Background: an optimization exercise with open tools, aiming at small area. Do not read the settings as production practice. RTL that was checked went through simulation tests only; none was proved equivalent to the original. Not every run is shown, and edits may drop behaviour that the tests do not exercise. Function not checked in runs 4 and 5: the RTL went through the layout flow alone.

`flow/design.v`:
```
`timescale 1ns / 1ps
module sliding_window #(
    parameter int DATA_WIDTH = 8,   
    parameter int IMG_WIDTH  = 28    
)(
    input  logic                   clk,
    input  logic                   rst_n,    
    input  logic                   i_valid,  
    input  logic [DATA_WIDTH-1:0]  i_data,   
    output logic                   o_valid,  
    output logic [8:0][DATA_WIDTH-1:0] o_window
);
    logic [IMG_WIDTH-1:0][DATA_WIDTH-1:0] line_buf_0;  
    logic [IMG_WIDTH-1:0][DATA_WIDTH-1:0] line_buf_1;  
    logic [2:0][2:0][DATA_WIDTH-1:0] window;
    logic [$clog2(IMG_WIDTH)-1:0] x_cnt;
    logic [$clog2(IMG_WIDTH)-1:0] y_cnt; 
    logic                         warmup_done; 
    always_ff @(posedge clk or negedge rst_n) begin
        if (!rst_n) begin
            x_cnt <= 0;
            y_cnt <= 0;
            o_valid <= 0;
            warmup_done <= 0;
            line_buf_0 <= '0;
            line_buf_1 <= '0;
            for (int r=0; r<3; r++) begin
                for (int c=0; c<3; c++) window[r][c] <= 0;
            end
        end
        else if (i_valid) begin
            line_buf_0 <= {line_buf_0[IMG_WIDTH-2:0], i_data};
            line_buf_1 <= {line_buf_1[IMG_WIDTH-2:0], line_buf_0[IMG_WIDTH-1]};
            window[0][0] <= line_buf_1[IMG_WIDTH-1]; 
            window[0][1] <= window[0][0];            
            window[0][2] <= window[0][1];
            window[1][0] <= line_buf_0[IMG_WIDTH-1]; 
            window[1][1] <= window[1][0];
            window[1][2] <= window[1][1];
            window[2][0] <= i_data;
            window[2][1] <= window[2][0];
            window[2][2] <= window[2][1];
            if (x_cnt == IMG_WIDTH - 1) begin
                x_cnt <= 0;
                y_cnt <= y_cnt + 1; 
                if (y_cnt >= 2) warmup_done <= 1; 
            end
            else begin
                x_cnt <= x_cnt + 1;
            end
            if ((warmup_done || y_cnt >= 2) && x_cnt >= 2) 
                o_valid <= 1;
            else
                o_valid <= 0;
        end 
        else begin
            o_valid <= 0;
        end
    end
    always_comb begin
        o_window[0] = window[0][2]; o_window[1] = window[0][1]; o_window[2] = window[0][0];
        o_window[3] = window[1][2]; o_window[4] = window[1][1]; o_window[5] = window[1][0];
        o_window[6] = window[2][2]; o_window[7] = window[2][1]; o_window[8] = window[2][0];
    end
endmodule
`timescale 1ns / 1ps
module conv_mac #(
    parameter int DATA_WIDTH = 8,
    parameter int OUT_WIDTH  = 32  
)(
    input  logic                   clk,
    input  logic                   rst_n,
    input  logic                   i_valid,  
    input  logic [8:0][DATA_WIDTH-1:0] i_window,
    input  logic [8:0][7:0]        i_weights,
    output logic                   o_valid,
    output logic signed [OUT_WIDTH-1:0] o_result
);
    logic [8:0][OUT_WIDTH-1:0]   mult_results;
    logic                        valid_stage1;
    always_ff @(posedge clk or negedge rst_n) begin
        if (!rst_n) begin
            valid_stage1 <= 0;
            for(int i=0; i<9; i++) mult_results[i] <= 0;
        end
        else begin
            valid_stage1 <= i_valid;
            if (i_valid) begin
                for(int i=0; i<9; i++) begin
                    mult_results[i] <= $signed({1'b0, i_window[i]}) * $signed(i_weights[i]);
                end
            end
        end
    end
    always_ff @(posedge clk or negedge rst_n) begin
        if (!rst_n) begin
            o_valid <= 0;
            o_result <= 0;
        end
        else begin
            o_valid <= valid_stage1;
            if (valid_stage1) begin
                o_result <= mult_results[0] + mult_results[1] + mult_results[2] +
                            mult_results[3] + mult_results[4] + mult_results[5] +
                            mult_results[6] + mult_results[7] + mult_results[8];
            end
        end
    end
endmodule
`timescale 1ns / 1ps
module cnn_top #(
    parameter int DATA_WIDTH = 8,
    parameter int OUT_WIDTH  = 32,
    parameter int IMG_WIDTH  = 28   
)(
    input  logic                   clk,
    input  logic                   rst_n,
    input  logic [DATA_WIDTH-1:0]  s_axis_tdata,    
    input  logic                   s_axis_tvalid,   
    output logic                   s_axis_tready,   
    output logic [OUT_WIDTH-1:0]   m_axis_tdata,    
    output logic                   m_axis_tvalid,   
    input  logic                   m_axis_tready,   
    output logic                   m_axis_tlast     
);
    logic                  win_valid;
    logic [8:0][DATA_WIDTH-1:0] win_data;
    logic [8:0][7:0]       weights;
    assign s_axis_tready = 1'b1; 
    assign m_axis_tlast  = 1'b0;  
    assign weights[0] = -8'sd1; assign weights[1] = -8'sd1; assign weights[2] = -8'sd1;
    assign weights[3] = -8'sd1; assign weights[4] =  8'sd8; assign weights[5] = -8'sd1;
    assign weights[6] = -8'sd1; assign weights[7] = -8'sd1; assign weights[8] = -8'sd1;
    sliding_window #(
        .DATA_WIDTH(DATA_WIDTH),
        .IMG_WIDTH(IMG_WIDTH)
    ) u_sliding_window (
        .clk(clk),
        .rst_n(rst_n),
        .i_valid(s_axis_tvalid),   
        .i_data(s_axis_tdata),     
        .o_valid(win_valid),
        .o_window(win_data)
    );
    conv_mac #(
        .DATA_WIDTH(DATA_WIDTH),
        .OUT_WIDTH(OUT_WIDTH)
    ) u_conv_mac (
        .clk(clk),
        .rst_n(rst_n),
        .i_valid(win_valid),
        .i_window(win_data),
        .i_weights(weights),       
        .o_valid(m_axis_tvalid),   
        .o_result(m_axis_tdata)    
    );
endmodule
```
`flow/run.sh`:
```
#!/bin/bash
# synth_recipe.tcl (not shown) runs the flow's synth.tcl, then flattens the netlist and writes it again
# the make line also repeats each setting of config.mk as NAME=value (left out here)
make -C /OpenROAD-flow-scripts/flow DESIGN_CONFIG=/design/flow/config.mk WORK_HOME=/design/flow/orfs CLKGATE_MAP_FILE= SYNTH_SCRIPT=/design/flow/synth_recipe.tcl finish
```
`flow/config.mk`:
```
export PLATFORM = sky130hd
export DESIGN_NAME = cnn_top
export DESIGN_NICKNAME = cnn_top
export VERILOG_FILES = /design/flow/design.v
export SDC_FILE = /design/flow/constraint.sdc
export NUM_CORES = 4
export LEC_CHECK = 0
export CAP_MARGIN = 20
export CORE_MARGIN = 2
export CORE_UTILIZATION = 40
export SLEW_MARGIN = 20
```
`flow/constraint.sdc`:
```
create_clock -name core_clock -period 5.5 [get_ports {clk}]
set_input_delay 1.1000 -clock core_clock [delete_from_list [all_inputs] [get_ports {clk}]]
set_output_delay 1.1000 -clock core_clock [all_outputs]
set_load 0.01 [all_outputs]
```
==> qor.yml, run 1 <==
clock_tree:
  path_clk_slew_ns: 0.06
  root_buffer: "clkbuf_16"
  ctsHoldBuffers: 0
  worstSkewPairLatency_ns: 0.62
  postCtsSetupRepairBufs: 0
  cts_resized: 0
  cts_htree_levels: 3
  cts.path.max_buffers: 3
  cts.sinks: 646
  tritoncts: "built"
  numCtsBuffers: 71
die:
  fp.dieArea_um2: 75450
  tap_cells: 959
  placementRows: 99
  boundaryPins: 47
critical_path:
  worstPathArrival_ns: 5.34
  rr_endpoint: "u_conv_mac.o_result[16]"
  rr_worst_depth: 17
  critical_path_buf_inv_count: 5
  critical_setup_path_class: "reg -> reg"
  critPathSlowestCell: "fa_1"
  critPathMaxStageDelay_ns: 0.57
  required_ns: 5.99
  timing.reg2reg.setup_slack_ns: 0.64
  timing.critical_path.from: "u_conv_mac.mult_results[2]"
  worst-path-stages: 17
  crit_path_cell_trace: "inv_1 > fa_1 > inv_1 > fa_1 > fa_1 > inv_1 > fa_1 > inv_1 > ha_1 > inv_1 > fa_1 > nor2b_1 > o31ai_1 > a21oi_2 > a41oi_2 > xnor2_1 > mux2_2"
  critical_path.reg2reg.startpoint: "u_conv_mac.mult_results[2]"
  worstSetupEndpointType: "flop"
  timing.critical_path.fanout_max: 6
  worst_setup_path_start_kind: "flop"
  worstSetupEndpoint: "u_conv_mac.o_result[16]"
  timing.critical_path.max_delay_family: "adder cells"
job:
  maxCapViolations: 0
layout:
  layout.cells.most_common_list: "dfrtp_1 (645), mux2_2 (505), inv_1 (268), o21ai_0 (128), fa_1 (114)"
  drive_above_1_share_pct: 27.96
  largest_register_by_flop_count: "u_sliding_window.line_buf_0"
  nets: 2433
  layout.comb_gates.multi_input: 1205
  clock_area_share_pct: 7.018
  seq_area_um2: 16170
  largest_reg_flops: 201
  fillers: 6467
  antenna-diode-count: 0
  numSequentialCells: 646
  clkbuf_count: 106
  non_clock_inverter_count: 268
  biggest_area_consumer_among_cell_classes: "sequential cells"
  mostFrequentLayoutCell: "dfrtp_1"
  flow.area_growth_from_synthesis_pct: 12.97
  buf_share_pct: 2.041
  sh_seq_area_pct: 48.84
  proportion_of_cell_area_occupied_by_multi_input_gates_pct: 35.44
  finalInstanceArea_um2: 33110
  reg_top3: "u_sliding_window.line_buf_0 x201, u_sliding_window.line_buf_1 x200, u_conv_mac.mult_results x128"
  multi_input_logic_area_um2: 11730
  signal_buffers: 60
  final_util_pct: 45.53
yosys:
  yosysUniqueCellTypes: 62
  synth_most_common_cell: "dfrtp_1"
  cell_type_contributing_the_most_total_cell_area_after_synthesis: "dfrtp_1"
  synth.yosys.warnings: 2
  synthesis.nets: 2393
  synth-edff-count: 0
  syn_avg_cell_area_um2: 13.25
  dominantRegCellSynth: "dfrtp_1"
  ys_seq_elements: 646
  ys_top_cells_by_area: "dfrtp_1 (55%), mux2_2 (19%), fa_1 (7.8%), inv_1 (3.4%), ha_1 (2.3%)"
  yosysSeqAreaShare_pct: 55.16
  synth.top_cells.by_count: "dfrtp_1 (646), mux2_2 (505), inv_1 (268), o21ai_0 (128), fa_1 (114)"
  proportion_of_register_bits_with_asynchronous_set_or_reset_after_synthesis_pct: 100.0
  synth_area_um2: 29310
  share_of_the_synthesized_area_in_the_top_cell_type_pct: 55.16
sta:
  timing.final.crit_share_pct: 88.30
  worst_clock_skew_ns: 0.02374
  hold_viol_final: 0
  slew_headroom_pct: 46.32
  fin_crit_ns: 4.857
  final-max-slew-violation-count: 0
  fmax_mhz: 205.9
  tightestPinTransition_ns: 0.8052
  setup-violations-final: 0
detailed_routing:
  routed_wirelength_mm: 50.86
  met2_length_mm: 24.24
  met3_length_mm: 1.565
  detailed_routing_wirelength_on_met1_mm: 23.43
  route.top_layer_used: "met4"
  post-route-drc-count: 0
  vias_per_cell: 4.891
  drt_antenna_net_count: 0
  wl_per_cell_um: 15.57
  initialDrtViolationCount: 872
  drt_pre_antenna_iters: 5
  num_vias: 15980
grt:
  grtUsageTotal_pct: 14.04
  wire_length_of_the_first_global_routing_pass_mm: 86.44
  initial_antenna_violation_count: 0
  met2_usage_pct: 22.80
  grt_start_max_net_pins: 158
  gr-usage-met3_pct: 2.723
  globalRouteOverflowTotal: 0
  gr-max-usage-layer: "met2"
  grt_pass1_vias: 16900
  globalRouteMet1Util_pct: 18.76
place:
  dp.final_hpwl_mm: 34.15
  total_instance_count_after_detailed_placement: 3137
  place.gp.congestion: 0.8602
  placement.cell_area_um2: 30760
worst_hold_path:
  min_path_cells: 2
  hold-path-endpoint: "u_sliding_window.window[0]"
  hold_path_class: "reg -> reg"
  hold_path_startpoint: "u_sliding_window.line_buf_1[216]"
outcome:
  status: "finished clean"
run 1: stage by stage:
step / hold slack, ns / worst slack, ns
CTS: 0.4794 / 0.6239
detailed placement: 0.4662 / 0.6490
global placement: 0.4636 / 0.6327
finish: 0.4730 / 0.6433
global route: 0.4901 / 0.3242
floorplan: 0.3721 / 1.122
run 1: cells by family after synthesis:
kind of cell             Yosys count  share of synthesized area (%)
multiplexers                     513                          19.68
AND/OR/NAND/NOR                  243                          3.954
adder cells (fa/ha/maj)          169                          10.14
other                              2                        0.02563
AO/OA/AOI/OAI                    224                          4.628
flip-flops                       646                          55.16
buffers and inverters            361                          4.803
XOR/XNOR                          54                          1.614
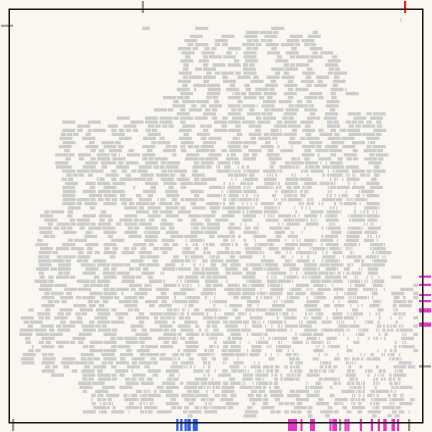
*Ports around the boundary, run 1*
Drawn at 1.5 px/µm. Pins as bars across the die edge, other pins in gray.
[blue] s_axis_tdata | pins: 8 | direction: input | edge: south
[magenta] m_axis_tdata | pins: 32 | direction: output | edge: 24 south, 8 east
[red] s_axis_tready | pins: 1 | direction: output | edge: north
all pins by edge: 35 south, 9 east, 2 north, 1 west
Die X: 274.7 µm
die height: 274.7 µm
IO Port Bufs: 43

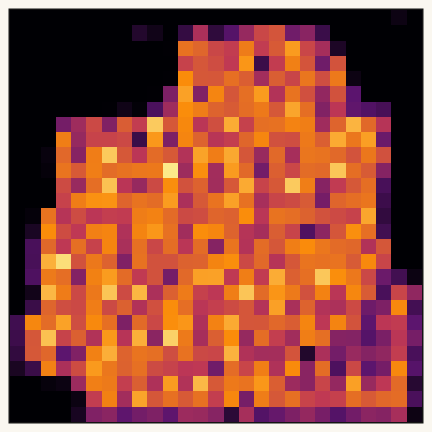
*Local utilization, run 1*
Drawn at 1.5 px/µm. 27 x 27 tiles, from black (low) to pale yellow (high), 0 to 100% covered.
emptiest ninth of the die: north-west
fullest tile: 96%
nearly empty tiles: 23%
core region area: 72710 µm²
effective utilization at floorplan: 40.30%

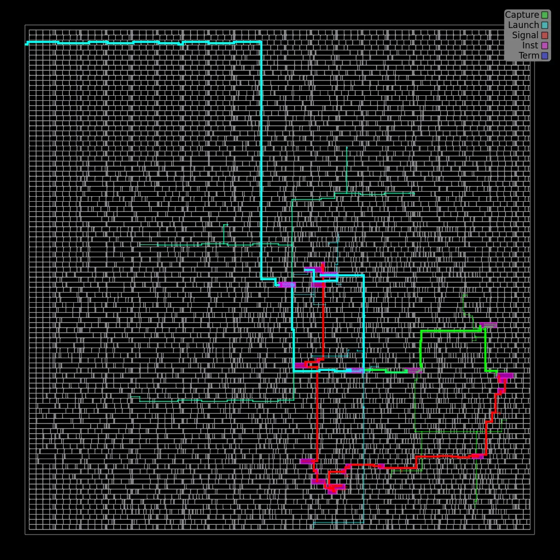
*Critical path on the layout, run 1*
sum of negative setup slack: 0 ns
number of non-filler instances in the completed layout: 3266

==> run 2: changes to the inputs <==
==> flow/design.v (replaced) <==
`timescale 1ns / 1ps
module sliding_window #(
    parameter int DATA_WIDTH = 8,
    parameter int IMG_WIDTH  = 28,
    parameter int DEPTH      = 2*IMG_WIDTH + 2
)(
    input  logic                              clk,
    input  logic                              rst_n,
    input  logic                              i_valid,
    input  logic [DATA_WIDTH-1:0]             i_data,
    output logic                              o_ready,    
    output logic [DEPTH-1:0][DATA_WIDTH-1:0]  o_hist
);
    logic [DEPTH-1:0][DATA_WIDTH-1:0] hist;
    logic [4:0] x_cnt;       
    logic [1:0] y_cnt;       
    always_ff @(posedge clk) begin
        if (i_valid)
            hist <= {hist[DEPTH-2:0], i_data};
    end
    wire x_last = x_cnt[4] & x_cnt[3] & x_cnt[1] & x_cnt[0];    
    always_ff @(posedge clk or negedge rst_n) begin
        if (!rst_n) begin
            x_cnt <= '0;
            y_cnt <= '0;
        end else if (i_valid) begin
            if (x_last) begin
                x_cnt <= '0;
                if (!y_cnt[1]) y_cnt <= y_cnt + 2'd1;
            end else begin
                x_cnt <= x_cnt + 5'd1;
            end
        end
    end
    assign o_ready = y_cnt[1] & (x_cnt[4] | x_cnt[3] | x_cnt[2] | x_cnt[1]);
    assign o_hist  = hist;
endmodule
`timescale 1ns / 1ps
module conv_mac #(
    parameter int DATA_WIDTH = 8,
    parameter int IMG_WIDTH  = 28,
    parameter int DEPTH      = 2*IMG_WIDTH + 2
)(
    input  logic [DATA_WIDTH-1:0]             i_px,
    input  logic [DEPTH-1:0][DATA_WIDTH-1:0]  i_hist,    
    output logic [11:0]                       o_result
);
    localparam int W = IMG_WIDTH;
    logic [10:0] nsum;    
    assign nsum = 11'(i_hist[2*W+1]) + 11'(i_hist[2*W]) + 11'(i_hist[2*W-1])
                + 11'(i_hist[W+1])   + 11'(i_hist[W-1])
                + 11'(i_hist[1])     + 11'(i_hist[0]);
    assign o_result = {1'b0, i_hist[W], 3'b000} - {1'b0, nsum} - 12'(i_px);
endmodule
`timescale 1ns / 1ps
module cnn_top #(
    parameter int DATA_WIDTH = 8,
    parameter int OUT_WIDTH  = 32,
    parameter int IMG_WIDTH  = 28
)(
    input  logic                   clk,
    input  logic                   rst_n,
    input  logic [DATA_WIDTH-1:0]  s_axis_tdata,
    input  logic                   s_axis_tvalid,
    output logic                   s_axis_tready,
    output logic [OUT_WIDTH-1:0]   m_axis_tdata,
    output logic                   m_axis_tvalid,
    input  logic                   m_axis_tready,
    output logic                   m_axis_tlast
);
    localparam int DEPTH = 2*IMG_WIDTH + 2;
    logic                              win_ready;
    logic [DEPTH-1:0][DATA_WIDTH-1:0]  hist;
    logic [11:0]                       result;
    assign s_axis_tready = 1'b1;
    assign m_axis_tlast  = 1'b0;
    sliding_window #(
        .DATA_WIDTH(DATA_WIDTH),
        .IMG_WIDTH(IMG_WIDTH),
        .DEPTH(DEPTH)
    ) u_sliding_window (
        .clk(clk),
        .rst_n(rst_n),
        .i_valid(s_axis_tvalid),
        .i_data(s_axis_tdata),
        .o_ready(win_ready),
        .o_hist(hist)
    );
    conv_mac #(
        .DATA_WIDTH(DATA_WIDTH),
        .IMG_WIDTH(IMG_WIDTH),
        .DEPTH(DEPTH)
    ) u_conv_mac (
        .i_px(s_axis_tdata),
        .i_hist(hist),
        .o_result(result)
    );
    assign m_axis_tvalid = s_axis_tvalid & win_ready;
    assign m_axis_tdata  = {{(OUT_WIDTH-12){result[11]}}, result};
endmodule
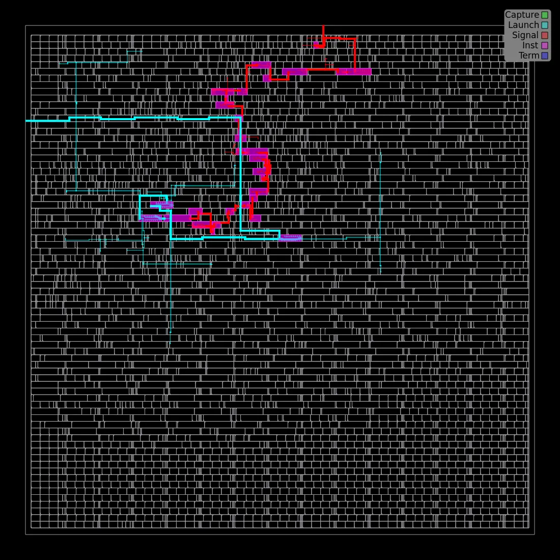
*Critical path on the layout, run 2*
number of non-filler instances in the completed layout: 1488
sum of negative setup slack: -49.69 ns

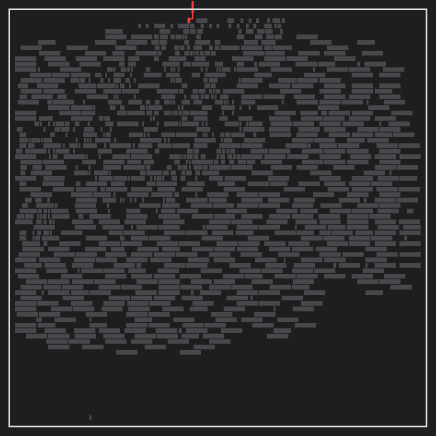
*I/O nets highlighted, run 2*
Drawn at 2 px/µm.
[red] s_axis_tready | bits: 1 | direction: output | edge: north | end cells: 1 | wire: 6.50 µm

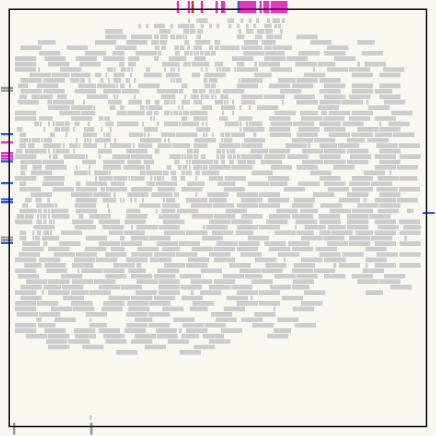
*Ports around the boundary, run 2*
Drawn at 2 px/µm. Pins as bars across the die edge, other pins in gray.
[blue] s_axis_tdata | pins: 8 | direction: input | edge: 6 west, 1 east, 1 north
[magenta] m_axis_tdata | pins: 32 | direction: output | edge: 28 north, 4 west
[red] s_axis_tready | pins: 1 | direction: output | edge: north

==> qor.yml, run 2 <==
layout:
  drive_above_1_share_pct: 24.16
  nets: 1007
  clock_area_share_pct: 7.180
  reg_top3: "u_sliding_window.hist x464, u_sliding_window.x_cnt x5, u_sliding_window.y_cnt x2"
  numSequentialCells: 471
  biggest_area_consumer_among_cell_classes: "sequential cells"
  buf_share_pct: 4.833
  largest_register_by_flop_count: "u_sliding_window.hist"
  seq_area_um2: 14110
  antenna-diode-count: 0
  non_clock_inverter_count: 98
  proportion_of_cell_area_occupied_by_multi_input_gates_pct: 12.03
  multi_input_logic_area_um2: 2397
  fillers: 3371
  layout.comb_gates.multi_input: 197
  largest_reg_flops: 464
  sh_seq_area_pct: 70.78
  flow.area_growth_from_synthesis_pct: 19.84
  finalInstanceArea_um2: 19930
  layout.cells.most_common_list: "edfxtp_1 (464), inv_1 (90), buf_4 (53), clkbuf_16 (44), fa_1 (37)"
  clkbuf_count: 55
  final_util_pct: 48.71
  mostFrequentLayoutCell: "edfxtp_1"
  signal_buffers: 109
sta:
  fmax_mhz: 136.3
  timing.final.crit_share_pct: 133.4
  whs_ns: 0.4121
  grt_setup_unrepaired: "true"
  fin_crit_ns: 7.338
  tightestPinTransition_ns: 0.9853
  setup-violations-final: 30
  final.setup.worst_slack_ns: -1.838
  slew_headroom_pct: 34.31
  worst_clock_skew_ns: 0.01567
  final-max-slew-violation-count: 0
  hold_viol_final: 0
critical_path:
  rr_worst_depth: 5
  worstSetupEndpointType: "output port"
  required_ns: 4.40
  timing.reg2reg.setup_slack_ns: 4.33
  timing.critical_path.fanout_max: 10
  rr_endpoint: "u_sliding_window.x_cnt[4]"
  worstPathArrival_ns: 6.24
  critical_setup_path_class: "reg -> out"
  critical_path.reg2reg.startpoint: "u_sliding_window.x_cnt[0]"
  critPathMaxStageDelay_ns: 0.55
  worst_setup_path_start_kind: "flop"
  critPathSlowestCell: "fa_1"
  timing.critical_path.mode_cell: "fa_1"
worst_hold_path:
  hold-path-endpoint: "u_sliding_window.hist[324]"
  hold_path_startpoint: "u_sliding_window.hist[316]"
  hold_path_class: "reg -> reg"
  min_path_cells: 0
yosys:
  synth.top_cells.by_count: "edfxtp_1 (464), inv_1 (98), fa_1 (39), ha_1 (35), buf_4 (22)"
  postSynthCellCount: 788
  synthesis.nets: 874
  post_synth_xor_area_fraction_pct: 1.264
  ys_seq_elements: 471
  share_of_the_synthesized_area_in_the_top_cell_type_pct: 83.77
  synth-edff-count: 464
  yosys.area_share.simple_pct: 1.820
  synth_adder_area_share_pct: 7.327
  yosysSeqAreaShare_pct: 84.82
  yosysUniqueCellTypes: 38
  synth_area_um2: 16630
  fraction_of_the_mapped_netlist_area_in_compound_gates_pct: 1.452
  synth_most_common_cell: "edfxtp_1"
  ys_top_cells_by_area: "edfxtp_1 (84%), fa_1 (4.7%), ha_1 (2.6%), inv_1 (2.2%), dfrtp_1 (1.1%)"
  synth.yosys.warnings: 1
  multiplexer_fraction_of_the_synthesized_cell_area_pct: 0.06770
  syn_avg_cell_area_um2: 21.11
  dominantRegCellSynth: "edfxtp_1"
  synth_top_family_by_area: "adder cells"
  cell_type_contributing_the_most_total_cell_area_after_synthesis: "edfxtp_1"
  proportion_of_register_bits_with_asynchronous_set_or_reset_after_synthesis_pct: 1.486
detailed_routing:
  detailed_routing_wirelength_on_met1_mm: 11.48
  drt_pre_antenna_iters: 6
  vias_per_cell: 4.446
  initialDrtViolationCount: 479
  post-route-drc-count: 0
  num_vias: 6615
  met2_length_mm: 9.555
  route.top_layer_used: "met4"
  routed_wirelength_mm: 22.41
  met3_length_um: 944
  drt_antenna_net_count: 0
  wl_per_cell_um: 15.06
place:
  portBuffers: 43
  dp.final_hpwl_mm: 12.66
  total_instance_count_after_detailed_placement: 1396
  pre_cts_ws_ns: -1.665
  placement.cell_area_um2: 18310
  place.gp.congestion: 0.7684
job:
  maxCapViolations: 0
grt:
  initial_antenna_violation_count: 1
  globalRouteOverflowTotal: 0
  grt_start_max_net_pins: 196
  grtUsageTotal_pct: 10.56
  wire_length_of_the_first_global_routing_pass_mm: 36.16
  grt_pass1_vias: 6703
die:
  placementRows: 74
  tap_cells: 532
  initial_core_util_pct: 40.64
  design.core.area_um2: 40920
  boundaryPins: 47
  fp.dieArea_um2: 43230
  die_w_um: 207.9
  die-height_um: 207.9
clock_tree:
  tritoncts: "built"
  cts.sinks: 471
  cts.path.max_buffers: 3
  worstSkewPairLatency_ns: 0.55
  root_buffer: "clkbuf_16"
  cts_htree_levels: 2
  numCtsBuffers: 44
  ctsHoldBuffers: 0
  path_clk_slew_ns: 0.06
outcome:
  status: "complete, but fails checks"
  layout.failed_checks: "negative setup slack"
run 2: worst max-delay path by stage:
stage                                from                to  cells past startpoint
2_1_floorplan  u_sliding_window.hist[448]  m_axis_tdata[12]                     26
3_3_place_gp   u_sliding_window.hist[448]  m_axis_tdata[13]                     27
3_5_place_dp   u_sliding_window.hist[448]  m_axis_tdata[29]                     29
4_1_cts        u_sliding_window.hist[448]  m_axis_tdata[16]                     28
5_1_grt        u_sliding_window.hist[448]  m_axis_tdata[17]                     28
6_report       u_sliding_window.hist[448]  m_axis_tdata[16]                     28
run 2: timing repair:
item | CTS | global route
setup buffers | 10 | 0
resized for setup | 153 | 9
gates cloned | 2 | 0
endpoints found under the setup margin | 31 | 31
pin swaps | 25 | 20
run 2: routing by layer:
metal,vias to the layer above,global-route usage (%)
li1,3138,-
met1,3352,16.24
met2,90,14.89
met3,35,2.491
met4,0,3.326
met5,-,0
run 2: worst max-delay path: cells and delay by family, from the launching register on:
kind / cells / cell delay (ns)
compound gates: 6 / 0.75
xor+xnor: 3 / 0.58
fa+ha+maj: 8 / 2.96
buf+inv: 7 / 0.58
flops: 1 / 0.35
simple gates: 4 / 0.47
==> run 3: changes to the inputs <==
--- a/flow/design.v
+++ b/flow/design.v
@@ -43,4 +43,8 @@
 )(
+    input  logic                              clk,
+    input  logic                              rst_n,
+    input  logic                              i_valid,
     input  logic [DATA_WIDTH-1:0]             i_px,
     input  logic [DEPTH-1:0][DATA_WIDTH-1:0]  i_hist,    
+    output logic                              o_valid,
     output logic [11:0]                       o_result
@@ -48,7 +52,11 @@
     localparam int W = IMG_WIDTH;
-    logic [10:0] nsum;    
+    logic [10:0] nsum;
     assign nsum = 11'(i_hist[2*W+1]) + 11'(i_hist[2*W]) + 11'(i_hist[2*W-1])
                 + 11'(i_hist[W+1])   + 11'(i_hist[W-1])
-                + 11'(i_hist[1])     + 11'(i_hist[0]);
-    assign o_result = {1'b0, i_hist[W], 3'b000} - {1'b0, nsum} - 12'(i_px);
+                + 11'(i_hist[1])     + 11'(i_hist[0]) + 11'(i_px);
+    always_ff @(posedge clk)
+        o_result <= {1'b0, i_hist[W], 3'b000} - {1'b0, nsum};
+    always_ff @(posedge clk or negedge rst_n)
+        if (!rst_n) o_valid <= 1'b0;
+        else        o_valid <= i_valid;
 endmodule
@@ -93,8 +101,11 @@
     ) u_conv_mac (
+        .clk(clk),
+        .rst_n(rst_n),
+        .i_valid(s_axis_tvalid & win_ready),
         .i_px(s_axis_tdata),
         .i_hist(hist),
+        .o_valid(m_axis_tvalid),
         .o_result(result)
     );
-    assign m_axis_tvalid = s_axis_tvalid & win_ready;
-    assign m_axis_tdata  = {{(OUT_WIDTH-12){result[11]}}, result};
+    assign m_axis_tdata = {{(OUT_WIDTH-12){result[11]}}, result};
 endmodule
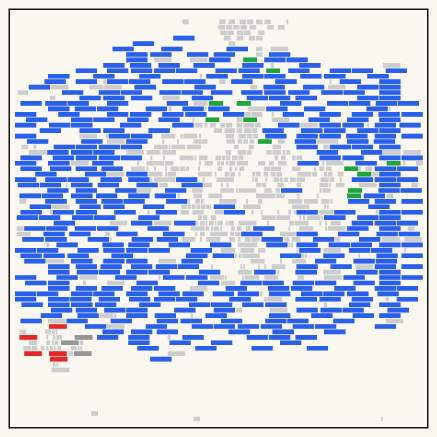
*Sequential cells colored by netlist name, run 3*
Drawn at 2 px/µm.
[red] u_sliding_window.x_cnt | flops: 5 | where: south-west
[blue] u_sliding_window.hist | flops: 464
[green] u_conv_mac.o_result | flops: 12
not colored: 3

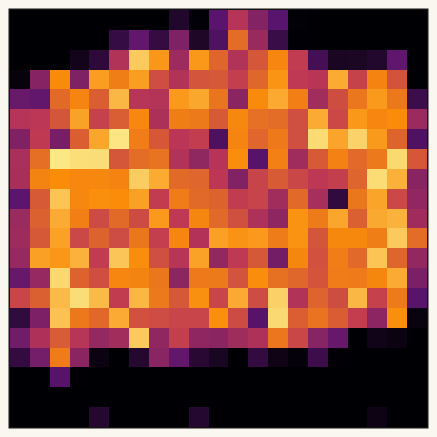
*Local utilization, run 3*
Drawn at 2 px/µm. 21 x 21 tiles, from black (low) to pale yellow (high), 0 to 100% covered.
tiles over 75% full: 16%
fullest tile: 95%
nearly empty tiles: 23%
mean over tiles: 44%
emptiest ninth of the die: south-east
final cell utilization of the core: 47.63%
effective utilization at floorplan: 40.71%

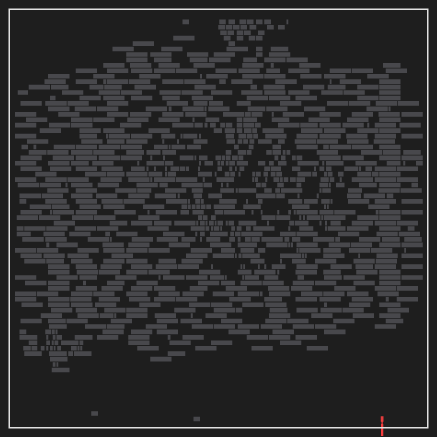
*I/O nets highlighted, run 3*
Drawn at 2 px/µm.
[red] s_axis_tready | bits: 1 | direction: output | edge: south | end cells: 1 | wire: 3.40 µm

==> qor.yml, run 3 <==
outcome:
  status: "complete, but fails checks"
  layout.failed_checks: "negative setup slack"
place:
  placement.cell_area_um2: 18020
  portBuffers: 43
  pre_cts_ws_ns: -0.6837
  dp.final_hpwl_mm: 12.09
  total_instance_count_after_detailed_placement: 1342
yosys:
  yosys.area_share.simple_pct: 1.323
  proportion_of_register_bits_with_asynchronous_set_or_reset_after_synthesis_pct: 1.653
  synth_area_um2: 16740
  fraction_of_the_mapped_netlist_area_in_compound_gates_pct: 1.682
  synth.top_cells.by_count: "edfxtp_1 (464), inv_1 (68), fa_1 (39), ha_1 (33), buf_4 (22)"
  synth_adder_area_share_pct: 7.132
  synthesis.nets: 842
  synth_most_common_cell: "edfxtp_1"
  ys_seq_elements: 484
  synth_top_family_by_area: "adder cells"
  yosysUniqueCellTypes: 40
  dominantRegCellSynth: "edfxtp_1"
  yosysSeqAreaShare_pct: 85.88
  synth-edff-count: 464
  multiplexer_fraction_of_the_synthesized_cell_area_pct: 0.06728
  cell_type_contributing_the_most_total_cell_area_after_synthesis: "edfxtp_1"
layout:
  layout.cells.most_common_list: "edfxtp_1 (464), inv_1 (64), clkbuf_16 (47), clkdlybuf4s50_1 (42), fa_1 (38)"
  seq_area_um2: 14370
  largest_register_by_flop_count: "u_sliding_window.hist"
  numSequentialCells: 484
  sh_seq_area_pct: 73.41
  mostFrequentLayoutCell: "edfxtp_1"
  largest_reg_flops: 464
  drive_above_1_share_pct: 15.72
  antenna-diode-count: 1
  final-instance-count-excl-fill: 1430
  nets: 945
  clock_area_share_pct: 7.144
  reg_top3: "u_sliding_window.hist x464, u_conv_mac.o_result x12, u_sliding_window.x_cnt x5"
  buf_share_pct: 3.815
  biggest_area_consumer_among_cell_classes: "sequential cells"
  finalInstanceArea_um2: 19580
  signal_buffers: 78
  non_clock_inverter_count: 68
  multi_input_logic_area_um2: 2138
sta:
  final.setup.worst_slack_ns: -0.2214
  setup-violations-final: 3
  totalNegativeSetupSlack_ns: -0.5546
  hold_viol_final: 0
  worst_clock_skew_ns: 0.02337
  timing.final.crit_share_pct: 104.0
  grt_setup_unrepaired: "true"
  tightestPinTransition_ns: 0.6882
  whs_ns: 0.4123
  fmax_mhz: 174.8
  slew_headroom_pct: 54.12
  final-max-slew-violation-count: 0
  fin_crit_ns: 5.721
detailed_routing:
  vias_per_cell: 4.479
  post-route-drc-count: 0
  initialDrtViolationCount: 506
  wl_per_cell_um: 15.50
  drt_antenna_net_count: 0
  drt_pre_antenna_iters: 4
critical_path:
  critical_path_buf_inv_count: 3
  timing.critical_path.fanout_max: 4
  worst_setup_path_start_kind: "flop"
  critical_setup_path_class: "reg -> reg"
  critPathSlowestCell: "fa_1"
  worstPathArrival_ns: 6.19
  worstSetupEndpointType: "flop"
  timing.critical_path.mode_cell: "fa_1"
die:
  boundaryPins: 47
  placementRows: 74
  die-height_um: 208.6
  design.core.area_um2: 41110
  fp.dieArea_um2: 43500
  die_w_um: 208.6
grt:
  grt_pass1_vias: 6406
  grt_start_max_net_pins: 123
  globalRouteOverflowTotal: 0
  grtUsageTotal_pct: 10.33
  wire_length_of_the_first_global_routing_pass_mm: 35.22
  initial_antenna_violation_count: 2
clock_tree:
  path_clk_slew_ns: 0.06
  postCtsSetupRepairBufs: 3
  cts.sinks: 484
  cts_resized: 21
  cts_htree_levels: 2
  ctsHoldBuffers: 0
  tritoncts: "built"
  worstSkewPairLatency_ns: 0.55
  root_buffer: "clkbuf_16"
worst_hold_path:
  hold_path_class: "reg -> reg"
-- run 3: cell types whose count changed in the layout (fill, tap and decap cells not counted), moves of 4 or more --
cell,change
a21oi_1,+5
dfxtp_1,+12
a21oi_2,-5
buf_6,-14
inv_1,-26
inv_2,-4
buf_4,-24
ha_1,+7
nor2_1,-5
a21o_1,+4
nand2_1,-6
clkdlybuf4s50_1,+31
ha_4,-8
buf_2,-19
-- run 3: worst paths after layout --
kind / start / to / slack (ns) / depth (start not counted)
max: u_sliding_window.hist[448] / u_conv_mac.o_result[10] / -0.22 / 24
min: u_sliding_window.hist[256] / u_sliding_window.hist[264] / 0.41 / 0
max reg2reg: u_sliding_window.hist[448] / u_conv_mac.o_result[10] / -0.22 / 24
min reg2reg: u_sliding_window.hist[256] / u_sliding_window.hist[264] / 0.41 / 0
max in group asynchronous: rst_n / u_sliding_window.x_cnt[4] / 4.43 / 1
min in group asynchronous: rst_n / u_sliding_window.x_cnt[1] / 0.82 / 1
-- run 3: routing by layer --
layer | wire length (µm) | global-route usage, %
met5 | 0 | 0
met4 | 408 | 3.276
met3 | 921 | 2.566
met2 | 9540 | 14.24
met1 | 11300 | 16.06
==> run 4: changes to the inputs <==
--- a/flow/design.v
+++ b/flow/design.v
@@ -4,3 +4,3 @@
     parameter int IMG_WIDTH  = 28,
-    parameter int DEPTH      = 2*IMG_WIDTH + 2
+    parameter int DEPTH      = 2*IMG_WIDTH
 )(
@@ -41,3 +41,3 @@
     parameter int IMG_WIDTH  = 28,
-    parameter int DEPTH      = 2*IMG_WIDTH + 2
+    parameter int DEPTH      = 2*IMG_WIDTH
 )(
@@ -45,3 +45,4 @@
     input  logic                              rst_n,
-    input  logic                              i_valid,
+    input  logic                              i_beat,    
+    input  logic                              i_valid,   
     input  logic [DATA_WIDTH-1:0]             i_px,
@@ -52,6 +53,11 @@
     localparam int W = IMG_WIDTH;
+    logic [8:0] t0, t1, t2;
+    assign t0 = 9'(i_px) + 9'(i_hist[2*W-1]);
+    always_ff @(posedge clk)
+        if (i_beat) begin
+            t1 <= t0;
+            t2 <= t1;
+        end
     logic [10:0] nsum;
-    assign nsum = 11'(i_hist[2*W+1]) + 11'(i_hist[2*W]) + 11'(i_hist[2*W-1])
-                + 11'(i_hist[W+1])   + 11'(i_hist[W-1])
-                + 11'(i_hist[1])     + 11'(i_hist[0]) + 11'(i_px);
+    assign nsum = 11'(t0) + 11'(t1) + 11'(t2) + 11'(i_hist[W-1]) + 11'(i_hist[W+1]);
     always_ff @(posedge clk)
@@ -78,3 +84,3 @@
 );
-    localparam int DEPTH = 2*IMG_WIDTH + 2;
+    localparam int DEPTH = 2*IMG_WIDTH;
     logic                              win_ready;
@@ -103,2 +109,3 @@
         .rst_n(rst_n),
+        .i_beat(s_axis_tvalid),
         .i_valid(s_axis_tvalid & win_ready),
--- a/flow/config.mk
+++ b/flow/config.mk
@@ -9,3 +9,4 @@
 export CORE_MARGIN = 2
-export CORE_UTILIZATION = 40
+export CORE_UTILIZATION = 70
+export CTS_BUF_LIST = sky130_fd_sc_hd__clkbuf_4 sky130_fd_sc_hd__clkbuf_8
 export SLEW_MARGIN = 20
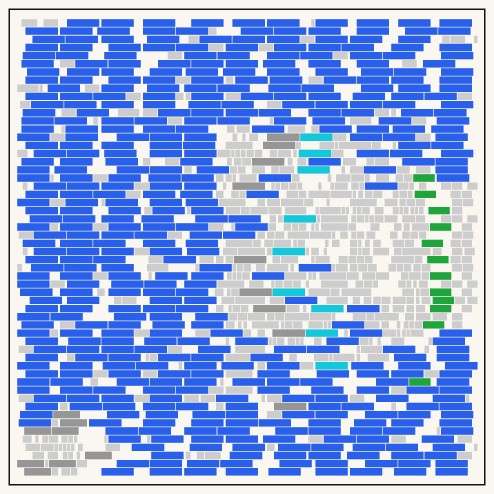
*Sequential cells colored by netlist name, run 4*
Drawn at 3 px/µm.
[cyan] u_conv_mac.t2 | flops: 9
[blue] u_sliding_window.hist | flops: 448 | where: spread over the die
[green] u_conv_mac.o_result | flops: 12 | where: east
final cell utilization of the core: 83.89%
area taken by flip-flops and latches: 14430 µm²
share of cell area taken by flip-flops and latches: 73.52%

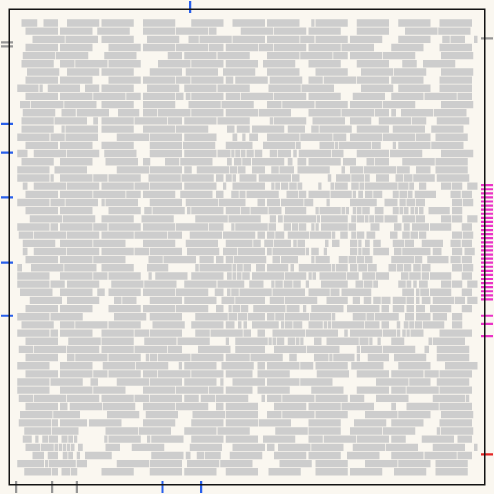
*Ports around the boundary, run 4*
Drawn at 3 px/µm. Pins as bars across the die edge, other pins in gray.
[blue] s_axis_tdata | pins: 8 | direction: input | edge: 5 west, 2 south, 1 north
[red] s_axis_tready | pins: 1 | direction: output | edge: east
[magenta] m_axis_tdata | pins: 32 | direction: output | edge: east
all pins by edge: 34 east, 7 west, 5 south, 1 north

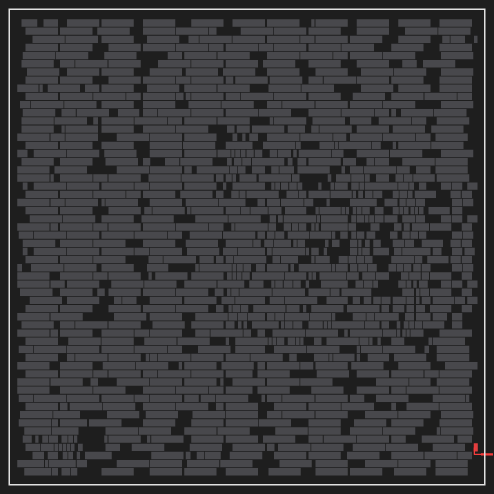
*I/O nets highlighted, run 4*
Drawn at 3 px/µm.
[red] s_axis_tready | bits: 1 | direction: output | edge: east | end cells: 1 | wire: 5.20 µm

==> qor.yml, run 4 <==
sta:
  slew_headroom_pct: 41.75
  final.setup.worst_slack_ns: -0.2036
  totalNegativeSetupSlack_ns: -0.6377
  timing.final.crit_share_pct: 103.7
  fmax_mhz: 175.3
  tightestPinTransition_ns: 0.8738
  grt_setup_unrepaired: "true"
  whs_ns: 0.4103
  setup-violations-final: 4
  final-max-slew-violation-count: 0
  fin_crit_ns: 5.704
  hold_viol_final: 0
  worst_clock_skew_ns: 0.01988
die:
  fp.dieArea_um2: 24970
  initial_core_util_pct: 70.95
  placementRows: 56
  die_w_um: 158.0
  boundaryPins: 47
  die-height_um: 158.0
critical_path:
  critical_path.reg2reg.startpoint: "u_sliding_window.hist[440]"
  critPathMaxStageDelay_ns: 0.49
  timing.critical_path.max_delay_family: "adder cells"
  critical_setup_path_class: "in -> reg"
  rr_worst_depth: 26
  critPathSlowestCell: "fa_1"
  rr_endpoint: "u_conv_mac.o_result[11]"
  timing.critical_path.mode_cell: "buf_4"
  worstPathArrival_ns: 6.20
  required_ns: 6.00
  worst_setup_path_start_kind: "input port"
yosys:
  synthesis.nets: 834
  synth.yosys.warnings: 2
  ys_seq_elements: 486
  ys_top_cells_by_area: "edfxtp_1 (84%), ha_1 (3.0%), fa_1 (2.2%), dfxtp_1 (1.4%), dfrtp_1 (1.2%)"
  synth_adder_area_share_pct: 5.185
  cell_type_contributing_the_most_total_cell_area_after_synthesis: "edfxtp_1"
  yosys.area_share.simple_pct: 1.650
  fraction_of_the_mapped_netlist_area_in_compound_gates_pct: 2.185
  proportion_of_register_bits_with_asynchronous_set_or_reset_after_synthesis_pct: 1.646
  synth_most_common_cell: "edfxtp_1"
  postSynthCellCount: 764
  syn_avg_cell_area_um2: 21.73
  synth.top_cells.by_count: "edfxtp_1 (466), inv_1 (53), ha_1 (40), buf_4 (22), xnor2_1 (21)"
  synth_area_um2: 16600
  multiplexer_fraction_of_the_synthesized_cell_area_pct: 0.06782
  post_synth_xor_area_fraction_pct: 1.741
  yosysUniqueCellTypes: 39
  yosysSeqAreaShare_pct: 86.93
  synth_top_family_by_area: "adder cells"
  share_of_the_synthesized_area_in_the_top_cell_type_pct: 84.28
  synth-edff-count: 466
outcome:
  status: "complete, but fails checks"
  layout.failed_checks: "negative setup slack"
clock_tree:
  root_buffer: "clkbuf_8"
  cts.sinks: 486
  cts.path.max_buffers: 3
  worstSkewPairLatency_ns: 0.58
  tritoncts: "built"
  ctsHoldBuffers: 0
  numCtsBuffers: 73
detailed_routing:
  initialDrtViolationCount: 494
  route.top_layer_used: "met4"
  drt_antenna_net_count: 0
  drt_pre_antenna_iters: 5
  routed_wirelength_mm: 22.94
  met2_length_mm: 10.80
  detailed_routing_wirelength_on_met1_mm: 10.65
  wl_per_cell_um: 17.52
  post-route-drc-count: 0
layout:
  drive_above_1_share_pct: 24.75
  flow.area_growth_from_synthesis_pct: 18.24
  antenna-diode-count: 0
  finalInstanceArea_um2: 19630
  largest_register_by_flop_count: "u_sliding_window.hist"
  largest_reg_flops: 448
  final-instance-count-excl-fill: 1309
  reg_top3: "u_sliding_window.hist x448, u_conv_mac.o_result x12"
grt:
  met2_usage_pct: 27.08
  globalRouteMet1Util_pct: 27.96
  globalRouteOverflowTotal: 0
  grt_pass1_vias: 6970
  gr-usage-met3_pct: 4.051
  wire_length_of_the_first_global_routing_pass_mm: 34.69
  gr-max-usage-layer: "met1"
  grt_start_max_net_pins: 120
place:
  total_instance_count_after_detailed_placement: 1166
  placement.cell_area_um2: 17820
  pre_cts_ws_ns: -1.403
  portBuffers: 43
  place.gp.congestion: 0.7805
worst_hold_path:
  min_path_cells: 0
  hold_path_class: "reg -> reg"
  hold_path_startpoint: "u_sliding_window.hist[278]"
  hold-path-endpoint: "u_sliding_window.hist[286]"
job:
  maxCapViolations: 0
## run 4: cell types whose count changed in the layout (fill, tap and decap cells not counted), sizes merged, moves of 5 or more
cell,before,now
xnor2,15,21
inv,71,56
a21oi,13,19
clkdlybuf4s50,42,37
clkinv,21,30
ha,33,40
buf,36,81
clkbuf,56,93
fa,39,18
## run 4: area by class of cell
| cell class | instances | area, µm² |
|---|---|---|
| clock buffer | 91 | 1159 |
| clock inverter | 37 | 201.4 |
| fill | 1083 | 3771 |
| inverter | 53 | 198.9 |
| multi-input combinational | 203 | 2196 |
| sequential | 486 | 14430 |
| tap | 319 | 399.1 |
| timing repair buffer | 120 | 1044 |
## run 4: how the worst max path moves through the flow
stage	endpoint	slack, ns	depth (start not counted)
2_1_floorplan	u_conv_mac.o_result[10]	-0.48	27
3_3_place_gp	u_conv_mac.o_result[10]	-1.23	28
3_5_place_dp	u_conv_mac.o_result[10]	-1.40	27
4_1_cts	u_conv_mac.o_result[10]	-0.21	28
5_1_grt	u_conv_mac.o_result[10]	-0.39	26
6_report	u_conv_mac.o_result[11]	-0.20	25
## run 4: repair_timing
item / CTS / global route
pin swaps: 23 / 45
resized for setup: 34 / 42
endpoints found under the setup margin: 6 / 5
buffers inserted: 7 / 9
==> run 5: changes to the inputs <==
--- a/flow/config.mk
+++ b/flow/config.mk
@@ -10,3 +10,2 @@
 export CORE_UTILIZATION = 70
-export CTS_BUF_LIST = sky130_fd_sc_hd__clkbuf_4 sky130_fd_sc_hd__clkbuf_8
 export SLEW_MARGIN = 20
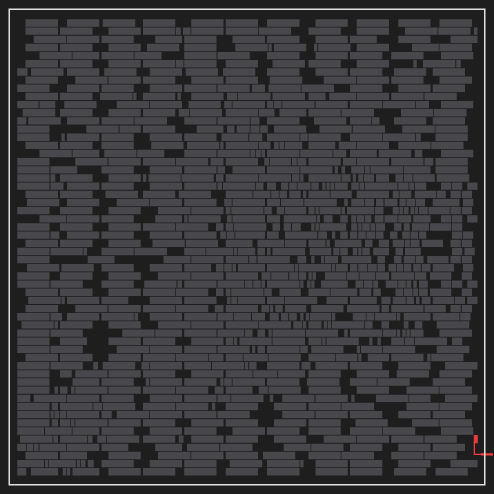
*I/O nets highlighted, run 5*
Drawn at 3 px/µm.
[red] s_axis_tready | bits: 1 | direction: output | edge: east | end cells: 1 | wire: 7.20 µm

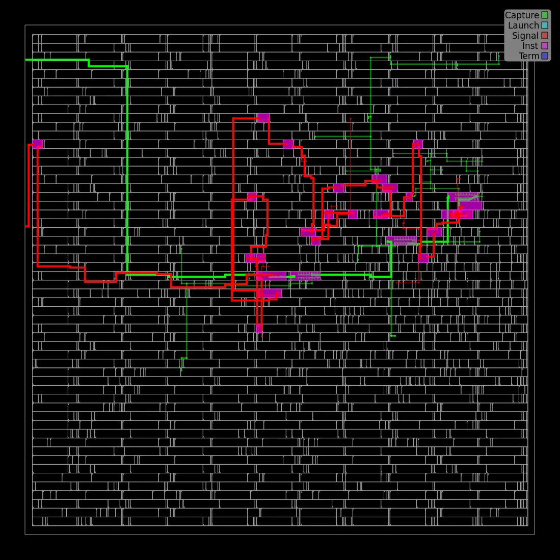
*Critical path on the layout, run 5*
number of non-filler instances in the completed layout: 1266
slack of the critical path: -0.3899 ns

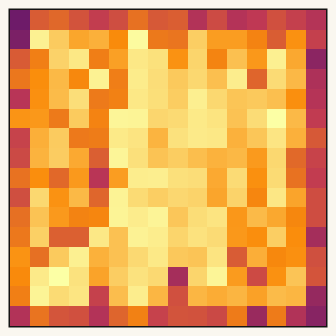
*Local utilization, run 5*
Drawn at 2 px/µm. 16 x 16 tiles, from black (low) to pale yellow (high), 0 to 100% covered.
mean over tiles: 78%
tiles over 75% full: 63%
fullest tile: 100%
densest ninth of the die: center

==> qor.yml, run 5 <==
worst_hold_path:
  min_path_cells: 0
  hold_path_class: "reg -> reg"
  hold-path-endpoint: "u_sliding_window.hist[96]"
  hold_path_startpoint: "u_sliding_window.hist[88]"
critical_path:
  timing.critical_path.from: "s_axis_tdata[4]"
  required_ns: 5.96
  critical_path.reg2reg.startpoint: "u_sliding_window.hist[440]"
  worstSetupEndpoint: "u_conv_mac.o_result[11]"
  timing.critical_path.max_delay_family: "adder cells"
  worst-path-stages: 24
  timing.reg2reg.setup_slack_ns: -0.17
  worstSetupEndpointType: "flop"
  rr_worst_depth: 26
  critical_setup_path_class: "in -> reg"
  rr_endpoint: "u_conv_mac.o_result[11]"
  critPathSlowestCell: "ha_1"
  worst_setup_path_start_kind: "input port"
  crit_path_cell_trace: "dlygate4sd2_1 > ha_4 > nand3_1 > o211ai_1 > buf_4 > buf_4 > nor4_4 > nor3_2 > xor2_1 > ha_1 > buf_4 > buf_4 > o211ai_1 > xnor2_1 > ha_1 > ha_1 > ha_1 > o21ai_1 > o21bai_1 > xnor2_1 > ha_1 > buf_6 > a221o_1 > a21oi_1"
  timing.critical_path.mode_cell: "ha_1"
  worstPathArrival_ns: 6.35
  critical_path_buf_inv_count: 6
  critPathMaxStageDelay_ns: 0.39
sta:
  grt_setup_unrepaired: "true"
  whs_ns: 0.4117
  hold_viol_final: 0
  worst_clock_skew_ns: 0.02358
  fmax_mhz: 169.8
  slew_headroom_pct: 42.64
  totalNegativeSetupSlack_ns: -1.301
  setup-violations-final: 5
  timing.final.crit_share_pct: 107.1
  final.setup.worst_slack_ns: -0.3899
  fin_crit_ns: 5.890
  final-max-slew-violation-count: 0
clock_tree:
  worstSkewPairLatency_ns: 0.55
  root_buffer: "clkbuf_16"
  path_clk_slew_ns: 0.06
  cts_htree_levels: 2
  cts.sinks: 486
  cts.path.max_buffers: 3
  numCtsBuffers: 45
  ctsHoldBuffers: 0
  tritoncts: "built"
yosys:
  yosys.area_share.simple_pct: 1.650
  fraction_of_the_mapped_netlist_area_in_compound_gates_pct: 2.185
  yosysSeqAreaShare_pct: 86.93
  cell_type_contributing_the_most_total_cell_area_after_synthesis: "edfxtp_1"
  multiplexer_fraction_of_the_synthesized_cell_area_pct: 0.06782
  yosysUniqueCellTypes: 39
  ys_seq_elements: 486
  ys_top_cells_by_area: "edfxtp_1 (84%), ha_1 (3.0%), fa_1 (2.2%), dfxtp_1 (1.4%), dfrtp_1 (1.2%)"
  share_of_the_synthesized_area_in_the_top_cell_type_pct: 84.28
  synth_adder_area_share_pct: 5.185
  proportion_of_register_bits_with_asynchronous_set_or_reset_after_synthesis_pct: 1.646
  synth.top_cells.by_count: "edfxtp_1 (466), inv_1 (53), ha_1 (40), buf_4 (22), xnor2_1 (21)"
  postSynthCellCount: 764
  synth-edff-count: 466
  dominantRegCellSynth: "edfxtp_1"
  syn_avg_cell_area_um2: 21.73
  synth.yosys.warnings: 2
  synth_top_family_by_area: "adder cells"
  synth_most_common_cell: "edfxtp_1"
  post_synth_xor_area_fraction_pct: 1.741
  synthesis.nets: 834
  synth_area_um2: 16600
job:
  maxCapViolations: 0
detailed_routing:
  wl_per_cell_um: 22.28
  drt_pre_antenna_iters: 5
  initialDrtViolationCount: 634
  route.top_layer_used: "met4"
  met3_length_mm: 1.557
  post-route-drc-count: 0
  routed_wirelength_mm: 28.21
  num_vias: 7143
  vias_per_cell: 5.642
  detailed_routing_wirelength_on_met1_mm: 11.63
  drt_antenna_net_count: 0
  met2_length_mm: 14.11
place:
  dp.final_hpwl_mm: 11.80
  total_instance_count_after_detailed_placement: 1166
  portBuffers: 43
  place.gp.congestion: 0.7805
die:
  die-height_um: 158.0
  initial_core_util_pct: 70.95
  die_w_um: 158.0
  fp.dieArea_um2: 24970
  boundaryPins: 47
  placementRows: 56
  design.core.area_um2: 23400
layout:
  largest_reg_flops: 448
  nets: 982
  flow.area_growth_from_synthesis_pct: 19.19
  reg_top3: "u_sliding_window.hist x448, u_conv_mac.o_result x12"
  layout.cells.most_common_list: "edfxtp_1 (466), buf_4 (70), clkbuf_16 (46), inv_1 (45), clkdlybuf4s50_1 (36)"
  drive_above_1_share_pct: 22.91
  largest_register_by_flop_count: "u_sliding_window.hist"
  antenna-diode-count: 0
grt:
  grtUsageTotal_pct: 22.72
  initial_antenna_violation_count: 0
  gr-max-usage-layer: "met2"
  globalRouteMet1Util_pct: 31.20
  met2_usage_pct: 37.87
  grt_pass1_vias: 7343
  wire_length_of_the_first_global_routing_pass_mm: 41.39
  globalRouteOverflowTotal: 0
outcome:
  status: "complete, but fails checks"
  layout.failed_checks: "negative setup slack"
-- run 5: changes by cell type in the layout (fill, tap and decap cells not counted), sizes merged, moves of 2 or more --
cell	delta
clkinvlp	-3
buf	+2
clkbuf	-36
dlygate4sd2	+2
bufinv	+2
clkinv	-11
-- run 5: per-stage QoR --
step	worst slack, ns	util (%)	instance area, µm²
after floorplan	-0.4836	-	16650
after global placement	-1.231	76.17	17820
after detailed placement	-1.403	76.17	17820
after CTS	-0.3380	83.49	19540
after global routing	-0.5121	84.56	19790
final	-0.3899	84.56	19790
-- run 5: area by class of cell --
cell class	count	area (µm²)
Sequential cell	486	14430
Fill cell	995	3613
Multi-Input combinational cell	203	2218
Clock buffer	57	1192
Timing Repair Buffer	123	1110
Tap cell	319	399.1
Clock inverter	25	236.5
Inverter	53	198.9
-- run 5: timing repair --
action / CTS / global route
cloned: 0 / 0
buffers inserted: 13 / 6
pin swaps: 52 / 44
gates resized for setup: 55 / 37
endpoints found under the setup margin: 8 / 6
--- run 6 (changed files replaced; the others as in run 5) ---
==> flow/design.v <==
`timescale 1ns / 1ps
module sliding_window #(
    parameter int DATA_WIDTH = 8,
    parameter int IMG_WIDTH  = 28,
    parameter int DEPTH      = 2*IMG_WIDTH
)(
    input  logic                              clk,
    input  logic                              rst_n,
    input  logic                              i_valid,
    input  logic [DATA_WIDTH-1:0]             i_data,
    output logic                              o_ready,    
    output logic [DEPTH-1:0][DATA_WIDTH-1:0]  o_hist
);
    logic [DEPTH-1:0][DATA_WIDTH-1:0] hist;
    logic [4:0] x_cnt;       
    logic [1:0] y_cnt;       
    always_ff @(posedge clk) begin
        if (i_valid)
            hist <= {hist[DEPTH-2:0], i_data};
    end
    wire x_last = x_cnt[4] & x_cnt[3] & x_cnt[1] & x_cnt[0];    
    always_ff @(posedge clk or negedge rst_n) begin
        if (!rst_n) begin
            x_cnt <= '0;
            y_cnt <= '0;
        end else if (i_valid) begin
            if (x_last) begin
                x_cnt <= '0;
                if (!y_cnt[1]) y_cnt <= y_cnt + 2'd1;
            end else begin
                x_cnt <= x_cnt + 5'd1;
            end
        end
    end
    assign o_ready = y_cnt[1] & (x_cnt[4] | x_cnt[3] | x_cnt[2] | x_cnt[1]);
    assign o_hist  = hist;
endmodule
`timescale 1ns / 1ps
module conv_mac #(
    parameter int DATA_WIDTH = 8,
    parameter int IMG_WIDTH  = 28,
    parameter int DEPTH      = 2*IMG_WIDTH
)(
    input  logic                              clk,
    input  logic                              rst_n,
    input  logic                              i_beat,    
    input  logic                              i_valid,   
    input  logic [DATA_WIDTH-1:0]             i_px,
    input  logic [DEPTH-1:0][DATA_WIDTH-1:0]  i_hist,    
    output logic                              o_valid,
    output logic [11:0]                       o_result
);
    localparam int W = IMG_WIDTH;
    logic [7:0] p56, m0, m2, cn;
    assign p56 = i_hist[2*W-1];      
    assign m0  = i_hist[W-1];        
    assign m2  = i_hist[W+1];        
    assign cn  = ~i_hist[W];         
    logic [8:0] t0, t1, t2;
    assign t0 = 9'(i_px) + 9'(p56);
    always_ff @(posedge clk)
        if (i_beat) begin
            t1 <= t0;
            t2 <= t1;
        end
    wire c_1 = i_px[0] ^ p56[0];
    wire c_2 = i_px[0] & p56[0];
    wire c_3 = i_px[1] ^ p56[1] ^ t1[1];
    wire c_4 = (i_px[1] & p56[1]) | (i_px[1] & t1[1]) | (p56[1] & t1[1]);
    wire c_5 = i_px[2] ^ p56[2] ^ t1[2];
    wire c_6 = (i_px[2] & p56[2]) | (i_px[2] & t1[2]) | (p56[2] & t1[2]);
    wire c_7 = i_px[3] ^ p56[3] ^ t1[3];
    wire c_8 = (i_px[3] & p56[3]) | (i_px[3] & t1[3]) | (p56[3] & t1[3]);
    wire c_9 = i_px[4] ^ p56[4] ^ t1[4];
    wire c_10 = (i_px[4] & p56[4]) | (i_px[4] & t1[4]) | (p56[4] & t1[4]);
    wire c_11 = i_px[5] ^ p56[5] ^ t1[5];
    wire c_12 = (i_px[5] & p56[5]) | (i_px[5] & t1[5]) | (p56[5] & t1[5]);
    wire c_13 = i_px[6] ^ p56[6] ^ t1[6];
    wire c_14 = (i_px[6] & p56[6]) | (i_px[6] & t1[6]) | (p56[6] & t1[6]);
    wire c_15 = i_px[7] ^ p56[7] ^ t1[7];
    wire c_16 = (i_px[7] & p56[7]) | (i_px[7] & t1[7]) | (p56[7] & t1[7]);
    wire c_17 = c_1 ^ t1[0] ^ t2[0];
    wire c_18 = (c_1 & t1[0]) | (c_1 & t2[0]) | (t1[0] & t2[0]);
    wire c_19 = c_3 ^ t2[1] ^ m0[1];
    wire c_20 = (c_3 & t2[1]) | (c_3 & m0[1]) | (t2[1] & m0[1]);
    wire c_21 = m2[1] ^ 1'b1;
    wire c_22 = m2[1] & 1'b1;
    wire c_23 = c_5 ^ t2[2] ^ m0[2];
    wire c_24 = (c_5 & t2[2]) | (c_5 & m0[2]) | (t2[2] & m0[2]);
    wire c_25 = m2[2] ^ 1'b1 ^ c_4;
    wire c_26 = (m2[2] & 1'b1) | (m2[2] & c_4) | (1'b1 & c_4);
    wire c_27 = c_7 ^ t2[3] ^ m0[3];
    wire c_28 = (c_7 & t2[3]) | (c_7 & m0[3]) | (t2[3] & m0[3]);
    wire c_29 = m2[3] ^ cn[0] ^ c_6;
    wire c_30 = (m2[3] & cn[0]) | (m2[3] & c_6) | (cn[0] & c_6);
    wire c_31 = c_9 ^ t2[4] ^ m0[4];
    wire c_32 = (c_9 & t2[4]) | (c_9 & m0[4]) | (t2[4] & m0[4]);
    wire c_33 = m2[4] ^ cn[1] ^ c_8;
    wire c_34 = (m2[4] & cn[1]) | (m2[4] & c_8) | (cn[1] & c_8);
    wire c_35 = c_11 ^ t2[5] ^ m0[5];
    wire c_36 = (c_11 & t2[5]) | (c_11 & m0[5]) | (t2[5] & m0[5]);
    wire c_37 = m2[5] ^ cn[2] ^ c_10;
    wire c_38 = (m2[5] & cn[2]) | (m2[5] & c_10) | (cn[2] & c_10);
    wire c_39 = c_13 ^ t2[6] ^ m0[6];
    wire c_40 = (c_13 & t2[6]) | (c_13 & m0[6]) | (t2[6] & m0[6]);
    wire c_41 = m2[6] ^ cn[3] ^ c_12;
    wire c_42 = (m2[6] & cn[3]) | (m2[6] & c_12) | (cn[3] & c_12);
    wire c_43 = c_15 ^ t2[7] ^ m0[7];
    wire c_44 = (c_15 & t2[7]) | (c_15 & m0[7]) | (t2[7] & m0[7]);
    wire c_45 = m2[7] ^ cn[4] ^ c_14;
    wire c_46 = (m2[7] & cn[4]) | (m2[7] & c_14) | (cn[4] & c_14);
    wire c_47 = t1[8] ^ t2[8] ^ cn[5];
    wire c_48 = (t1[8] & t2[8]) | (t1[8] & cn[5]) | (t2[8] & cn[5]);
    wire c_49 = c_17 ^ m0[0];
    wire c_50 = c_17 & m0[0];
    wire c_51 = c_19 ^ c_21 ^ c_2;
    wire c_52 = (c_19 & c_21) | (c_19 & c_2) | (c_21 & c_2);
    wire c_53 = c_23 ^ c_25 ^ c_20;
    wire c_54 = (c_23 & c_25) | (c_23 & c_20) | (c_25 & c_20);
    wire c_55 = c_27 ^ c_29 ^ c_24;
    wire c_56 = (c_27 & c_29) | (c_27 & c_24) | (c_29 & c_24);
    wire c_57 = c_31 ^ c_33 ^ c_28;
    wire c_58 = (c_31 & c_33) | (c_31 & c_28) | (c_33 & c_28);
    wire c_59 = c_35 ^ c_37 ^ c_32;
    wire c_60 = (c_35 & c_37) | (c_35 & c_32) | (c_37 & c_32);
    wire c_61 = c_39 ^ c_41 ^ c_36;
    wire c_62 = (c_39 & c_41) | (c_39 & c_36) | (c_41 & c_36);
    wire c_63 = c_43 ^ c_45 ^ c_40;
    wire c_64 = (c_43 & c_45) | (c_43 & c_40) | (c_45 & c_40);
    wire c_65 = c_47 ^ c_16 ^ c_44;
    wire c_66 = (c_47 & c_16) | (c_47 & c_44) | (c_16 & c_44);
    wire c_67 = c_49 ^ m2[0];
    wire c_68 = c_49 & m2[0];
    wire c_69 = c_51 ^ c_18 ^ c_50;
    wire c_70 = (c_51 & c_18) | (c_51 & c_50) | (c_18 & c_50);
    wire c_71 = c_53 ^ c_22 ^ c_52;
    wire c_72 = (c_53 & c_22) | (c_53 & c_52) | (c_22 & c_52);
    wire c_73 = c_55 ^ c_26 ^ c_54;
    wire c_74 = (c_55 & c_26) | (c_55 & c_54) | (c_26 & c_54);
    wire c_75 = c_57 ^ c_30 ^ c_56;
    wire c_76 = (c_57 & c_30) | (c_57 & c_56) | (c_30 & c_56);
    wire c_77 = c_59 ^ c_34 ^ c_58;
    wire c_78 = (c_59 & c_34) | (c_59 & c_58) | (c_34 & c_58);
    wire c_79 = c_61 ^ c_38 ^ c_60;
    wire c_80 = (c_61 & c_38) | (c_61 & c_60) | (c_38 & c_60);
    wire c_81 = c_63 ^ c_42 ^ c_62;
    wire c_82 = (c_63 & c_42) | (c_63 & c_62) | (c_42 & c_62);
    wire c_83 = c_65 ^ c_46 ^ c_64;
    wire c_84 = (c_65 & c_46) | (c_65 & c_64) | (c_46 & c_64);
    wire c_85 = cn[6] ^ c_48 ^ c_66;
    wire c_86 = (cn[6] & c_48) | (cn[6] & c_66) | (c_48 & c_66);
    logic [11:0] sum;
    assign sum = {1'b1, cn[7], c_85, c_83, c_81, c_79, c_77, c_75, c_73, c_71, c_69, c_67} + {1'b0, c_86, c_84, c_82, c_80, c_78, c_76, c_74, c_72, c_70, c_68, 1'b1};
    always_ff @(posedge clk)
        o_result <= ~sum;
    always_ff @(posedge clk or negedge rst_n)
        if (!rst_n) o_valid <= 1'b0;
        else        o_valid <= i_valid;
endmodule
`timescale 1ns / 1ps
module cnn_top #(
    parameter int DATA_WIDTH = 8,
    parameter int OUT_WIDTH  = 32,
    parameter int IMG_WIDTH  = 28
)(
    input  logic                   clk,
    input  logic                   rst_n,
    input  logic [DATA_WIDTH-1:0]  s_axis_tdata,
    input  logic                   s_axis_tvalid,
    output logic                   s_axis_tready,
    output logic [OUT_WIDTH-1:0]   m_axis_tdata,
    output logic                   m_axis_tvalid,
    input  logic                   m_axis_tready,
    output logic                   m_axis_tlast
);
    localparam int DEPTH = 2*IMG_WIDTH;
    logic                              win_ready;
    logic [DEPTH-1:0][DATA_WIDTH-1:0]  hist;
    logic [11:0]                       result;
    assign s_axis_tready = 1'b1;
    assign m_axis_tlast  = 1'b0;
    sliding_window #(
        .DATA_WIDTH(DATA_WIDTH),
        .IMG_WIDTH(IMG_WIDTH),
        .DEPTH(DEPTH)
    ) u_sliding_window (
        .clk(clk),
        .rst_n(rst_n),
        .i_valid(s_axis_tvalid),
        .i_data(s_axis_tdata),
        .o_ready(win_ready),
        .o_hist(hist)
    );
    conv_mac #(
        .DATA_WIDTH(DATA_WIDTH),
        .IMG_WIDTH(IMG_WIDTH),
        .DEPTH(DEPTH)
    ) u_conv_mac (
        .clk(clk),
        .rst_n(rst_n),
        .i_beat(s_axis_tvalid),
        .i_valid(s_axis_tvalid & win_ready),
        .i_px(s_axis_tdata),
        .i_hist(hist),
        .o_valid(m_axis_tvalid),
        .o_result(result)
    );
    assign m_axis_tdata = {{(OUT_WIDTH-12){result[11]}}, result};
endmodule
==> flow/config.mk <==
export PLATFORM = sky130hd
export DESIGN_NAME = cnn_top
export DESIGN_NICKNAME = cnn_top
export VERILOG_FILES = /design/flow/design.v
export SDC_FILE = /design/flow/constraint.sdc
export NUM_CORES = 4
export LEC_CHECK = 0
export CAP_MARGIN = 20
export CORE_MARGIN = 2
export CORE_UTILIZATION = 70
export CTS_BUF_LIST = sky130_fd_sc_hd__clkbuf_8
export CTS_CLUSTER_DIAMETER = 35
export CTS_CLUSTER_SIZE = 22
export SLEW_MARGIN = 20
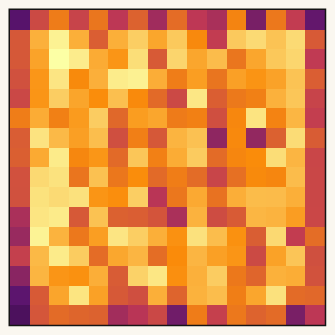
*Local utilization, run 6*
Drawn at 2 px/µm. 16 x 16 tiles, from black (low) to pale yellow (high), 0 to 100% covered.
mean over tiles: 72%
tiles over 75% full: 50%
fullest tile: 100%
effective utilization at floorplan: 70.84%
final cell utilization of the core: 78.86%
core region area: 23260 µm²

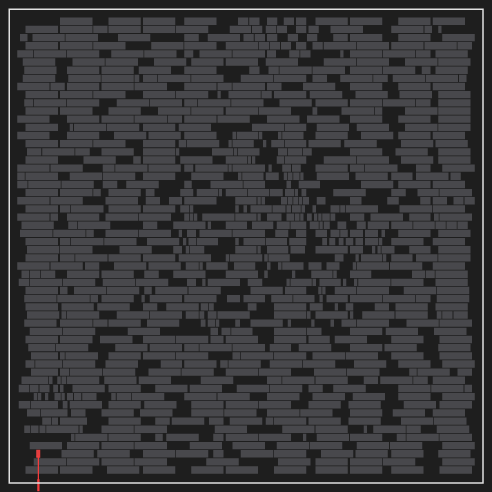
*I/O nets highlighted, run 6*
Drawn at 3 px/µm.
[red] s_axis_tready | bits: 1 | direction: output | edge: south | end cells: 1 | wire: 8.80 µm
count of pins on the block boundary: 47

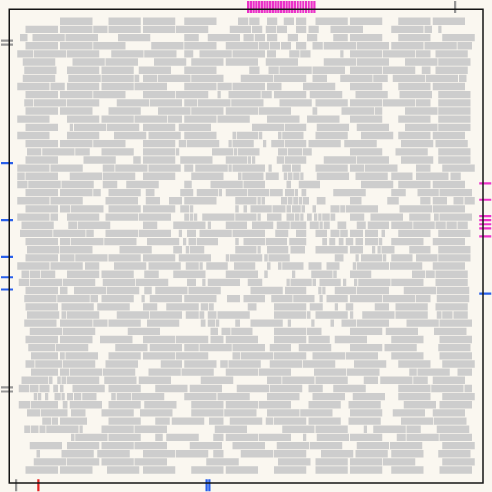
*Ports around the boundary, run 6*
Drawn at 3 px/µm. Pins as bars across the die edge, other pins in gray.
[magenta] m_axis_tdata | pins: 32 | direction: output | edge: 25 north, 7 east
[red] s_axis_tready | pins: 1 | direction: output | edge: south
[blue] s_axis_tdata | pins: 8 | direction: input | edge: 5 west, 2 south, 1 east
all pins by edge: 26 north, 9 west, 8 east, 4 south

==> qor.yml, run 6 <==
layout:
  layout.cells.most_common_list: "edfxtp_1 (466), inv_1 (53), clkbuf_8 (51), clkdlybuf4s50_1 (42), fa_1 (40)"
  buf_share_pct: 2.960
  flow.area_growth_from_synthesis_pct: 11.32
  numSequentialCells: 486
  biggest_area_consumer_among_cell_classes: "sequential cells"
  clock_area_share_pct: 5.955
  non_clock_inverter_count: 52
  mostFrequentLayoutCell: "edfxtp_1"
  layout.comb_gates.multi_input: 156
  proportion_of_cell_area_occupied_by_multi_input_gates_pct: 9.160
  signal_buffers: 54
  nets: 875
  reg_top3: "u_sliding_window.hist x448, u_conv_mac.o_result x12"
  seq_area_um2: 14430
yosys:
  fraction_of_the_mapped_netlist_area_in_compound_gates_pct: 1.519
  synth.yosys.warnings: 2
  yosysSeqAreaShare_pct: 87.59
  ys_seq_elements: 486
  yosysUniqueCellTypes: 36
  post_synth_xor_area_fraction_pct: 0.9036
  synth_most_common_cell: "edfxtp_1"
  share_of_the_synthesized_area_in_the_top_cell_type_pct: 84.92
  ys_top_cells_by_area: "edfxtp_1 (85%), fa_1 (4.9%), ha_1 (1.7%), dfxtp_1 (1.5%), dfrtp_1 (1.2%)"
  proportion_of_register_bits_with_asynchronous_set_or_reset_after_synthesis_pct: 1.646
  synth.top_cells.by_count: "edfxtp_1 (466), inv_1 (52), fa_1 (40), buf_4 (22), ha_1 (22)"
  dominantRegCellSynth: "edfxtp_1"
  postSynthCellCount: 717
clock_tree:
  ctsHoldBuffers: 0
  root_buffer: "clkbuf_8"
  cts_htree_levels: 2
die:
  tap_cells: 319
  fp.dieArea_um2: 24780
  placementRows: 56
  die_w_um: 157.4
detailed_routing:
  vias_per_cell: 5.261
  post-route-drc-count: 0
  drt_antenna_net_count: 0
  detailed_routing_wirelength_on_met1_mm: 10.25
outcome:
  status: "finished clean"
sta:
  slew_headroom_pct: 34.53
  fmax_mhz: 209.9
  worst_clock_skew_ns: 0.02174
  hold_viol_final: 0
  timing.final.crit_share_pct: 86.64
  totalNegativeSetupSlack_ns: 0
critical_path:
  crit_path_cell_trace: "clkdlybuf4s50_1 > fa_1 > inv_1 > fa_1 > fa_1 > fa_1 > inv_1 > ha_1 > a211oi_2 > o21ai_1 > a31oi_1 > o221ai_1 > a21o_1"
  rr_worst_depth: 12
  timing.critical_path.max_delay_family: "adder cells"
  worstPathArrival_ns: 5.23
  critPathSlowestCell: "fa_1"
  critical_path.reg2reg.startpoint: "u_sliding_window.hist[441]"
  critical_setup_path_class: "in -> reg"
worst_hold_path:
  min_path_cells: 0
  hold_path_class: "reg -> reg"
grt:
  gr-max-usage-layer: "met1"
  gr-usage-met3_pct: 3.827
place:
  portBuffers: 43
  place.gp.congestion: 0.7602
  dp.final_hpwl_mm: 11.19
job:
  maxCapViolations: 0
-- run 6: cell types whose count changed after synthesis, sizes merged, moves of 2 or more --
cell	previous run	this run
o21bai	4	1
fa	18	40
or3	4	1
a21oi	19	7
and3	6	3
xnor2	21	7
xor2	12	10
o21ai	11	6
ha	40	22
nor3	7	2
-- run 6: worst max-delay path by stage --
stage	startpoint	to	slack [ns]	cells after the start
final	s_axis_tdata[1]	u_conv_mac.o_result[11]	0.73	13
after global routing	s_axis_tdata[1]	u_conv_mac.o_result[11]	0.58	13
after CTS	s_axis_tdata[1]	u_conv_mac.o_result[11]	0.76	13
after detailed placement	s_axis_tdata[1]	u_conv_mac.o_result[11]	0.15	13
after global placement	s_axis_tdata[1]	u_conv_mac.o_result[11]	0.19	13
after floorplan	s_axis_tdata[1]	u_conv_mac.o_result[11]	0.96	12
-- run 6: stage by stage --
step	setup WS (ns)	cell area [µm²]
4_1_cts	0.7551	18340
6_report	0.7349	18340
5_1_grt	0.5776	18340
3_3_place_gp	0.1857	17250
3_5_place_dp	0.1505	17250
2_1_floorplan	0.9647	16480
==> run 7: changes to the inputs <==
--- a/flow/config.mk
+++ b/flow/config.mk
@@ -11,4 +11,4 @@
 export CTS_BUF_LIST = sky130_fd_sc_hd__clkbuf_8
-export CTS_CLUSTER_DIAMETER = 35
-export CTS_CLUSTER_SIZE = 22
+export CTS_CLUSTER_DIAMETER = 50
+export CTS_CLUSTER_SIZE = 20
 export SLEW_MARGIN = 20
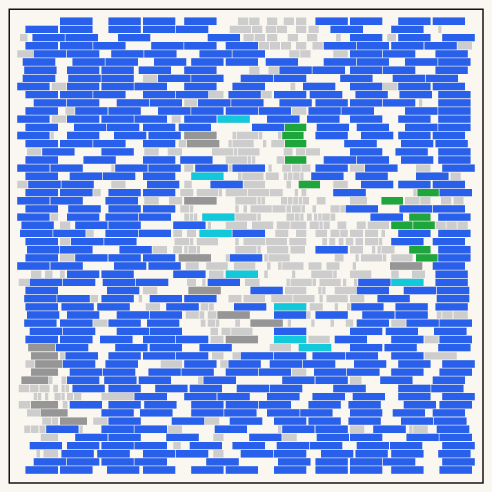
*Sequential cells colored by netlist name, run 7*
Drawn at 3 px/µm.
[green] u_conv_mac.o_result | flops: 12 | where: east
[cyan] u_conv_mac.t2 | flops: 9
[blue] u_sliding_window.hist | flops: 448 | where: spread over the die

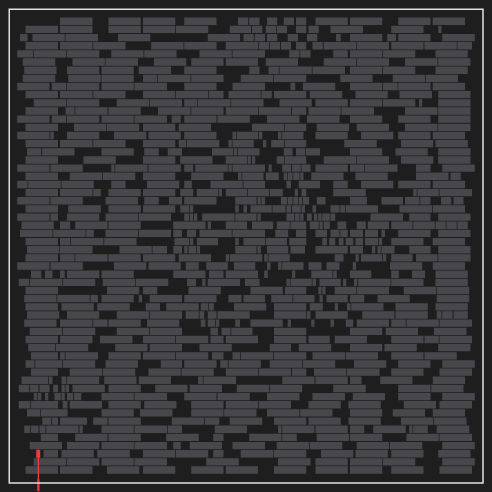
*I/O nets highlighted, run 7*
Drawn at 3 px/µm.
[red] s_axis_tready | bits: 1 | direction: output | edge: south | end cells: 1 | wire: 8.80 µm

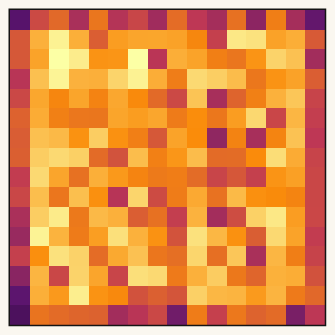
*Local utilization, run 7*
Drawn at 2 px/µm. 16 x 16 tiles, from black (low) to pale yellow (high), 0 to 100% covered.
tiles over 75% full: 47%
fullest tile: 100%
mean over tiles: 71%
final cell utilization of the core: 77.54%

==> qor.yml, run 7 <==
layout:
  buf_share_pct: 3.011
  mostFrequentLayoutCell: "edfxtp_1"
  reg_top3: "u_sliding_window.hist x448, u_conv_mac.o_result x12"
  antenna-diode-count: 0
  biggest_area_consumer_among_cell_classes: "sequential cells"
  clock_area_share_pct: 4.356
  largest_reg_flops: 448
  drive_above_1_share_pct: 9.214
  sh_seq_area_pct: 80.02
  layout.comb_gates.multi_input: 156
  multi_input_logic_area_um2: 1680
  non_clock_inverter_count: 52
  nets: 861
  numSequentialCells: 486
  layout.cells.most_common_list: "edfxtp_1 (466), inv_1 (53), clkdlybuf4s50_1 (42), fa_1 (40), clkbuf_8 (39)"
  seq_area_um2: 14430
  signal_buffers: 54
  proportion_of_cell_area_occupied_by_multi_input_gates_pct: 9.316
  flow.area_growth_from_synthesis_pct: 9.461
  fillers: 1255
sta:
  final-max-slew-violation-count: 0
  setup-violations-final: 0
  slew_headroom_pct: 32.40
  fin_crit_ns: 4.761
  tightestPinTransition_ns: 1.014
  timing.final.crit_share_pct: 86.57
  grt_setup_unrepaired: "false"
  fmax_mhz: 210.0
  hold_viol_final: 0
  worst_clock_skew_ns: 0.02603
grt:
  gr-max-usage-layer: "met1"
  globalRouteOverflowTotal: 0
  grt_pass1_vias: 6026
  globalRouteMet1Util_pct: 27.44
  wire_length_of_the_first_global_routing_pass_mm: 31.65
  met2_usage_pct: 23.87
  grtUsageTotal_pct: 16.90
  grt_start_max_net_pins: 137
  initial_antenna_violation_count: 0
detailed_routing:
  route.top_layer_used: "met4"
  initialDrtViolationCount: 594
  drt_pre_antenna_iters: 5
  routed_wirelength_mm: 20.13
  post-route-drc-count: 0
  met3_length_um: 674
  num_vias: 6033
  vias_per_cell: 5.325
  met2_length_mm: 8.877
  wl_per_cell_um: 17.77
yosys:
  postSynthCellCount: 717
  post_synth_xor_area_fraction_pct: 0.9036
  yosysSeqAreaShare_pct: 87.59
  ys_top_cells_by_area: "edfxtp_1 (85%), fa_1 (4.9%), ha_1 (1.7%), dfxtp_1 (1.5%), dfrtp_1 (1.2%)"
  synth_adder_area_share_pct: 6.530
  ys_seq_elements: 486
  synth.yosys.warnings: 2
  dominantRegCellSynth: "edfxtp_1"
  synthesis.nets: 791
  synth-edff-count: 466
  synth_most_common_cell: "edfxtp_1"
  fraction_of_the_mapped_netlist_area_in_compound_gates_pct: 1.519
  share_of_the_synthesized_area_in_the_top_cell_type_pct: 84.92
  synth_area_um2: 16480
  syn_avg_cell_area_um2: 22.98
  synth.top_cells.by_count: "edfxtp_1 (466), inv_1 (52), fa_1 (40), buf_4 (22), ha_1 (22)"
  multiplexer_fraction_of_the_synthesized_cell_area_pct: 0.1291
  yosys.area_share.simple_pct: 1.071
  yosysUniqueCellTypes: 36
  proportion_of_register_bits_with_asynchronous_set_or_reset_after_synthesis_pct: 1.646
  cell_type_contributing_the_most_total_cell_area_after_synthesis: "edfxtp_1"
critical_path:
  crit_path_cell_trace: "clkdlybuf4s50_1 > fa_1 > inv_1 > fa_1 > fa_1 > fa_1 > inv_1 > ha_1 > a211oi_2 > o21ai_1 > a31oi_1 > o221ai_1 > a21o_1"
  worstSetupEndpointType: "flop"
  critical_path_buf_inv_count: 3
  timing.critical_path.mode_cell: "fa_1"
  required_ns: 5.94
  worstPathArrival_ns: 5.20
  critPathMaxStageDelay_ns: 0.59
  critical_setup_path_class: "in -> reg"
  timing.critical_path.max_delay_family: "adder cells"
  worst_setup_path_start_kind: "input port"
  timing.critical_path.fanout_max: 2
worst_hold_path:
  hold_path_class: "reg -> reg"
clock_tree:
  cts.sinks: 486
  cts.path.max_buffers: 3
  worstSkewPairLatency_ns: 0.55
  root_buffer: "clkbuf_8"
  path_clk_slew_ns: 0.09
  ctsHoldBuffers: 0
  postCtsSetupRepairBufs: 0
  cts_resized: 0
  numCtsBuffers: 37
die:
  placementRows: 56
  design.core.area_um2: 23260
  tap_cells: 319
  die-height_um: 157.4
  initial_core_util_pct: 70.84
  boundaryPins: 47
  fp.dieArea_um2: 24780
place:
  dp.final_hpwl_mm: 11.19
  pre_cts_ws_ns: 0.1505
  place.gp.congestion: 0.7602
job:
  maxCapViolations: 0
outcome:
  status: "finished clean"
[run 7: cell counts after synthesis]
No cell type changed its count.
[run 7: through the flow]
stage                     std cells  area [µm²]  hold slack, ns
after floorplan                 717       16480          0.4003
after global placement         1067       17250          0.4043
after detailed placement       1067       17250          0.4045
after CTS                      1133       18040          0.4173
after global routing           1133       18040          0.4210
final                          1133       18040          0.4165
[run 7: final timing paths]
kind	from	to	slack, ns	cells past startpoint
max reg2reg	u_sliding_window.hist[441]	u_conv_mac.o_result[11]	1.30	12
min	u_sliding_window.hist[240]	u_sliding_window.hist[248]	0.42	0
max	s_axis_tdata[1]	u_conv_mac.o_result[11]	0.74	13
min reg2reg	u_sliding_window.hist[240]	u_sliding_window.hist[248]	0.42	0
min in group asynchronous	rst_n	u_sliding_window.x_cnt[1]	0.81	1
max in group asynchronous	rst_n	u_sliding_window.x_cnt[3]	4.44	1
==> run 8: changes to the inputs <==
==> flow/flow/run.sh (new file) <==
#!/bin/bash
# Standard layout (standard.sh: the ORFS flow, synthesis unchanged), with
# clock tree synthesis told not to add dummy loads.
set -euo pipefail
export CTS_ARGS="-sink_clustering_enable -repair_clock_nets -buf_list sky130_fd_sc_hd__clkbuf_8 -sink_clustering_size 20 -sink_clustering_max_diameter 50 -dont_use_dummy_load"
bash standard.sh > standard.log 2>&1
==> flow/standard.sh (new file) <==
#!/bin/bash
# synth_recipe.tcl (not shown) runs the flow's synth.tcl, then flattens the netlist and writes it again
# the make line also repeats each setting of config.mk as NAME=value (left out here)
make -C /OpenROAD-flow-scripts/flow DESIGN_CONFIG=/design/flow/config.mk WORK_HOME=/design/flow/orfs CLKGATE_MAP_FILE= SYNTH_SCRIPT=/design/flow/synth_recipe.tcl "${@:-finish}"
removed: flow/run.sh
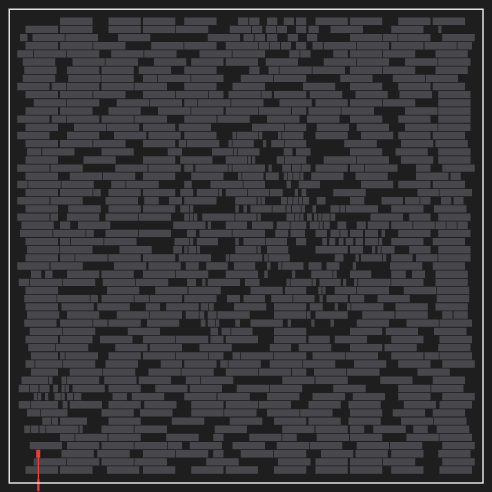
*I/O nets highlighted, run 8*
Drawn at 3 px/µm.
[red] s_axis_tready | bits: 1 | direction: output | edge: south | end cells: 1 | wire: 8.80 µm

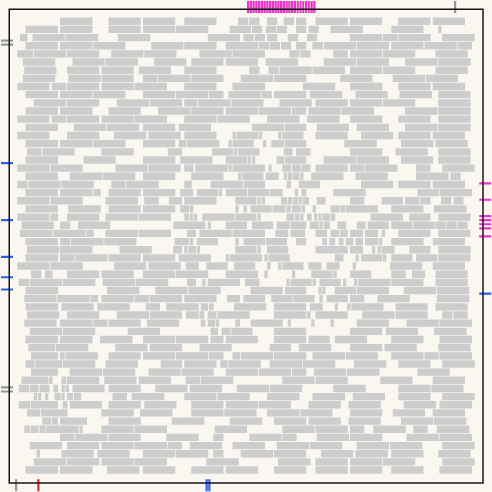
*Ports around the boundary, run 8*
Drawn at 3 px/µm. Pins as bars across the die edge, other pins in gray.
[red] s_axis_tready | pins: 1 | direction: output | edge: south
[magenta] m_axis_tdata | pins: 32 | direction: output | edge: 25 north, 7 east
[blue] s_axis_tdata | pins: 8 | direction: input | edge: 5 west, 2 south, 1 east
all pins by edge: 26 north, 9 west, 8 east, 4 south

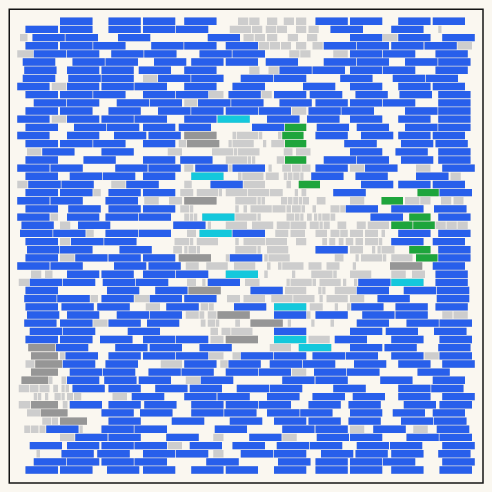
*Sequential cells colored by netlist name, run 8*
Drawn at 3 px/µm.
[cyan] u_conv_mac.t2 | flops: 9
[blue] u_sliding_window.hist | flops: 448 | where: spread over the die
[green] u_conv_mac.o_result | flops: 12 | where: east
share of cell area taken by flip-flops and latches: 81.27%
final cell utilization of the core: 76.35%

==> qor.yml, run 8 <==
yosys:
  proportion_of_register_bits_with_asynchronous_set_or_reset_after_synthesis_pct: 1.646
  ys_seq_elements: 486
  ys_top_cells_by_area: "edfxtp_1 (85%), fa_1 (4.9%), ha_1 (1.7%), dfxtp_1 (1.5%), dfrtp_1 (1.2%)"
  synthesis.nets: 791
  synth.top_cells.by_count: "edfxtp_1 (466), inv_1 (52), fa_1 (40), buf_4 (22), ha_1 (22)"
  synth.yosys.warnings: 2
  cell_type_contributing_the_most_total_cell_area_after_synthesis: "edfxtp_1"
  yosysUniqueCellTypes: 36
  synth_area_um2: 16480
  yosysSeqAreaShare_pct: 87.59
  postSynthCellCount: 717
  share_of_the_synthesized_area_in_the_top_cell_type_pct: 84.92
  synth_most_common_cell: "edfxtp_1"
  synth-edff-count: 466
  syn_avg_cell_area_um2: 22.98
  dominantRegCellSynth: "edfxtp_1"
place:
  place.gp.congestion: 0.7602
  total_instance_count_after_detailed_placement: 1067
  dp.final_hpwl_mm: 11.19
  pre_cts_ws_ns: 0.1505
  placement.cell_area_um2: 17250
  portBuffers: 43
grt:
  grt_pass1_vias: 5998
  initial_antenna_violation_count: 0
  gr-usage-met3_pct: 3.359
  grt_start_max_net_pins: 137
  grtUsageTotal_pct: 16.80
  met2_usage_pct: 23.71
  globalRouteOverflowTotal: 0
  gr-max-usage-layer: "met1"
  wire_length_of_the_first_global_routing_pass_mm: 31.47
  globalRouteMet1Util_pct: 27.37
clock_tree:
  cts_resized: 0
  tritoncts: "built"
  cts.sinks: 486
  cts_htree_levels: 2
  cts.path.max_buffers: 3
  path_clk_slew_ns: 0.09
  ctsHoldBuffers: 0
  numCtsBuffers: 37
  postCtsSetupRepairBufs: 0
  worstSkewPairLatency_ns: 0.53
  root_buffer: "clkbuf_8"
sta:
  hold_viol_final: 0
  slew_headroom_pct: 31.72
  totalNegativeSetupSlack_ns: 0
  fmax_mhz: 209.4
  tightestPinTransition_ns: 1.024
  worst_clock_skew_ns: 0.04460
  final-max-slew-violation-count: 0
  grt_setup_unrepaired: "false"
  setup-violations-final: 0
  timing.final.crit_share_pct: 86.83
  fin_crit_ns: 4.775
  whs_ns: 0.3822
  final.setup.worst_slack_ns: 0.7245
die:
  die_w_um: 157.4
  design.core.area_um2: 23260
  initial_core_util_pct: 70.84
  placementRows: 56
  boundaryPins: 47
  fp.dieArea_um2: 24780
  die-height_um: 157.4
critical_path:
  timing.critical_path.mode_cell: "fa_1"
  critPathSlowestCell: "fa_1"
  worst_setup_path_start_kind: "input port"
  timing.critical_path.max_delay_family: "adder cells"
  worstSetupEndpointType: "flop"
  critPathMaxStageDelay_ns: 0.59
  critical_path_buf_inv_count: 3
  critical_setup_path_class: "in -> reg"
  timing.critical_path.fanout_max: 2
  crit_path_cell_trace: "clkdlybuf4s50_1 > fa_1 > inv_1 > fa_1 > fa_1 > fa_1 > inv_1 > ha_1 > a211oi_2 > o21ai_1 > a31oi_1 > o221ai_1 > a21o_1"
  required_ns: 5.92
  worstPathArrival_ns: 5.20
detailed_routing:
  post-route-drc-count: 0
  wl_per_cell_um: 18.18
  drt_pre_antenna_iters: 4
  met3_length_um: 736
  num_vias: 6003
  detailed_routing_wirelength_on_met1_mm: 10.06
  route.top_layer_used: "met4"
  met2_length_mm: 8.879
  initialDrtViolationCount: 537
  drt_antenna_net_count: 0
  vias_per_cell: 5.438
  routed_wirelength_mm: 20.07
outcome:
  status: "finished clean"
job:
  maxCapViolations: 0
layout:
  mostFrequentLayoutCell: "edfxtp_1"
  antenna-diode-count: 0
  drive_above_1_share_pct: 6.752
  nets: 861
  flow.area_growth_from_synthesis_pct: 7.783
  final-instance-count-excl-fill: 1104
  largest_register_by_flop_count: "u_sliding_window.hist"
  finalInstanceArea_um2: 17760
  largest_reg_flops: 448
  reg_top3: "u_sliding_window.hist x448, u_conv_mac.o_result x12"
  layout.cells.most_common_list: "edfxtp_1 (466), inv_1 (52), clkdlybuf4s50_1 (42), fa_1 (40), clkbuf_8 (37)"
worst_hold_path:
  hold_path_class: "reg -> reg"
==> run 8: kinds of logic after synthesis <==
logic type,after synthesis,synth area share (%)
DFF,486,87.59
xor gates and xnor gates,17,0.9036
other,2,0.04558
AOI/OAI and AO/OA,35,1.519
buffers and inverters,75,2.210
muxes,2,0.1291
and+or+nand+nor,38,1.071
adders and majority gates,62,6.530
==> run 8: layout make-up <==
class	count	area [µm²]
clock buffer	37	509.2
tap	319	399.1
timing repair buffer	54	543.0
fill	1279	5502
inverter	52	195.2
multi-input combinational	156	1680
sequential	486	14430
==> run 8: worst paths after layout <==
path,startpoint,end,slack (ns),depth (start not counted)
setup / recovery,s_axis_tdata[1],u_conv_mac.o_result[11],0.72,13
hold / removal,u_sliding_window.hist[240],u_sliding_window.hist[248],0.38,0
setup reg to reg,u_sliding_window.hist[441],u_conv_mac.o_result[11],1.28,12
hold reg to reg,u_sliding_window.hist[240],u_sliding_window.hist[248],0.38,0
max in group asynchronous,rst_n,u_sliding_window.x_cnt[4],4.40,1
min in group asynchronous,rst_n,u_sliding_window.x_cnt[1],0.81,1
==> run 9: changes to the inputs <==
==> flow/flow/run.sh (replaced) <==
#!/bin/bash
# Standard layout (standard.sh: the ORFS flow, synthesis unchanged), with
# clock tree synthesis told not to add dummy loads, the smallest buffer on the
# ports, and power recovery (downsizing off the critical paths) after routing.
set -euo pipefail
export CTS_ARGS="-sink_clustering_enable -repair_clock_nets -buf_list sky130_fd_sc_hd__clkbuf_8 -sink_clustering_size 20 -sink_clustering_max_diameter 50 -dont_use_dummy_load"
export BUFFER_PORTS_ARGS="-buffer_cell sky130_fd_sc_hd__buf_1"
export RECOVER_POWER=100
bash standard.sh > standard.log 2>&1
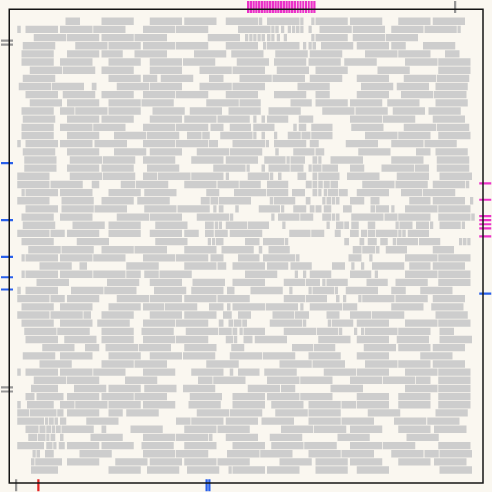
*Ports around the boundary, run 9*
Drawn at 3 px/µm. Pins as bars across the die edge, other pins in gray.
[magenta] m_axis_tdata | pins: 32 | direction: output | edge: 25 north, 7 east
[blue] s_axis_tdata | pins: 8 | direction: input | edge: 5 west, 2 south, 1 east
[red] s_axis_tready | pins: 1 | direction: output | edge: south
die height: 157.4 µm
Die X: 157.4 µm

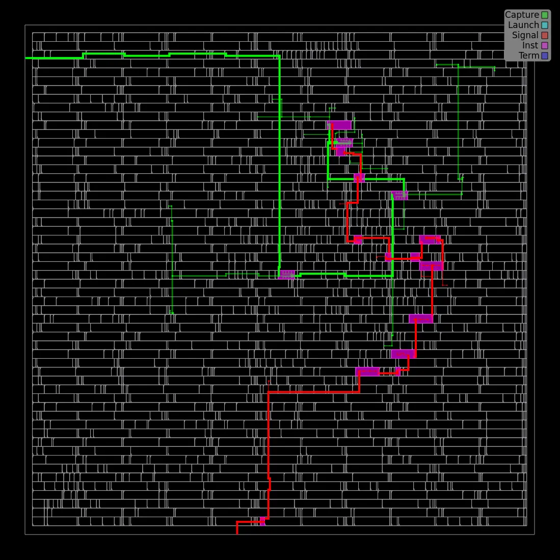
*Critical path on the layout, run 9*
number of non-filler instances in the completed layout: 1103
sum of negative setup slack: 0 ns
slack of the critical path: 0.8671 ns

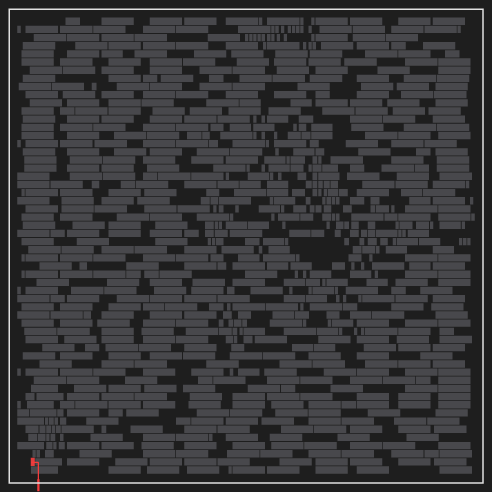
*I/O nets highlighted, run 9*
Drawn at 3 px/µm.
[red] s_axis_tready | bits: 1 | direction: output | edge: south | end cells: 1 | wire: 8.60 µm

==> qor.yml, run 9 <==
clock_tree:
  root_buffer: "clkbuf_8"
  cts_resized: 0
  cts_htree_levels: 2
  cts.sinks: 486
  tritoncts: "built"
  path_clk_slew_ns: 0.11
  ctsHoldBuffers: 0
  postCtsSetupRepairBufs: 0
place:
  placement.cell_area_um2: 16990
  place.gp.congestion: 0.7176
  total_instance_count_after_detailed_placement: 1066
  dp.final_hpwl_mm: 10.71
yosys:
  synth_area_um2: 16480
  ys_seq_elements: 486
  share_of_the_synthesized_area_in_the_top_cell_type_pct: 84.92
  proportion_of_register_bits_with_asynchronous_set_or_reset_after_synthesis_pct: 1.646
  yosysSeqAreaShare_pct: 87.59
  synth.yosys.warnings: 2
  dominantRegCellSynth: "edfxtp_1"
  syn_avg_cell_area_um2: 22.98
  cell_type_contributing_the_most_total_cell_area_after_synthesis: "edfxtp_1"
  synth-edff-count: 466
critical_path:
  critical_path.reg2reg.startpoint: "u_sliding_window.hist[441]"
  worstSetupEndpoint: "u_conv_mac.o_result[11]"
  rr_worst_depth: 12
  worstSetupEndpointType: "flop"
  worst_setup_path_start_kind: "input port"
  timing.critical_path.fanout_max: 2
  rr_endpoint: "u_conv_mac.o_result[11]"
  required_ns: 5.89
  worstPathArrival_ns: 5.03
  timing.critical_path.from: "s_axis_tdata[1]"
  timing.reg2reg.setup_slack_ns: 1.07
job:
  maxCapViolations: 1
grt:
  wire_length_of_the_first_global_routing_pass_mm: 30.68
  grt_pass1_vias: 5877
  grtUsageTotal_pct: 16.45
  initial_antenna_violation_count: 0
  globalRouteOverflowTotal: 0
  grt_start_max_net_pins: 149
detailed_routing:
  drt_antenna_net_count: 0
  initialDrtViolationCount: 365
  num_vias: 5967
  wl_per_cell_um: 17.61
  post-route-drc-count: 0
  drt_pre_antenna_iters: 4
worst_hold_path:
  hold_path_class: "reg -> reg"
  hold_path_startpoint: "u_sliding_window.hist[164]"
  hold-path-endpoint: "u_sliding_window.hist[172]"
  min_path_cells: 0
sta:
  fin_crit_ns: 4.633
  hold_viol_final: 0
  whs_ns: 0.3612
  setup-violations-final: 0
  final-max-slew-violation-count: 55
  grt_setup_unrepaired: "false"
  tightestPinTransition_ns: 3.347
  worst_clock_skew_ns: 0.08436
  timing.final.crit_share_pct: 84.23
  fmax_mhz: 215.8
layout:
  antenna-diode-count: 0
  mostFrequentLayoutCell: "edfxtp_1"
  seq_area_um2: 14430
  largest_reg_flops: 448
  fillers: 1314
  multi_input_logic_area_um2: 1672
  nets: 860
  finalInstanceArea_um2: 17470
  reg_top3: "u_sliding_window.hist x448, u_conv_mac.o_result x12"
  flow.area_growth_from_synthesis_pct: 6.021
  drive_above_1_share_pct: 5.995
  layout.cells.most_common_list: "edfxtp_1 (466), inv_1 (52), fa_1 (40), clkbuf_8 (37), buf_1 (35)"
  final_util_pct: 75.10
die:
  placementRows: 56
  boundaryPins: 47
  fp.dieArea_um2: 24780
  design.core.area_um2: 23260
  initial_core_util_pct: 70.84
outcome:
  layout.failed_checks: "max-capacitance violations, max-slew violations"
  status: "complete, but fails checks"
[run 9: changes by cell type in the layout (fill, tap and decap cells not counted), moves of 2 or more]
cell,before,now
buf_1,0,35
buf_4,9,3
clkbuf_1,0,10
clkbuf_2,0,2
clkdlybuf4s50_1,42,0
[run 9: kinds of logic after synthesis]
group	synth area share, %
compound gates	1.519
xor+xnor	0.9036
fa+ha+maj	6.530
buf+inv	2.210
flops	87.59
mux	0.1291
other cells	0.04558
simple gates	1.071
[run 9: final cells by class]
| cell class | instances | area share, % |
|---|---|---|
| flip-flops and latches | 486 | 82.62 |
| multi-input cells | 156 | 9.568 |
| clock buffers | 37 | 2.915 |
| well taps | 319 | 2.285 |
| repair buffers | 53 | 1.497 |
| inverters | 52 | 1.117 |
[run 9: critical path: stages]
cell      delay [ns]
clkbuf_1        0.15
fa_1            0.56
inv_1           0.05
fa_1            0.47
fa_1            0.51
fa_1            0.60
inv_1           0.05
ha_1            0.29
a211oi_1        0.31
o21ai_0         0.21
a31oi_1         0.33
o221ai_1        0.19
a21o_1          0.20
[run 9: per-layer routing]
metal,track usage (%),routed length [µm]
met1,27.03,9846
met2,23.10,8599
met3,2.974,594
met4,5.325,382
met5,0,0
==> run 10: changes to the inputs <==
==> flow/flow/run.sh (replaced) <==
#!/bin/bash
# Standard layout (standard.sh: the ORFS flow, synthesis unchanged), with
# clock tree synthesis told not to add dummy loads and the smallest buffer on
# the ports.
set -euo pipefail
export CTS_ARGS="-sink_clustering_enable -repair_clock_nets -buf_list sky130_fd_sc_hd__clkbuf_8 -sink_clustering_size 20 -sink_clustering_max_diameter 50 -dont_use_dummy_load"
export BUFFER_PORTS_ARGS="-buffer_cell sky130_fd_sc_hd__buf_1"
bash standard.sh > standard.log 2>&1
--- a/flow/config.mk
+++ b/flow/config.mk
@@ -9,3 +9,3 @@
 export CORE_MARGIN = 2
-export CORE_UTILIZATION = 70
+export CORE_UTILIZATION = 80
 export CTS_BUF_LIST = sky130_fd_sc_hd__clkbuf_8
==> qor.yml, run 10 <==
place:
  dp.final_hpwl_mm: 13.77
  place.gp.congestion: 0.7285
  pre_cts_ws_ns: 0.3785
  total_instance_count_after_detailed_placement: 1017
  placement.cell_area_um2: 16930
  portBuffers: 43
yosys:
  dominantRegCellSynth: "edfxtp_1"
  synth.top_cells.by_count: "edfxtp_1 (466), inv_1 (52), fa_1 (40), buf_4 (22), ha_1 (22)"
  yosysSeqAreaShare_pct: 87.59
  proportion_of_register_bits_with_asynchronous_set_or_reset_after_synthesis_pct: 1.646
  synth.yosys.warnings: 2
  yosysUniqueCellTypes: 36
  share_of_the_synthesized_area_in_the_top_cell_type_pct: 84.92
  ys_top_cells_by_area: "edfxtp_1 (85%), fa_1 (4.9%), ha_1 (1.7%), dfxtp_1 (1.5%), dfrtp_1 (1.2%)"
  postSynthCellCount: 717
  syn_avg_cell_area_um2: 22.98
  cell_type_contributing_the_most_total_cell_area_after_synthesis: "edfxtp_1"
  ys_seq_elements: 486
  synth-edff-count: 466
  synth_area_um2: 16480
  synth_most_common_cell: "edfxtp_1"
  synthesis.nets: 791
die:
  boundaryPins: 47
  initial_core_util_pct: 81.44
  die-height_um: 147.5
  die_w_um: 147.5
  placementRows: 52
clock_tree:
  cts_resized: 0
  ctsHoldBuffers: 0
  numCtsBuffers: 37
  root_buffer: "clkbuf_8"
  postCtsSetupRepairBufs: 0
  cts.sinks: 486
  cts_htree_levels: 2
  cts.path.max_buffers: 3
outcome:
  firstError: "[ERROR DPL-0033] detailed placement checks failed during check placement."
  stop_stage: "clock tree synthesis"
  status: "did not finish"
## run 10: cell counts after synthesis
Identical to the previous run, type by type.
## run 10: worst max-delay path by stage
stage	to	slack, ns	cells after the start
detailed placement	u_conv_mac.o_result[8]	0.38	13
global placement	u_conv_mac.o_result[11]	0.52	13
floorplan	u_conv_mac.o_result[11]	0.96	12
## run 10: cells by family after synthesis
logic type               synth area share [%]
AO/OA/AOI/OAI                           1.519
XOR/XNOR                               0.9036
adder cells (fa/ha/maj)                 6.530
buffers and inverters                   2.210
flip-flops                              87.59
multiplexers                           0.1291
other                                 0.04558
AND/OR/NAND/NOR                         1.071
## run 10: metrics by stage
step                      util [%]
after detailed placement     83.64
after floorplan                  -
after global placement       83.64
==> run 11: changes to the inputs <==
--- a/flow/config.mk
+++ b/flow/config.mk
@@ -9,3 +9,3 @@
 export CORE_MARGIN = 2
-export CORE_UTILIZATION = 80
+export CORE_UTILIZATION = 70
 export CTS_BUF_LIST = sky130_fd_sc_hd__clkbuf_8
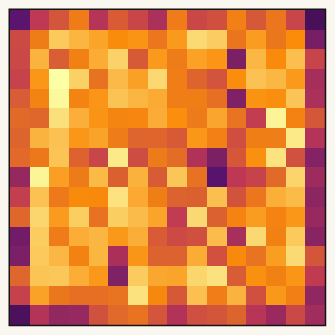
*Local utilization, run 11*
Drawn at 2 px/µm. 16 x 16 tiles, from black (low) to pale yellow (high), 0 to 100% covered.
tiles over 75% full: 41%
mean over tiles: 69%
fullest tile: 100%
final cell utilization of the core: 75.21%

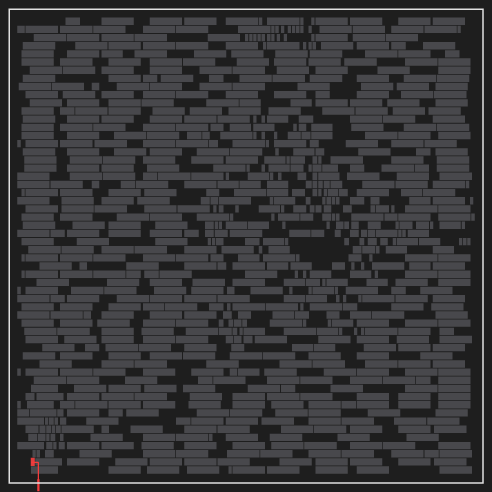
*I/O nets highlighted, run 11*
Drawn at 3 px/µm.
[red] s_axis_tready | bits: 1 | direction: output | edge: south | end cells: 1 | wire: 8.60 µm

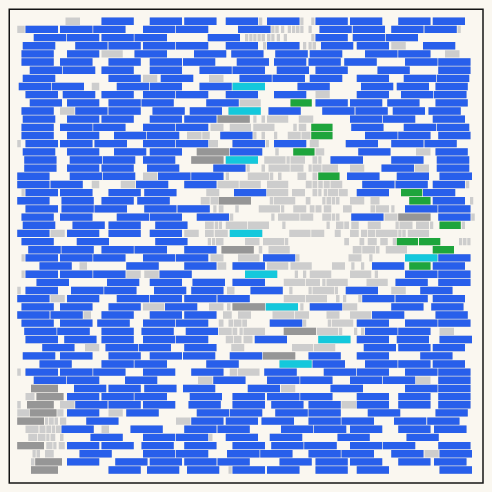
*Sequential cells colored by netlist name, run 11*
Drawn at 3 px/µm.
[blue] u_sliding_window.hist | flops: 448 | where: spread over the die
[green] u_conv_mac.o_result | flops: 12 | where: east
[cyan] u_conv_mac.t2 | flops: 9
not colored: 17

==> qor.yml, run 11 <==
yosys:
  ys_top_cells_by_area: "edfxtp_1 (85%), fa_1 (4.9%), ha_1 (1.7%), dfxtp_1 (1.5%), dfrtp_1 (1.2%)"
  yosys.area_share.simple_pct: 1.071
  yosysUniqueCellTypes: 36
  synthesis.nets: 791
  synth_most_common_cell: "edfxtp_1"
  postSynthCellCount: 717
  synth_adder_area_share_pct: 6.530
  synth_top_family_by_area: "adder cells"
  multiplexer_fraction_of_the_synthesized_cell_area_pct: 0.1291
  synth.yosys.warnings: 2
  synth-edff-count: 466
  synth.top_cells.by_count: "edfxtp_1 (466), inv_1 (52), fa_1 (40), buf_4 (22), ha_1 (22)"
  yosysSeqAreaShare_pct: 87.59
  syn_avg_cell_area_um2: 22.98
  share_of_the_synthesized_area_in_the_top_cell_type_pct: 84.92
  cell_type_contributing_the_most_total_cell_area_after_synthesis: "edfxtp_1"
  ys_seq_elements: 486
  dominantRegCellSynth: "edfxtp_1"
  synth_area_um2: 16480
  post_synth_xor_area_fraction_pct: 0.9036
  proportion_of_register_bits_with_asynchronous_set_or_reset_after_synthesis_pct: 1.646
  fraction_of_the_mapped_netlist_area_in_compound_gates_pct: 1.519
place:
  place.gp.congestion: 0.7176
  pre_cts_ws_ns: 0.4856
  dp.final_hpwl_mm: 10.71
  placement.cell_area_um2: 16990
  portBuffers: 43
  total_instance_count_after_detailed_placement: 1066
grt:
  globalRouteMet1Util_pct: 27.03
  grt_pass1_vias: 5877
  wire_length_of_the_first_global_routing_pass_mm: 30.68
  grt_start_max_net_pins: 149
  globalRouteOverflowTotal: 0
  gr-usage-met3_pct: 2.974
  met2_usage_pct: 23.10
  grtUsageTotal_pct: 16.45
  gr-max-usage-layer: "met1"
  initial_antenna_violation_count: 0
die:
  fp.dieArea_um2: 24780
  initial_core_util_pct: 70.84
  boundaryPins: 47
  placementRows: 56
  die_w_um: 157.4
  die-height_um: 157.4
  design.core.area_um2: 23260
layout:
  flow.area_growth_from_synthesis_pct: 6.173
  nets: 860
  layout.cells.most_common_list: "edfxtp_1 (466), inv_1 (52), buf_1 (42), fa_1 (40), clkbuf_8 (37)"
  finalInstanceArea_um2: 17500
  multi_input_logic_area_um2: 1680
  mostFrequentLayoutCell: "edfxtp_1"
  seq_area_um2: 14430
  largest_reg_flops: 448
  antenna-diode-count: 0
  fillers: 1308
  final-instance-count-excl-fill: 1103
  drive_above_1_share_pct: 6.633
  largest_register_by_flop_count: "u_sliding_window.hist"
  reg_top3: "u_sliding_window.hist x448, u_conv_mac.o_result x12"
sta:
  grt_setup_unrepaired: "false"
  slew_headroom_pct: 41.26
  fin_crit_ns: 4.499
  final.setup.worst_slack_ns: 1.001
  whs_ns: 0.3633
  totalNegativeSetupSlack_ns: 0
  final-max-slew-violation-count: 0
  hold_viol_final: 0
  timing.final.crit_share_pct: 81.80
  tightestPinTransition_ns: 0.8811
  fmax_mhz: 222.3
  worst_clock_skew_ns: 0.08389
  setup-violations-final: 0
clock_tree:
  root_buffer: "clkbuf_8"
  ctsHoldBuffers: 0
  cts.sinks: 486
  worstSkewPairLatency_ns: 0.55
  tritoncts: "built"
  numCtsBuffers: 37
  cts_htree_levels: 2
  cts_resized: 0
  postCtsSetupRepairBufs: 0
  cts.path.max_buffers: 3
  path_clk_slew_ns: 0.11
critical_path:
  critPathMaxStageDelay_ns: 0.60
  worst-path-stages: 13
  timing.critical_path.fanout_max: 2
  crit_path_cell_trace: "buf_1 > fa_1 > inv_1 > fa_1 > fa_1 > fa_1 > inv_1 > ha_1 > a211oi_2 > o21ai_1 > a31oi_1 > o221ai_1 > a21o_1"
  timing.critical_path.mode_cell: "fa_1"
  rr_worst_depth: 12
  worstSetupEndpointType: "flop"
  critical_setup_path_class: "in -> reg"
  critical_path.reg2reg.startpoint: "u_sliding_window.hist[441]"
  critPathSlowestCell: "fa_1"
  critical_path_buf_inv_count: 3
  worstPathArrival_ns: 4.89
  timing.reg2reg.setup_slack_ns: 1.21
  timing.critical_path.max_delay_family: "adder cells"
  required_ns: 5.89
  worst_setup_path_start_kind: "input port"
  rr_endpoint: "u_conv_mac.o_result[11]"
detailed_routing:
  drt_pre_antenna_iters: 4
  num_vias: 5975
  wl_per_cell_um: 17.64
  drt_antenna_net_count: 0
  vias_per_cell: 5.417
  met2_length_mm: 8.592
  post-route-drc-count: 0
  routed_wirelength_mm: 19.46
  route.top_layer_used: "met4"
  initialDrtViolationCount: 401
  detailed_routing_wirelength_on_met1_mm: 9.866
  met3_length_um: 620
outcome:
  status: "finished clean"
worst_hold_path:
  hold_path_startpoint: "u_sliding_window.hist[164]"
  hold-path-endpoint: "u_sliding_window.hist[172]"
  min_path_cells: 0
  hold_path_class: "reg -> reg"
job:
  maxCapViolations: 0
run 11: layout make-up:
cell class              instances  area share, %
flip-flops and latches        486          82.50
multi-input cells             156          9.605
clock buffers                  37          2.911
well taps                     319          2.281
repair buffers                 53          1.588
inverters                      52          1.116
run 11: worst register-to-register path: stages (launching register included):
cell and delay (ns):
edfxtp_1 0.52, fa_1 0.55, inv_1 0.05, fa_1 0.47
fa_1 0.51, fa_1 0.60, inv_1 0.05, ha_1 0.30
a211oi_2 0.26, o21ai_1 0.14, a31oi_1 0.31, o221ai_1 0.19
a21o_1 0.20
run 11: how the worst max path moves through the flow:
| stage | from | to | slack, ns |
|---|---|---|---|
| floorplan | s_axis_tdata[1] | u_conv_mac.o_result[11] | 0.96 |
| global placement | s_axis_tdata[1] | u_conv_mac.o_result[11] | 0.55 |
| detailed placement | s_axis_tdata[1] | u_conv_mac.o_result[11] | 0.49 |
| CTS | s_axis_tdata[1] | u_conv_mac.o_result[11] | 1.03 |
| global route | s_axis_tdata[1] | u_conv_mac.o_result[11] | 0.84 |
| finish | s_axis_tdata[1] | u_conv_mac.o_result[11] | 1.00 |
==> run 12: changes to the inputs <==
==> flow/flow/run.sh (replaced) <==
#!/bin/bash
# Standard layout (standard.sh: the ORFS flow, synthesis unchanged), with
# clock tree synthesis told not to add dummy loads and the smallest buffer on
# the ports.
set -euo pipefail
export CTS_ARGS="-sink_clustering_enable -repair_clock_nets -buf_list sky130_fd_sc_hd__clkbuf_16 -sink_clustering_size 30 -sink_clustering_max_diameter 60 -dont_use_dummy_load"
export BUFFER_PORTS_ARGS="-buffer_cell sky130_fd_sc_hd__buf_1"
bash standard.sh > standard.log 2>&1
--- a/flow/config.mk
+++ b/flow/config.mk
@@ -10,5 +10,5 @@
 export CORE_UTILIZATION = 70
-export CTS_BUF_LIST = sky130_fd_sc_hd__clkbuf_8
-export CTS_CLUSTER_DIAMETER = 50
-export CTS_CLUSTER_SIZE = 20
+export CTS_BUF_LIST = sky130_fd_sc_hd__clkbuf_16
+export CTS_CLUSTER_DIAMETER = 60
+export CTS_CLUSTER_SIZE = 30
 export SLEW_MARGIN = 20
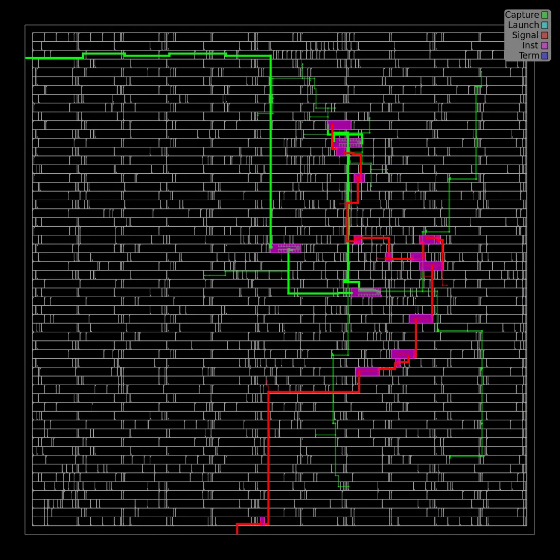
*Critical path on the layout, run 12*
min cycle time layout: 4.470 ns
slack of the critical path: 1.030 ns
final cell utilization of the core: 76.14%
number of non-filler instances in the completed layout: 1095

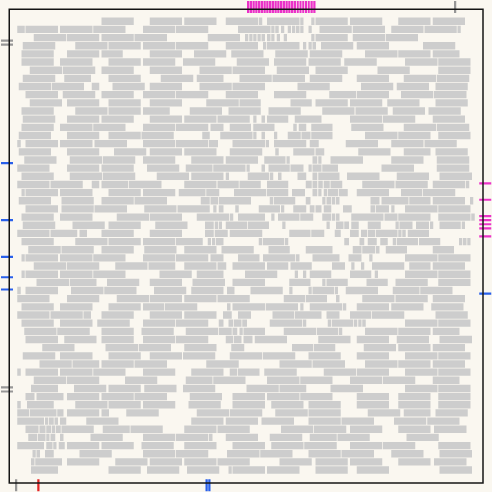
*Ports around the boundary, run 12*
Drawn at 3 px/µm. Pins as bars across the die edge, other pins in gray.
[magenta] m_axis_tdata | pins: 32 | direction: output | edge: 25 north, 7 east
[red] s_axis_tready | pins: 1 | direction: output | edge: south
[blue] s_axis_tdata | pins: 8 | direction: input | edge: 5 west, 2 south, 1 east
all pins by edge: 26 north, 9 west, 8 east, 4 south

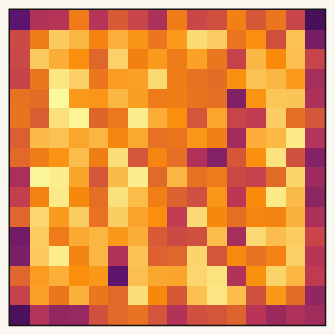
*Local utilization, run 12*
Drawn at 2 px/µm. 16 x 16 tiles, from black (low) to pale yellow (high), 0 to 100% covered.
fullest tile: 99%
tiles over 75% full: 43%
mean over tiles: 70%

==> qor.yml, run 12 <==
clock_tree:
  tritoncts: "built"
  cts.path.max_buffers: 3
  ctsHoldBuffers: 0
  cts.sinks: 486
  cts_htree_levels: 1
  cts_resized: 0
  worstSkewPairLatency_ns: 0.54
  path_clk_slew_ns: 0.10
  numCtsBuffers: 29
  postCtsSetupRepairBufs: 0
  root_buffer: "clkbuf_16"
critical_path:
  critPathMaxStageDelay_ns: 0.60
  crit_path_cell_trace: "buf_1 > fa_1 > inv_1 > fa_1 > fa_1 > fa_1 > inv_1 > ha_1 > a211oi_2 > o21ai_1 > a31oi_1 > o221ai_1 > a21o_1"
  worstSetupEndpointType: "flop"
  timing.critical_path.mode_cell: "fa_1"
  critical_path_buf_inv_count: 3
  required_ns: 5.93
  critPathSlowestCell: "fa_1"
  critical_setup_path_class: "in -> reg"
  timing.critical_path.max_delay_family: "adder cells"
  worst_setup_path_start_kind: "input port"
  timing.critical_path.fanout_max: 2
  worstPathArrival_ns: 4.90
die:
  fp.dieArea_um2: 24780
  die_w_um: 157.4
  initial_core_util_pct: 70.84
  design.core.area_um2: 23260
  die-height_um: 157.4
  placementRows: 56
  boundaryPins: 47
sta:
  fmax_mhz: 223.7
  final-max-slew-violation-count: 0
  setup-violations-final: 0
  totalNegativeSetupSlack_ns: 0
  worst_clock_skew_ns: 0.03855
  timing.final.crit_share_pct: 81.28
  hold_viol_final: 0
  whs_ns: 0.3886
  tightestPinTransition_ns: 0.8530
  slew_headroom_pct: 43.13
  grt_setup_unrepaired: "false"
yosys:
  ys_seq_elements: 486
  synth_adder_area_share_pct: 6.530
  yosysSeqAreaShare_pct: 87.59
  synth.yosys.warnings: 2
  synthesis.nets: 791
  post_synth_xor_area_fraction_pct: 0.9036
  postSynthCellCount: 717
  synth-edff-count: 466
  fraction_of_the_mapped_netlist_area_in_compound_gates_pct: 1.519
  synth.top_cells.by_count: "edfxtp_1 (466), inv_1 (52), fa_1 (40), buf_4 (22), ha_1 (22)"
  yosys.area_share.simple_pct: 1.071
  syn_avg_cell_area_um2: 22.98
  dominantRegCellSynth: "edfxtp_1"
  multiplexer_fraction_of_the_synthesized_cell_area_pct: 0.1291
  cell_type_contributing_the_most_total_cell_area_after_synthesis: "edfxtp_1"
  share_of_the_synthesized_area_in_the_top_cell_type_pct: 84.92
  yosysUniqueCellTypes: 36
  ys_top_cells_by_area: "edfxtp_1 (85%), fa_1 (4.9%), ha_1 (1.7%), dfxtp_1 (1.5%), dfrtp_1 (1.2%)"
  synth_top_family_by_area: "adder cells"
  synth_area_um2: 16480
  synth_most_common_cell: "edfxtp_1"
  proportion_of_register_bits_with_asynchronous_set_or_reset_after_synthesis_pct: 1.646
layout:
  mostFrequentLayoutCell: "edfxtp_1"
  nets: 852
  layout.cells.most_common_list: "edfxtp_1 (466), inv_1 (52), buf_1 (42), fa_1 (40), clkbuf_16 (29)"
  largest_register_by_flop_count: "u_sliding_window.hist"
  antenna-diode-count: 0
  largest_reg_flops: 448
  flow.area_growth_from_synthesis_pct: 7.487
  drive_above_1_share_pct: 5.670
  finalInstanceArea_um2: 17710
  reg_top3: "u_sliding_window.hist x448, u_conv_mac.o_result x12"
place:
  place.gp.congestion: 0.7176
  total_instance_count_after_detailed_placement: 1066
  pre_cts_ws_ns: 0.4856
  placement.cell_area_um2: 16990
  dp.final_hpwl_mm: 10.71
  portBuffers: 43
detailed_routing:
  routed_wirelength_mm: 19.44
  met2_length_mm: 8.505
  route.top_layer_used: "met4"
  vias_per_cell: 5.447
  detailed_routing_wirelength_on_met1_mm: 9.951
  drt_antenna_net_count: 0
  drt_pre_antenna_iters: 4
  num_vias: 5964
  post-route-drc-count: 0
  initialDrtViolationCount: 422
  met3_length_um: 553
  wl_per_cell_um: 17.76
grt:
  gr-usage-met3_pct: 2.368
  globalRouteOverflowTotal: 0
  globalRouteMet1Util_pct: 27.40
  grt_pass1_vias: 5785
  met2_usage_pct: 22.96
  wire_length_of_the_first_global_routing_pass_mm: 30.75
  grtUsageTotal_pct: 16.20
  grt_start_max_net_pins: 149
  gr-max-usage-layer: "met1"
  initial_antenna_violation_count: 0
job:
  maxCapViolations: 0
outcome:
  status: "finished clean"
worst_hold_path:
  hold_path_class: "reg -> reg"
==> run 12: area by class of cell <==
| cell class | instances | area [µm²] |
|---|---|---|
| clock buffers | 29 | 725.7 |
| well taps | 319 | 399.1 |
| flip-flops and latches | 486 | 14430 |
| repair buffers | 53 | 277.8 |
| fillers | 1292 | 5550 |
| inverters | 52 | 195.2 |
| multi-input cells | 156 | 1680 |
==> run 12: final timing paths <==
check | from | slack [ns] | cells past startpoint | endpoint
min in group asynchronous | rst_n | 0.46 | 1 | u_sliding_window.x_cnt[4]
worst max-delay path | s_axis_tdata[1] | 1.03 | 13 | u_conv_mac.o_result[11]
worst min-delay path | u_sliding_window.hist[341] | 0.39 | 0 | u_sliding_window.hist[349]
worst min register to register | u_sliding_window.hist[341] | 0.39 | 0 | u_sliding_window.hist[349]
worst max register to register | u_sliding_window.hist[441] | 1.25 | 12 | u_conv_mac.o_result[11]
max in group asynchronous | rst_n | 4.75 | 1 | u_sliding_window.x_cnt[3]

==> notes/layouts.md <==
Pictures saved along the way, in no particular order.

Critical path on the layout.
image #1
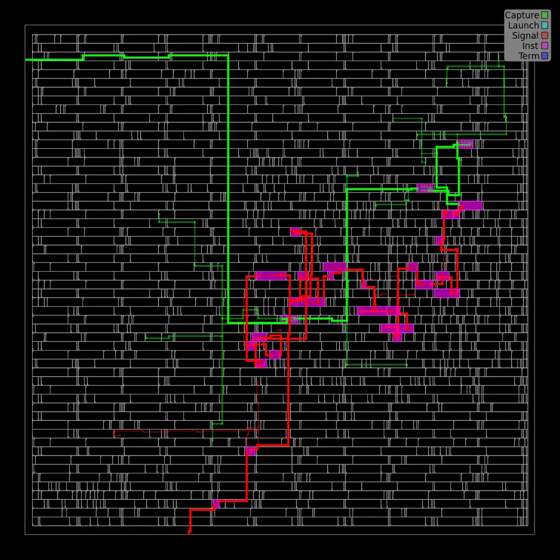
image #2
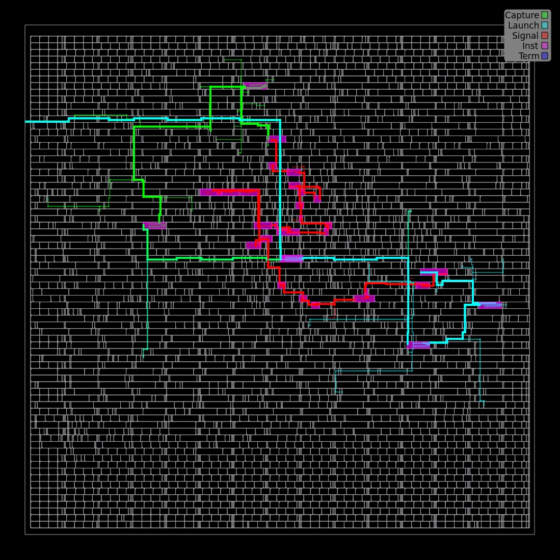
- highest utilization: image #1
Image #1 comes from run 4.
Image #2 comes from run 3.


==> screenshots <==
Local utilization.
panel A
Drawn at 2 px/µm. 16 x 16 tiles, from black (low) to pale yellow (high), 0 to 100% covered.
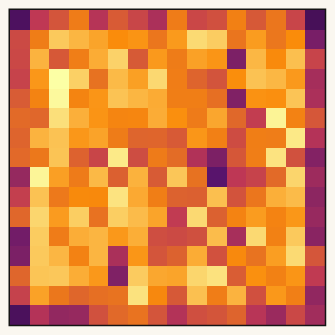
panel B
Drawn at 2 px/µm. 16 x 16 tiles, from black (low) to pale yellow (high), 0 to 100% covered.
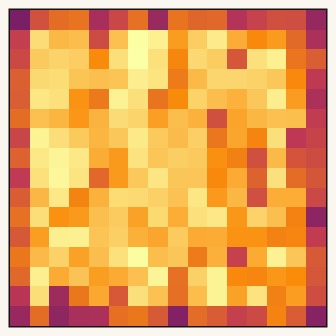
panel C
Drawn at 2 px/µm. 21 x 21 tiles, from black (low) to pale yellow (high), 0 to 100% covered.
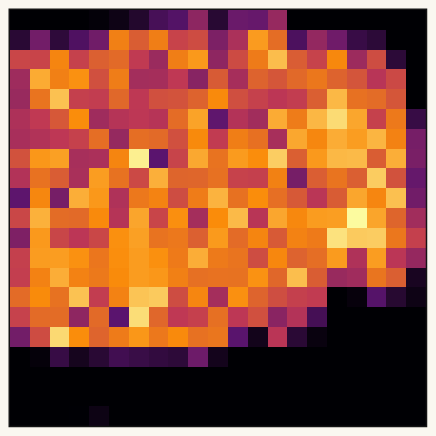
panel D
Drawn at 2 px/µm. 16 x 16 tiles, from black (low) to pale yellow (high), 0 to 100% covered.
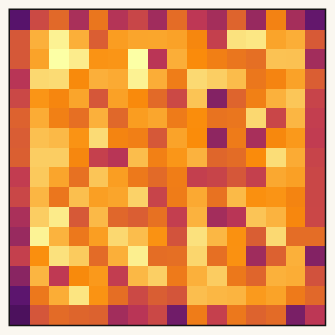
Run 2 is panel C.
Run 4 is panel B.
Run 8 is panel D.
Run 9 is panel A.
The one with the largest die is panel C.

Key to panel C:
fullest tile: 99%
tiles over 75% full: 17%
mean over tiles: 45%
emptiest ninth of the die: south-east
nearly empty tiles: 23%

re-timing with driven ports:
The results above use ideal ports. As a check the final layouts listed here were re-extracted and re-timed, cells and wires unchanged.
Step 1 sets driving cells, clkbuf_16 on the clock port and buf_2 on the other inputs (assumed; they add their load-dependent delay and slew).
Step 2 times the ports against the registers' clock, not the clock port: input delays grow and output delays shrink by t, the midpoint of the rising clock arrivals with the driver on.
Three values: ideal ports, drivers, drivers and shift; two values: the first two.
run	shift t [ns]	slack for setup (ns)	worst setup path after step 2	clock arrival spread, ns	slew at the worst register clock pin (ns)
run 1	0.668	0.643 / 0.643 / 0.643	register to register	0.027 / 0.026	0.06 / 0.06
run 2	0.591	-1.838 / -1.888 / -1.296	register to output	0.017 / 0.017	0.07 / 0.07
run 3	0.587	-0.221 / -0.221 / -0.580	input to register	0.028 / 0.028	0.06 / 0.06
run 4	0.616	-0.204 / -0.184 / -0.800	input to register	0.026 / 0.026	0.07 / 0.07
run 5	0.588	-0.390 / -0.365 / -0.953	input to register	0.028 / 0.028	0.07 / 0.07
run 6	0.610	0.735 / 0.753 / 0.143	input to register	0.029 / 0.028	0.09 / 0.09
run 7	0.583	0.739 / 0.758 / 0.175	input to register	0.035 / 0.036	0.12 / 0.12
run 8	0.561	0.725 / 0.743 / 0.182	input to register	0.059 / 0.059	0.11 / 0.11
run 9	0.550	0.867 / 0.886 / 0.335	input to register	0.085 / 0.085	0.11 / 0.11
run 11	0.551	1.001 / 1.021 / 0.470	input to register	0.085 / 0.084	0.11 / 0.11
run 12	0.578	1.030 / 1.050 / 0.473	input to register	0.055 / 0.055	0.10 / 0.10
For run 4, which loses most, drivers alone change the setup slack by +0.020 ns; drivers and shift together by -0.596 ns.
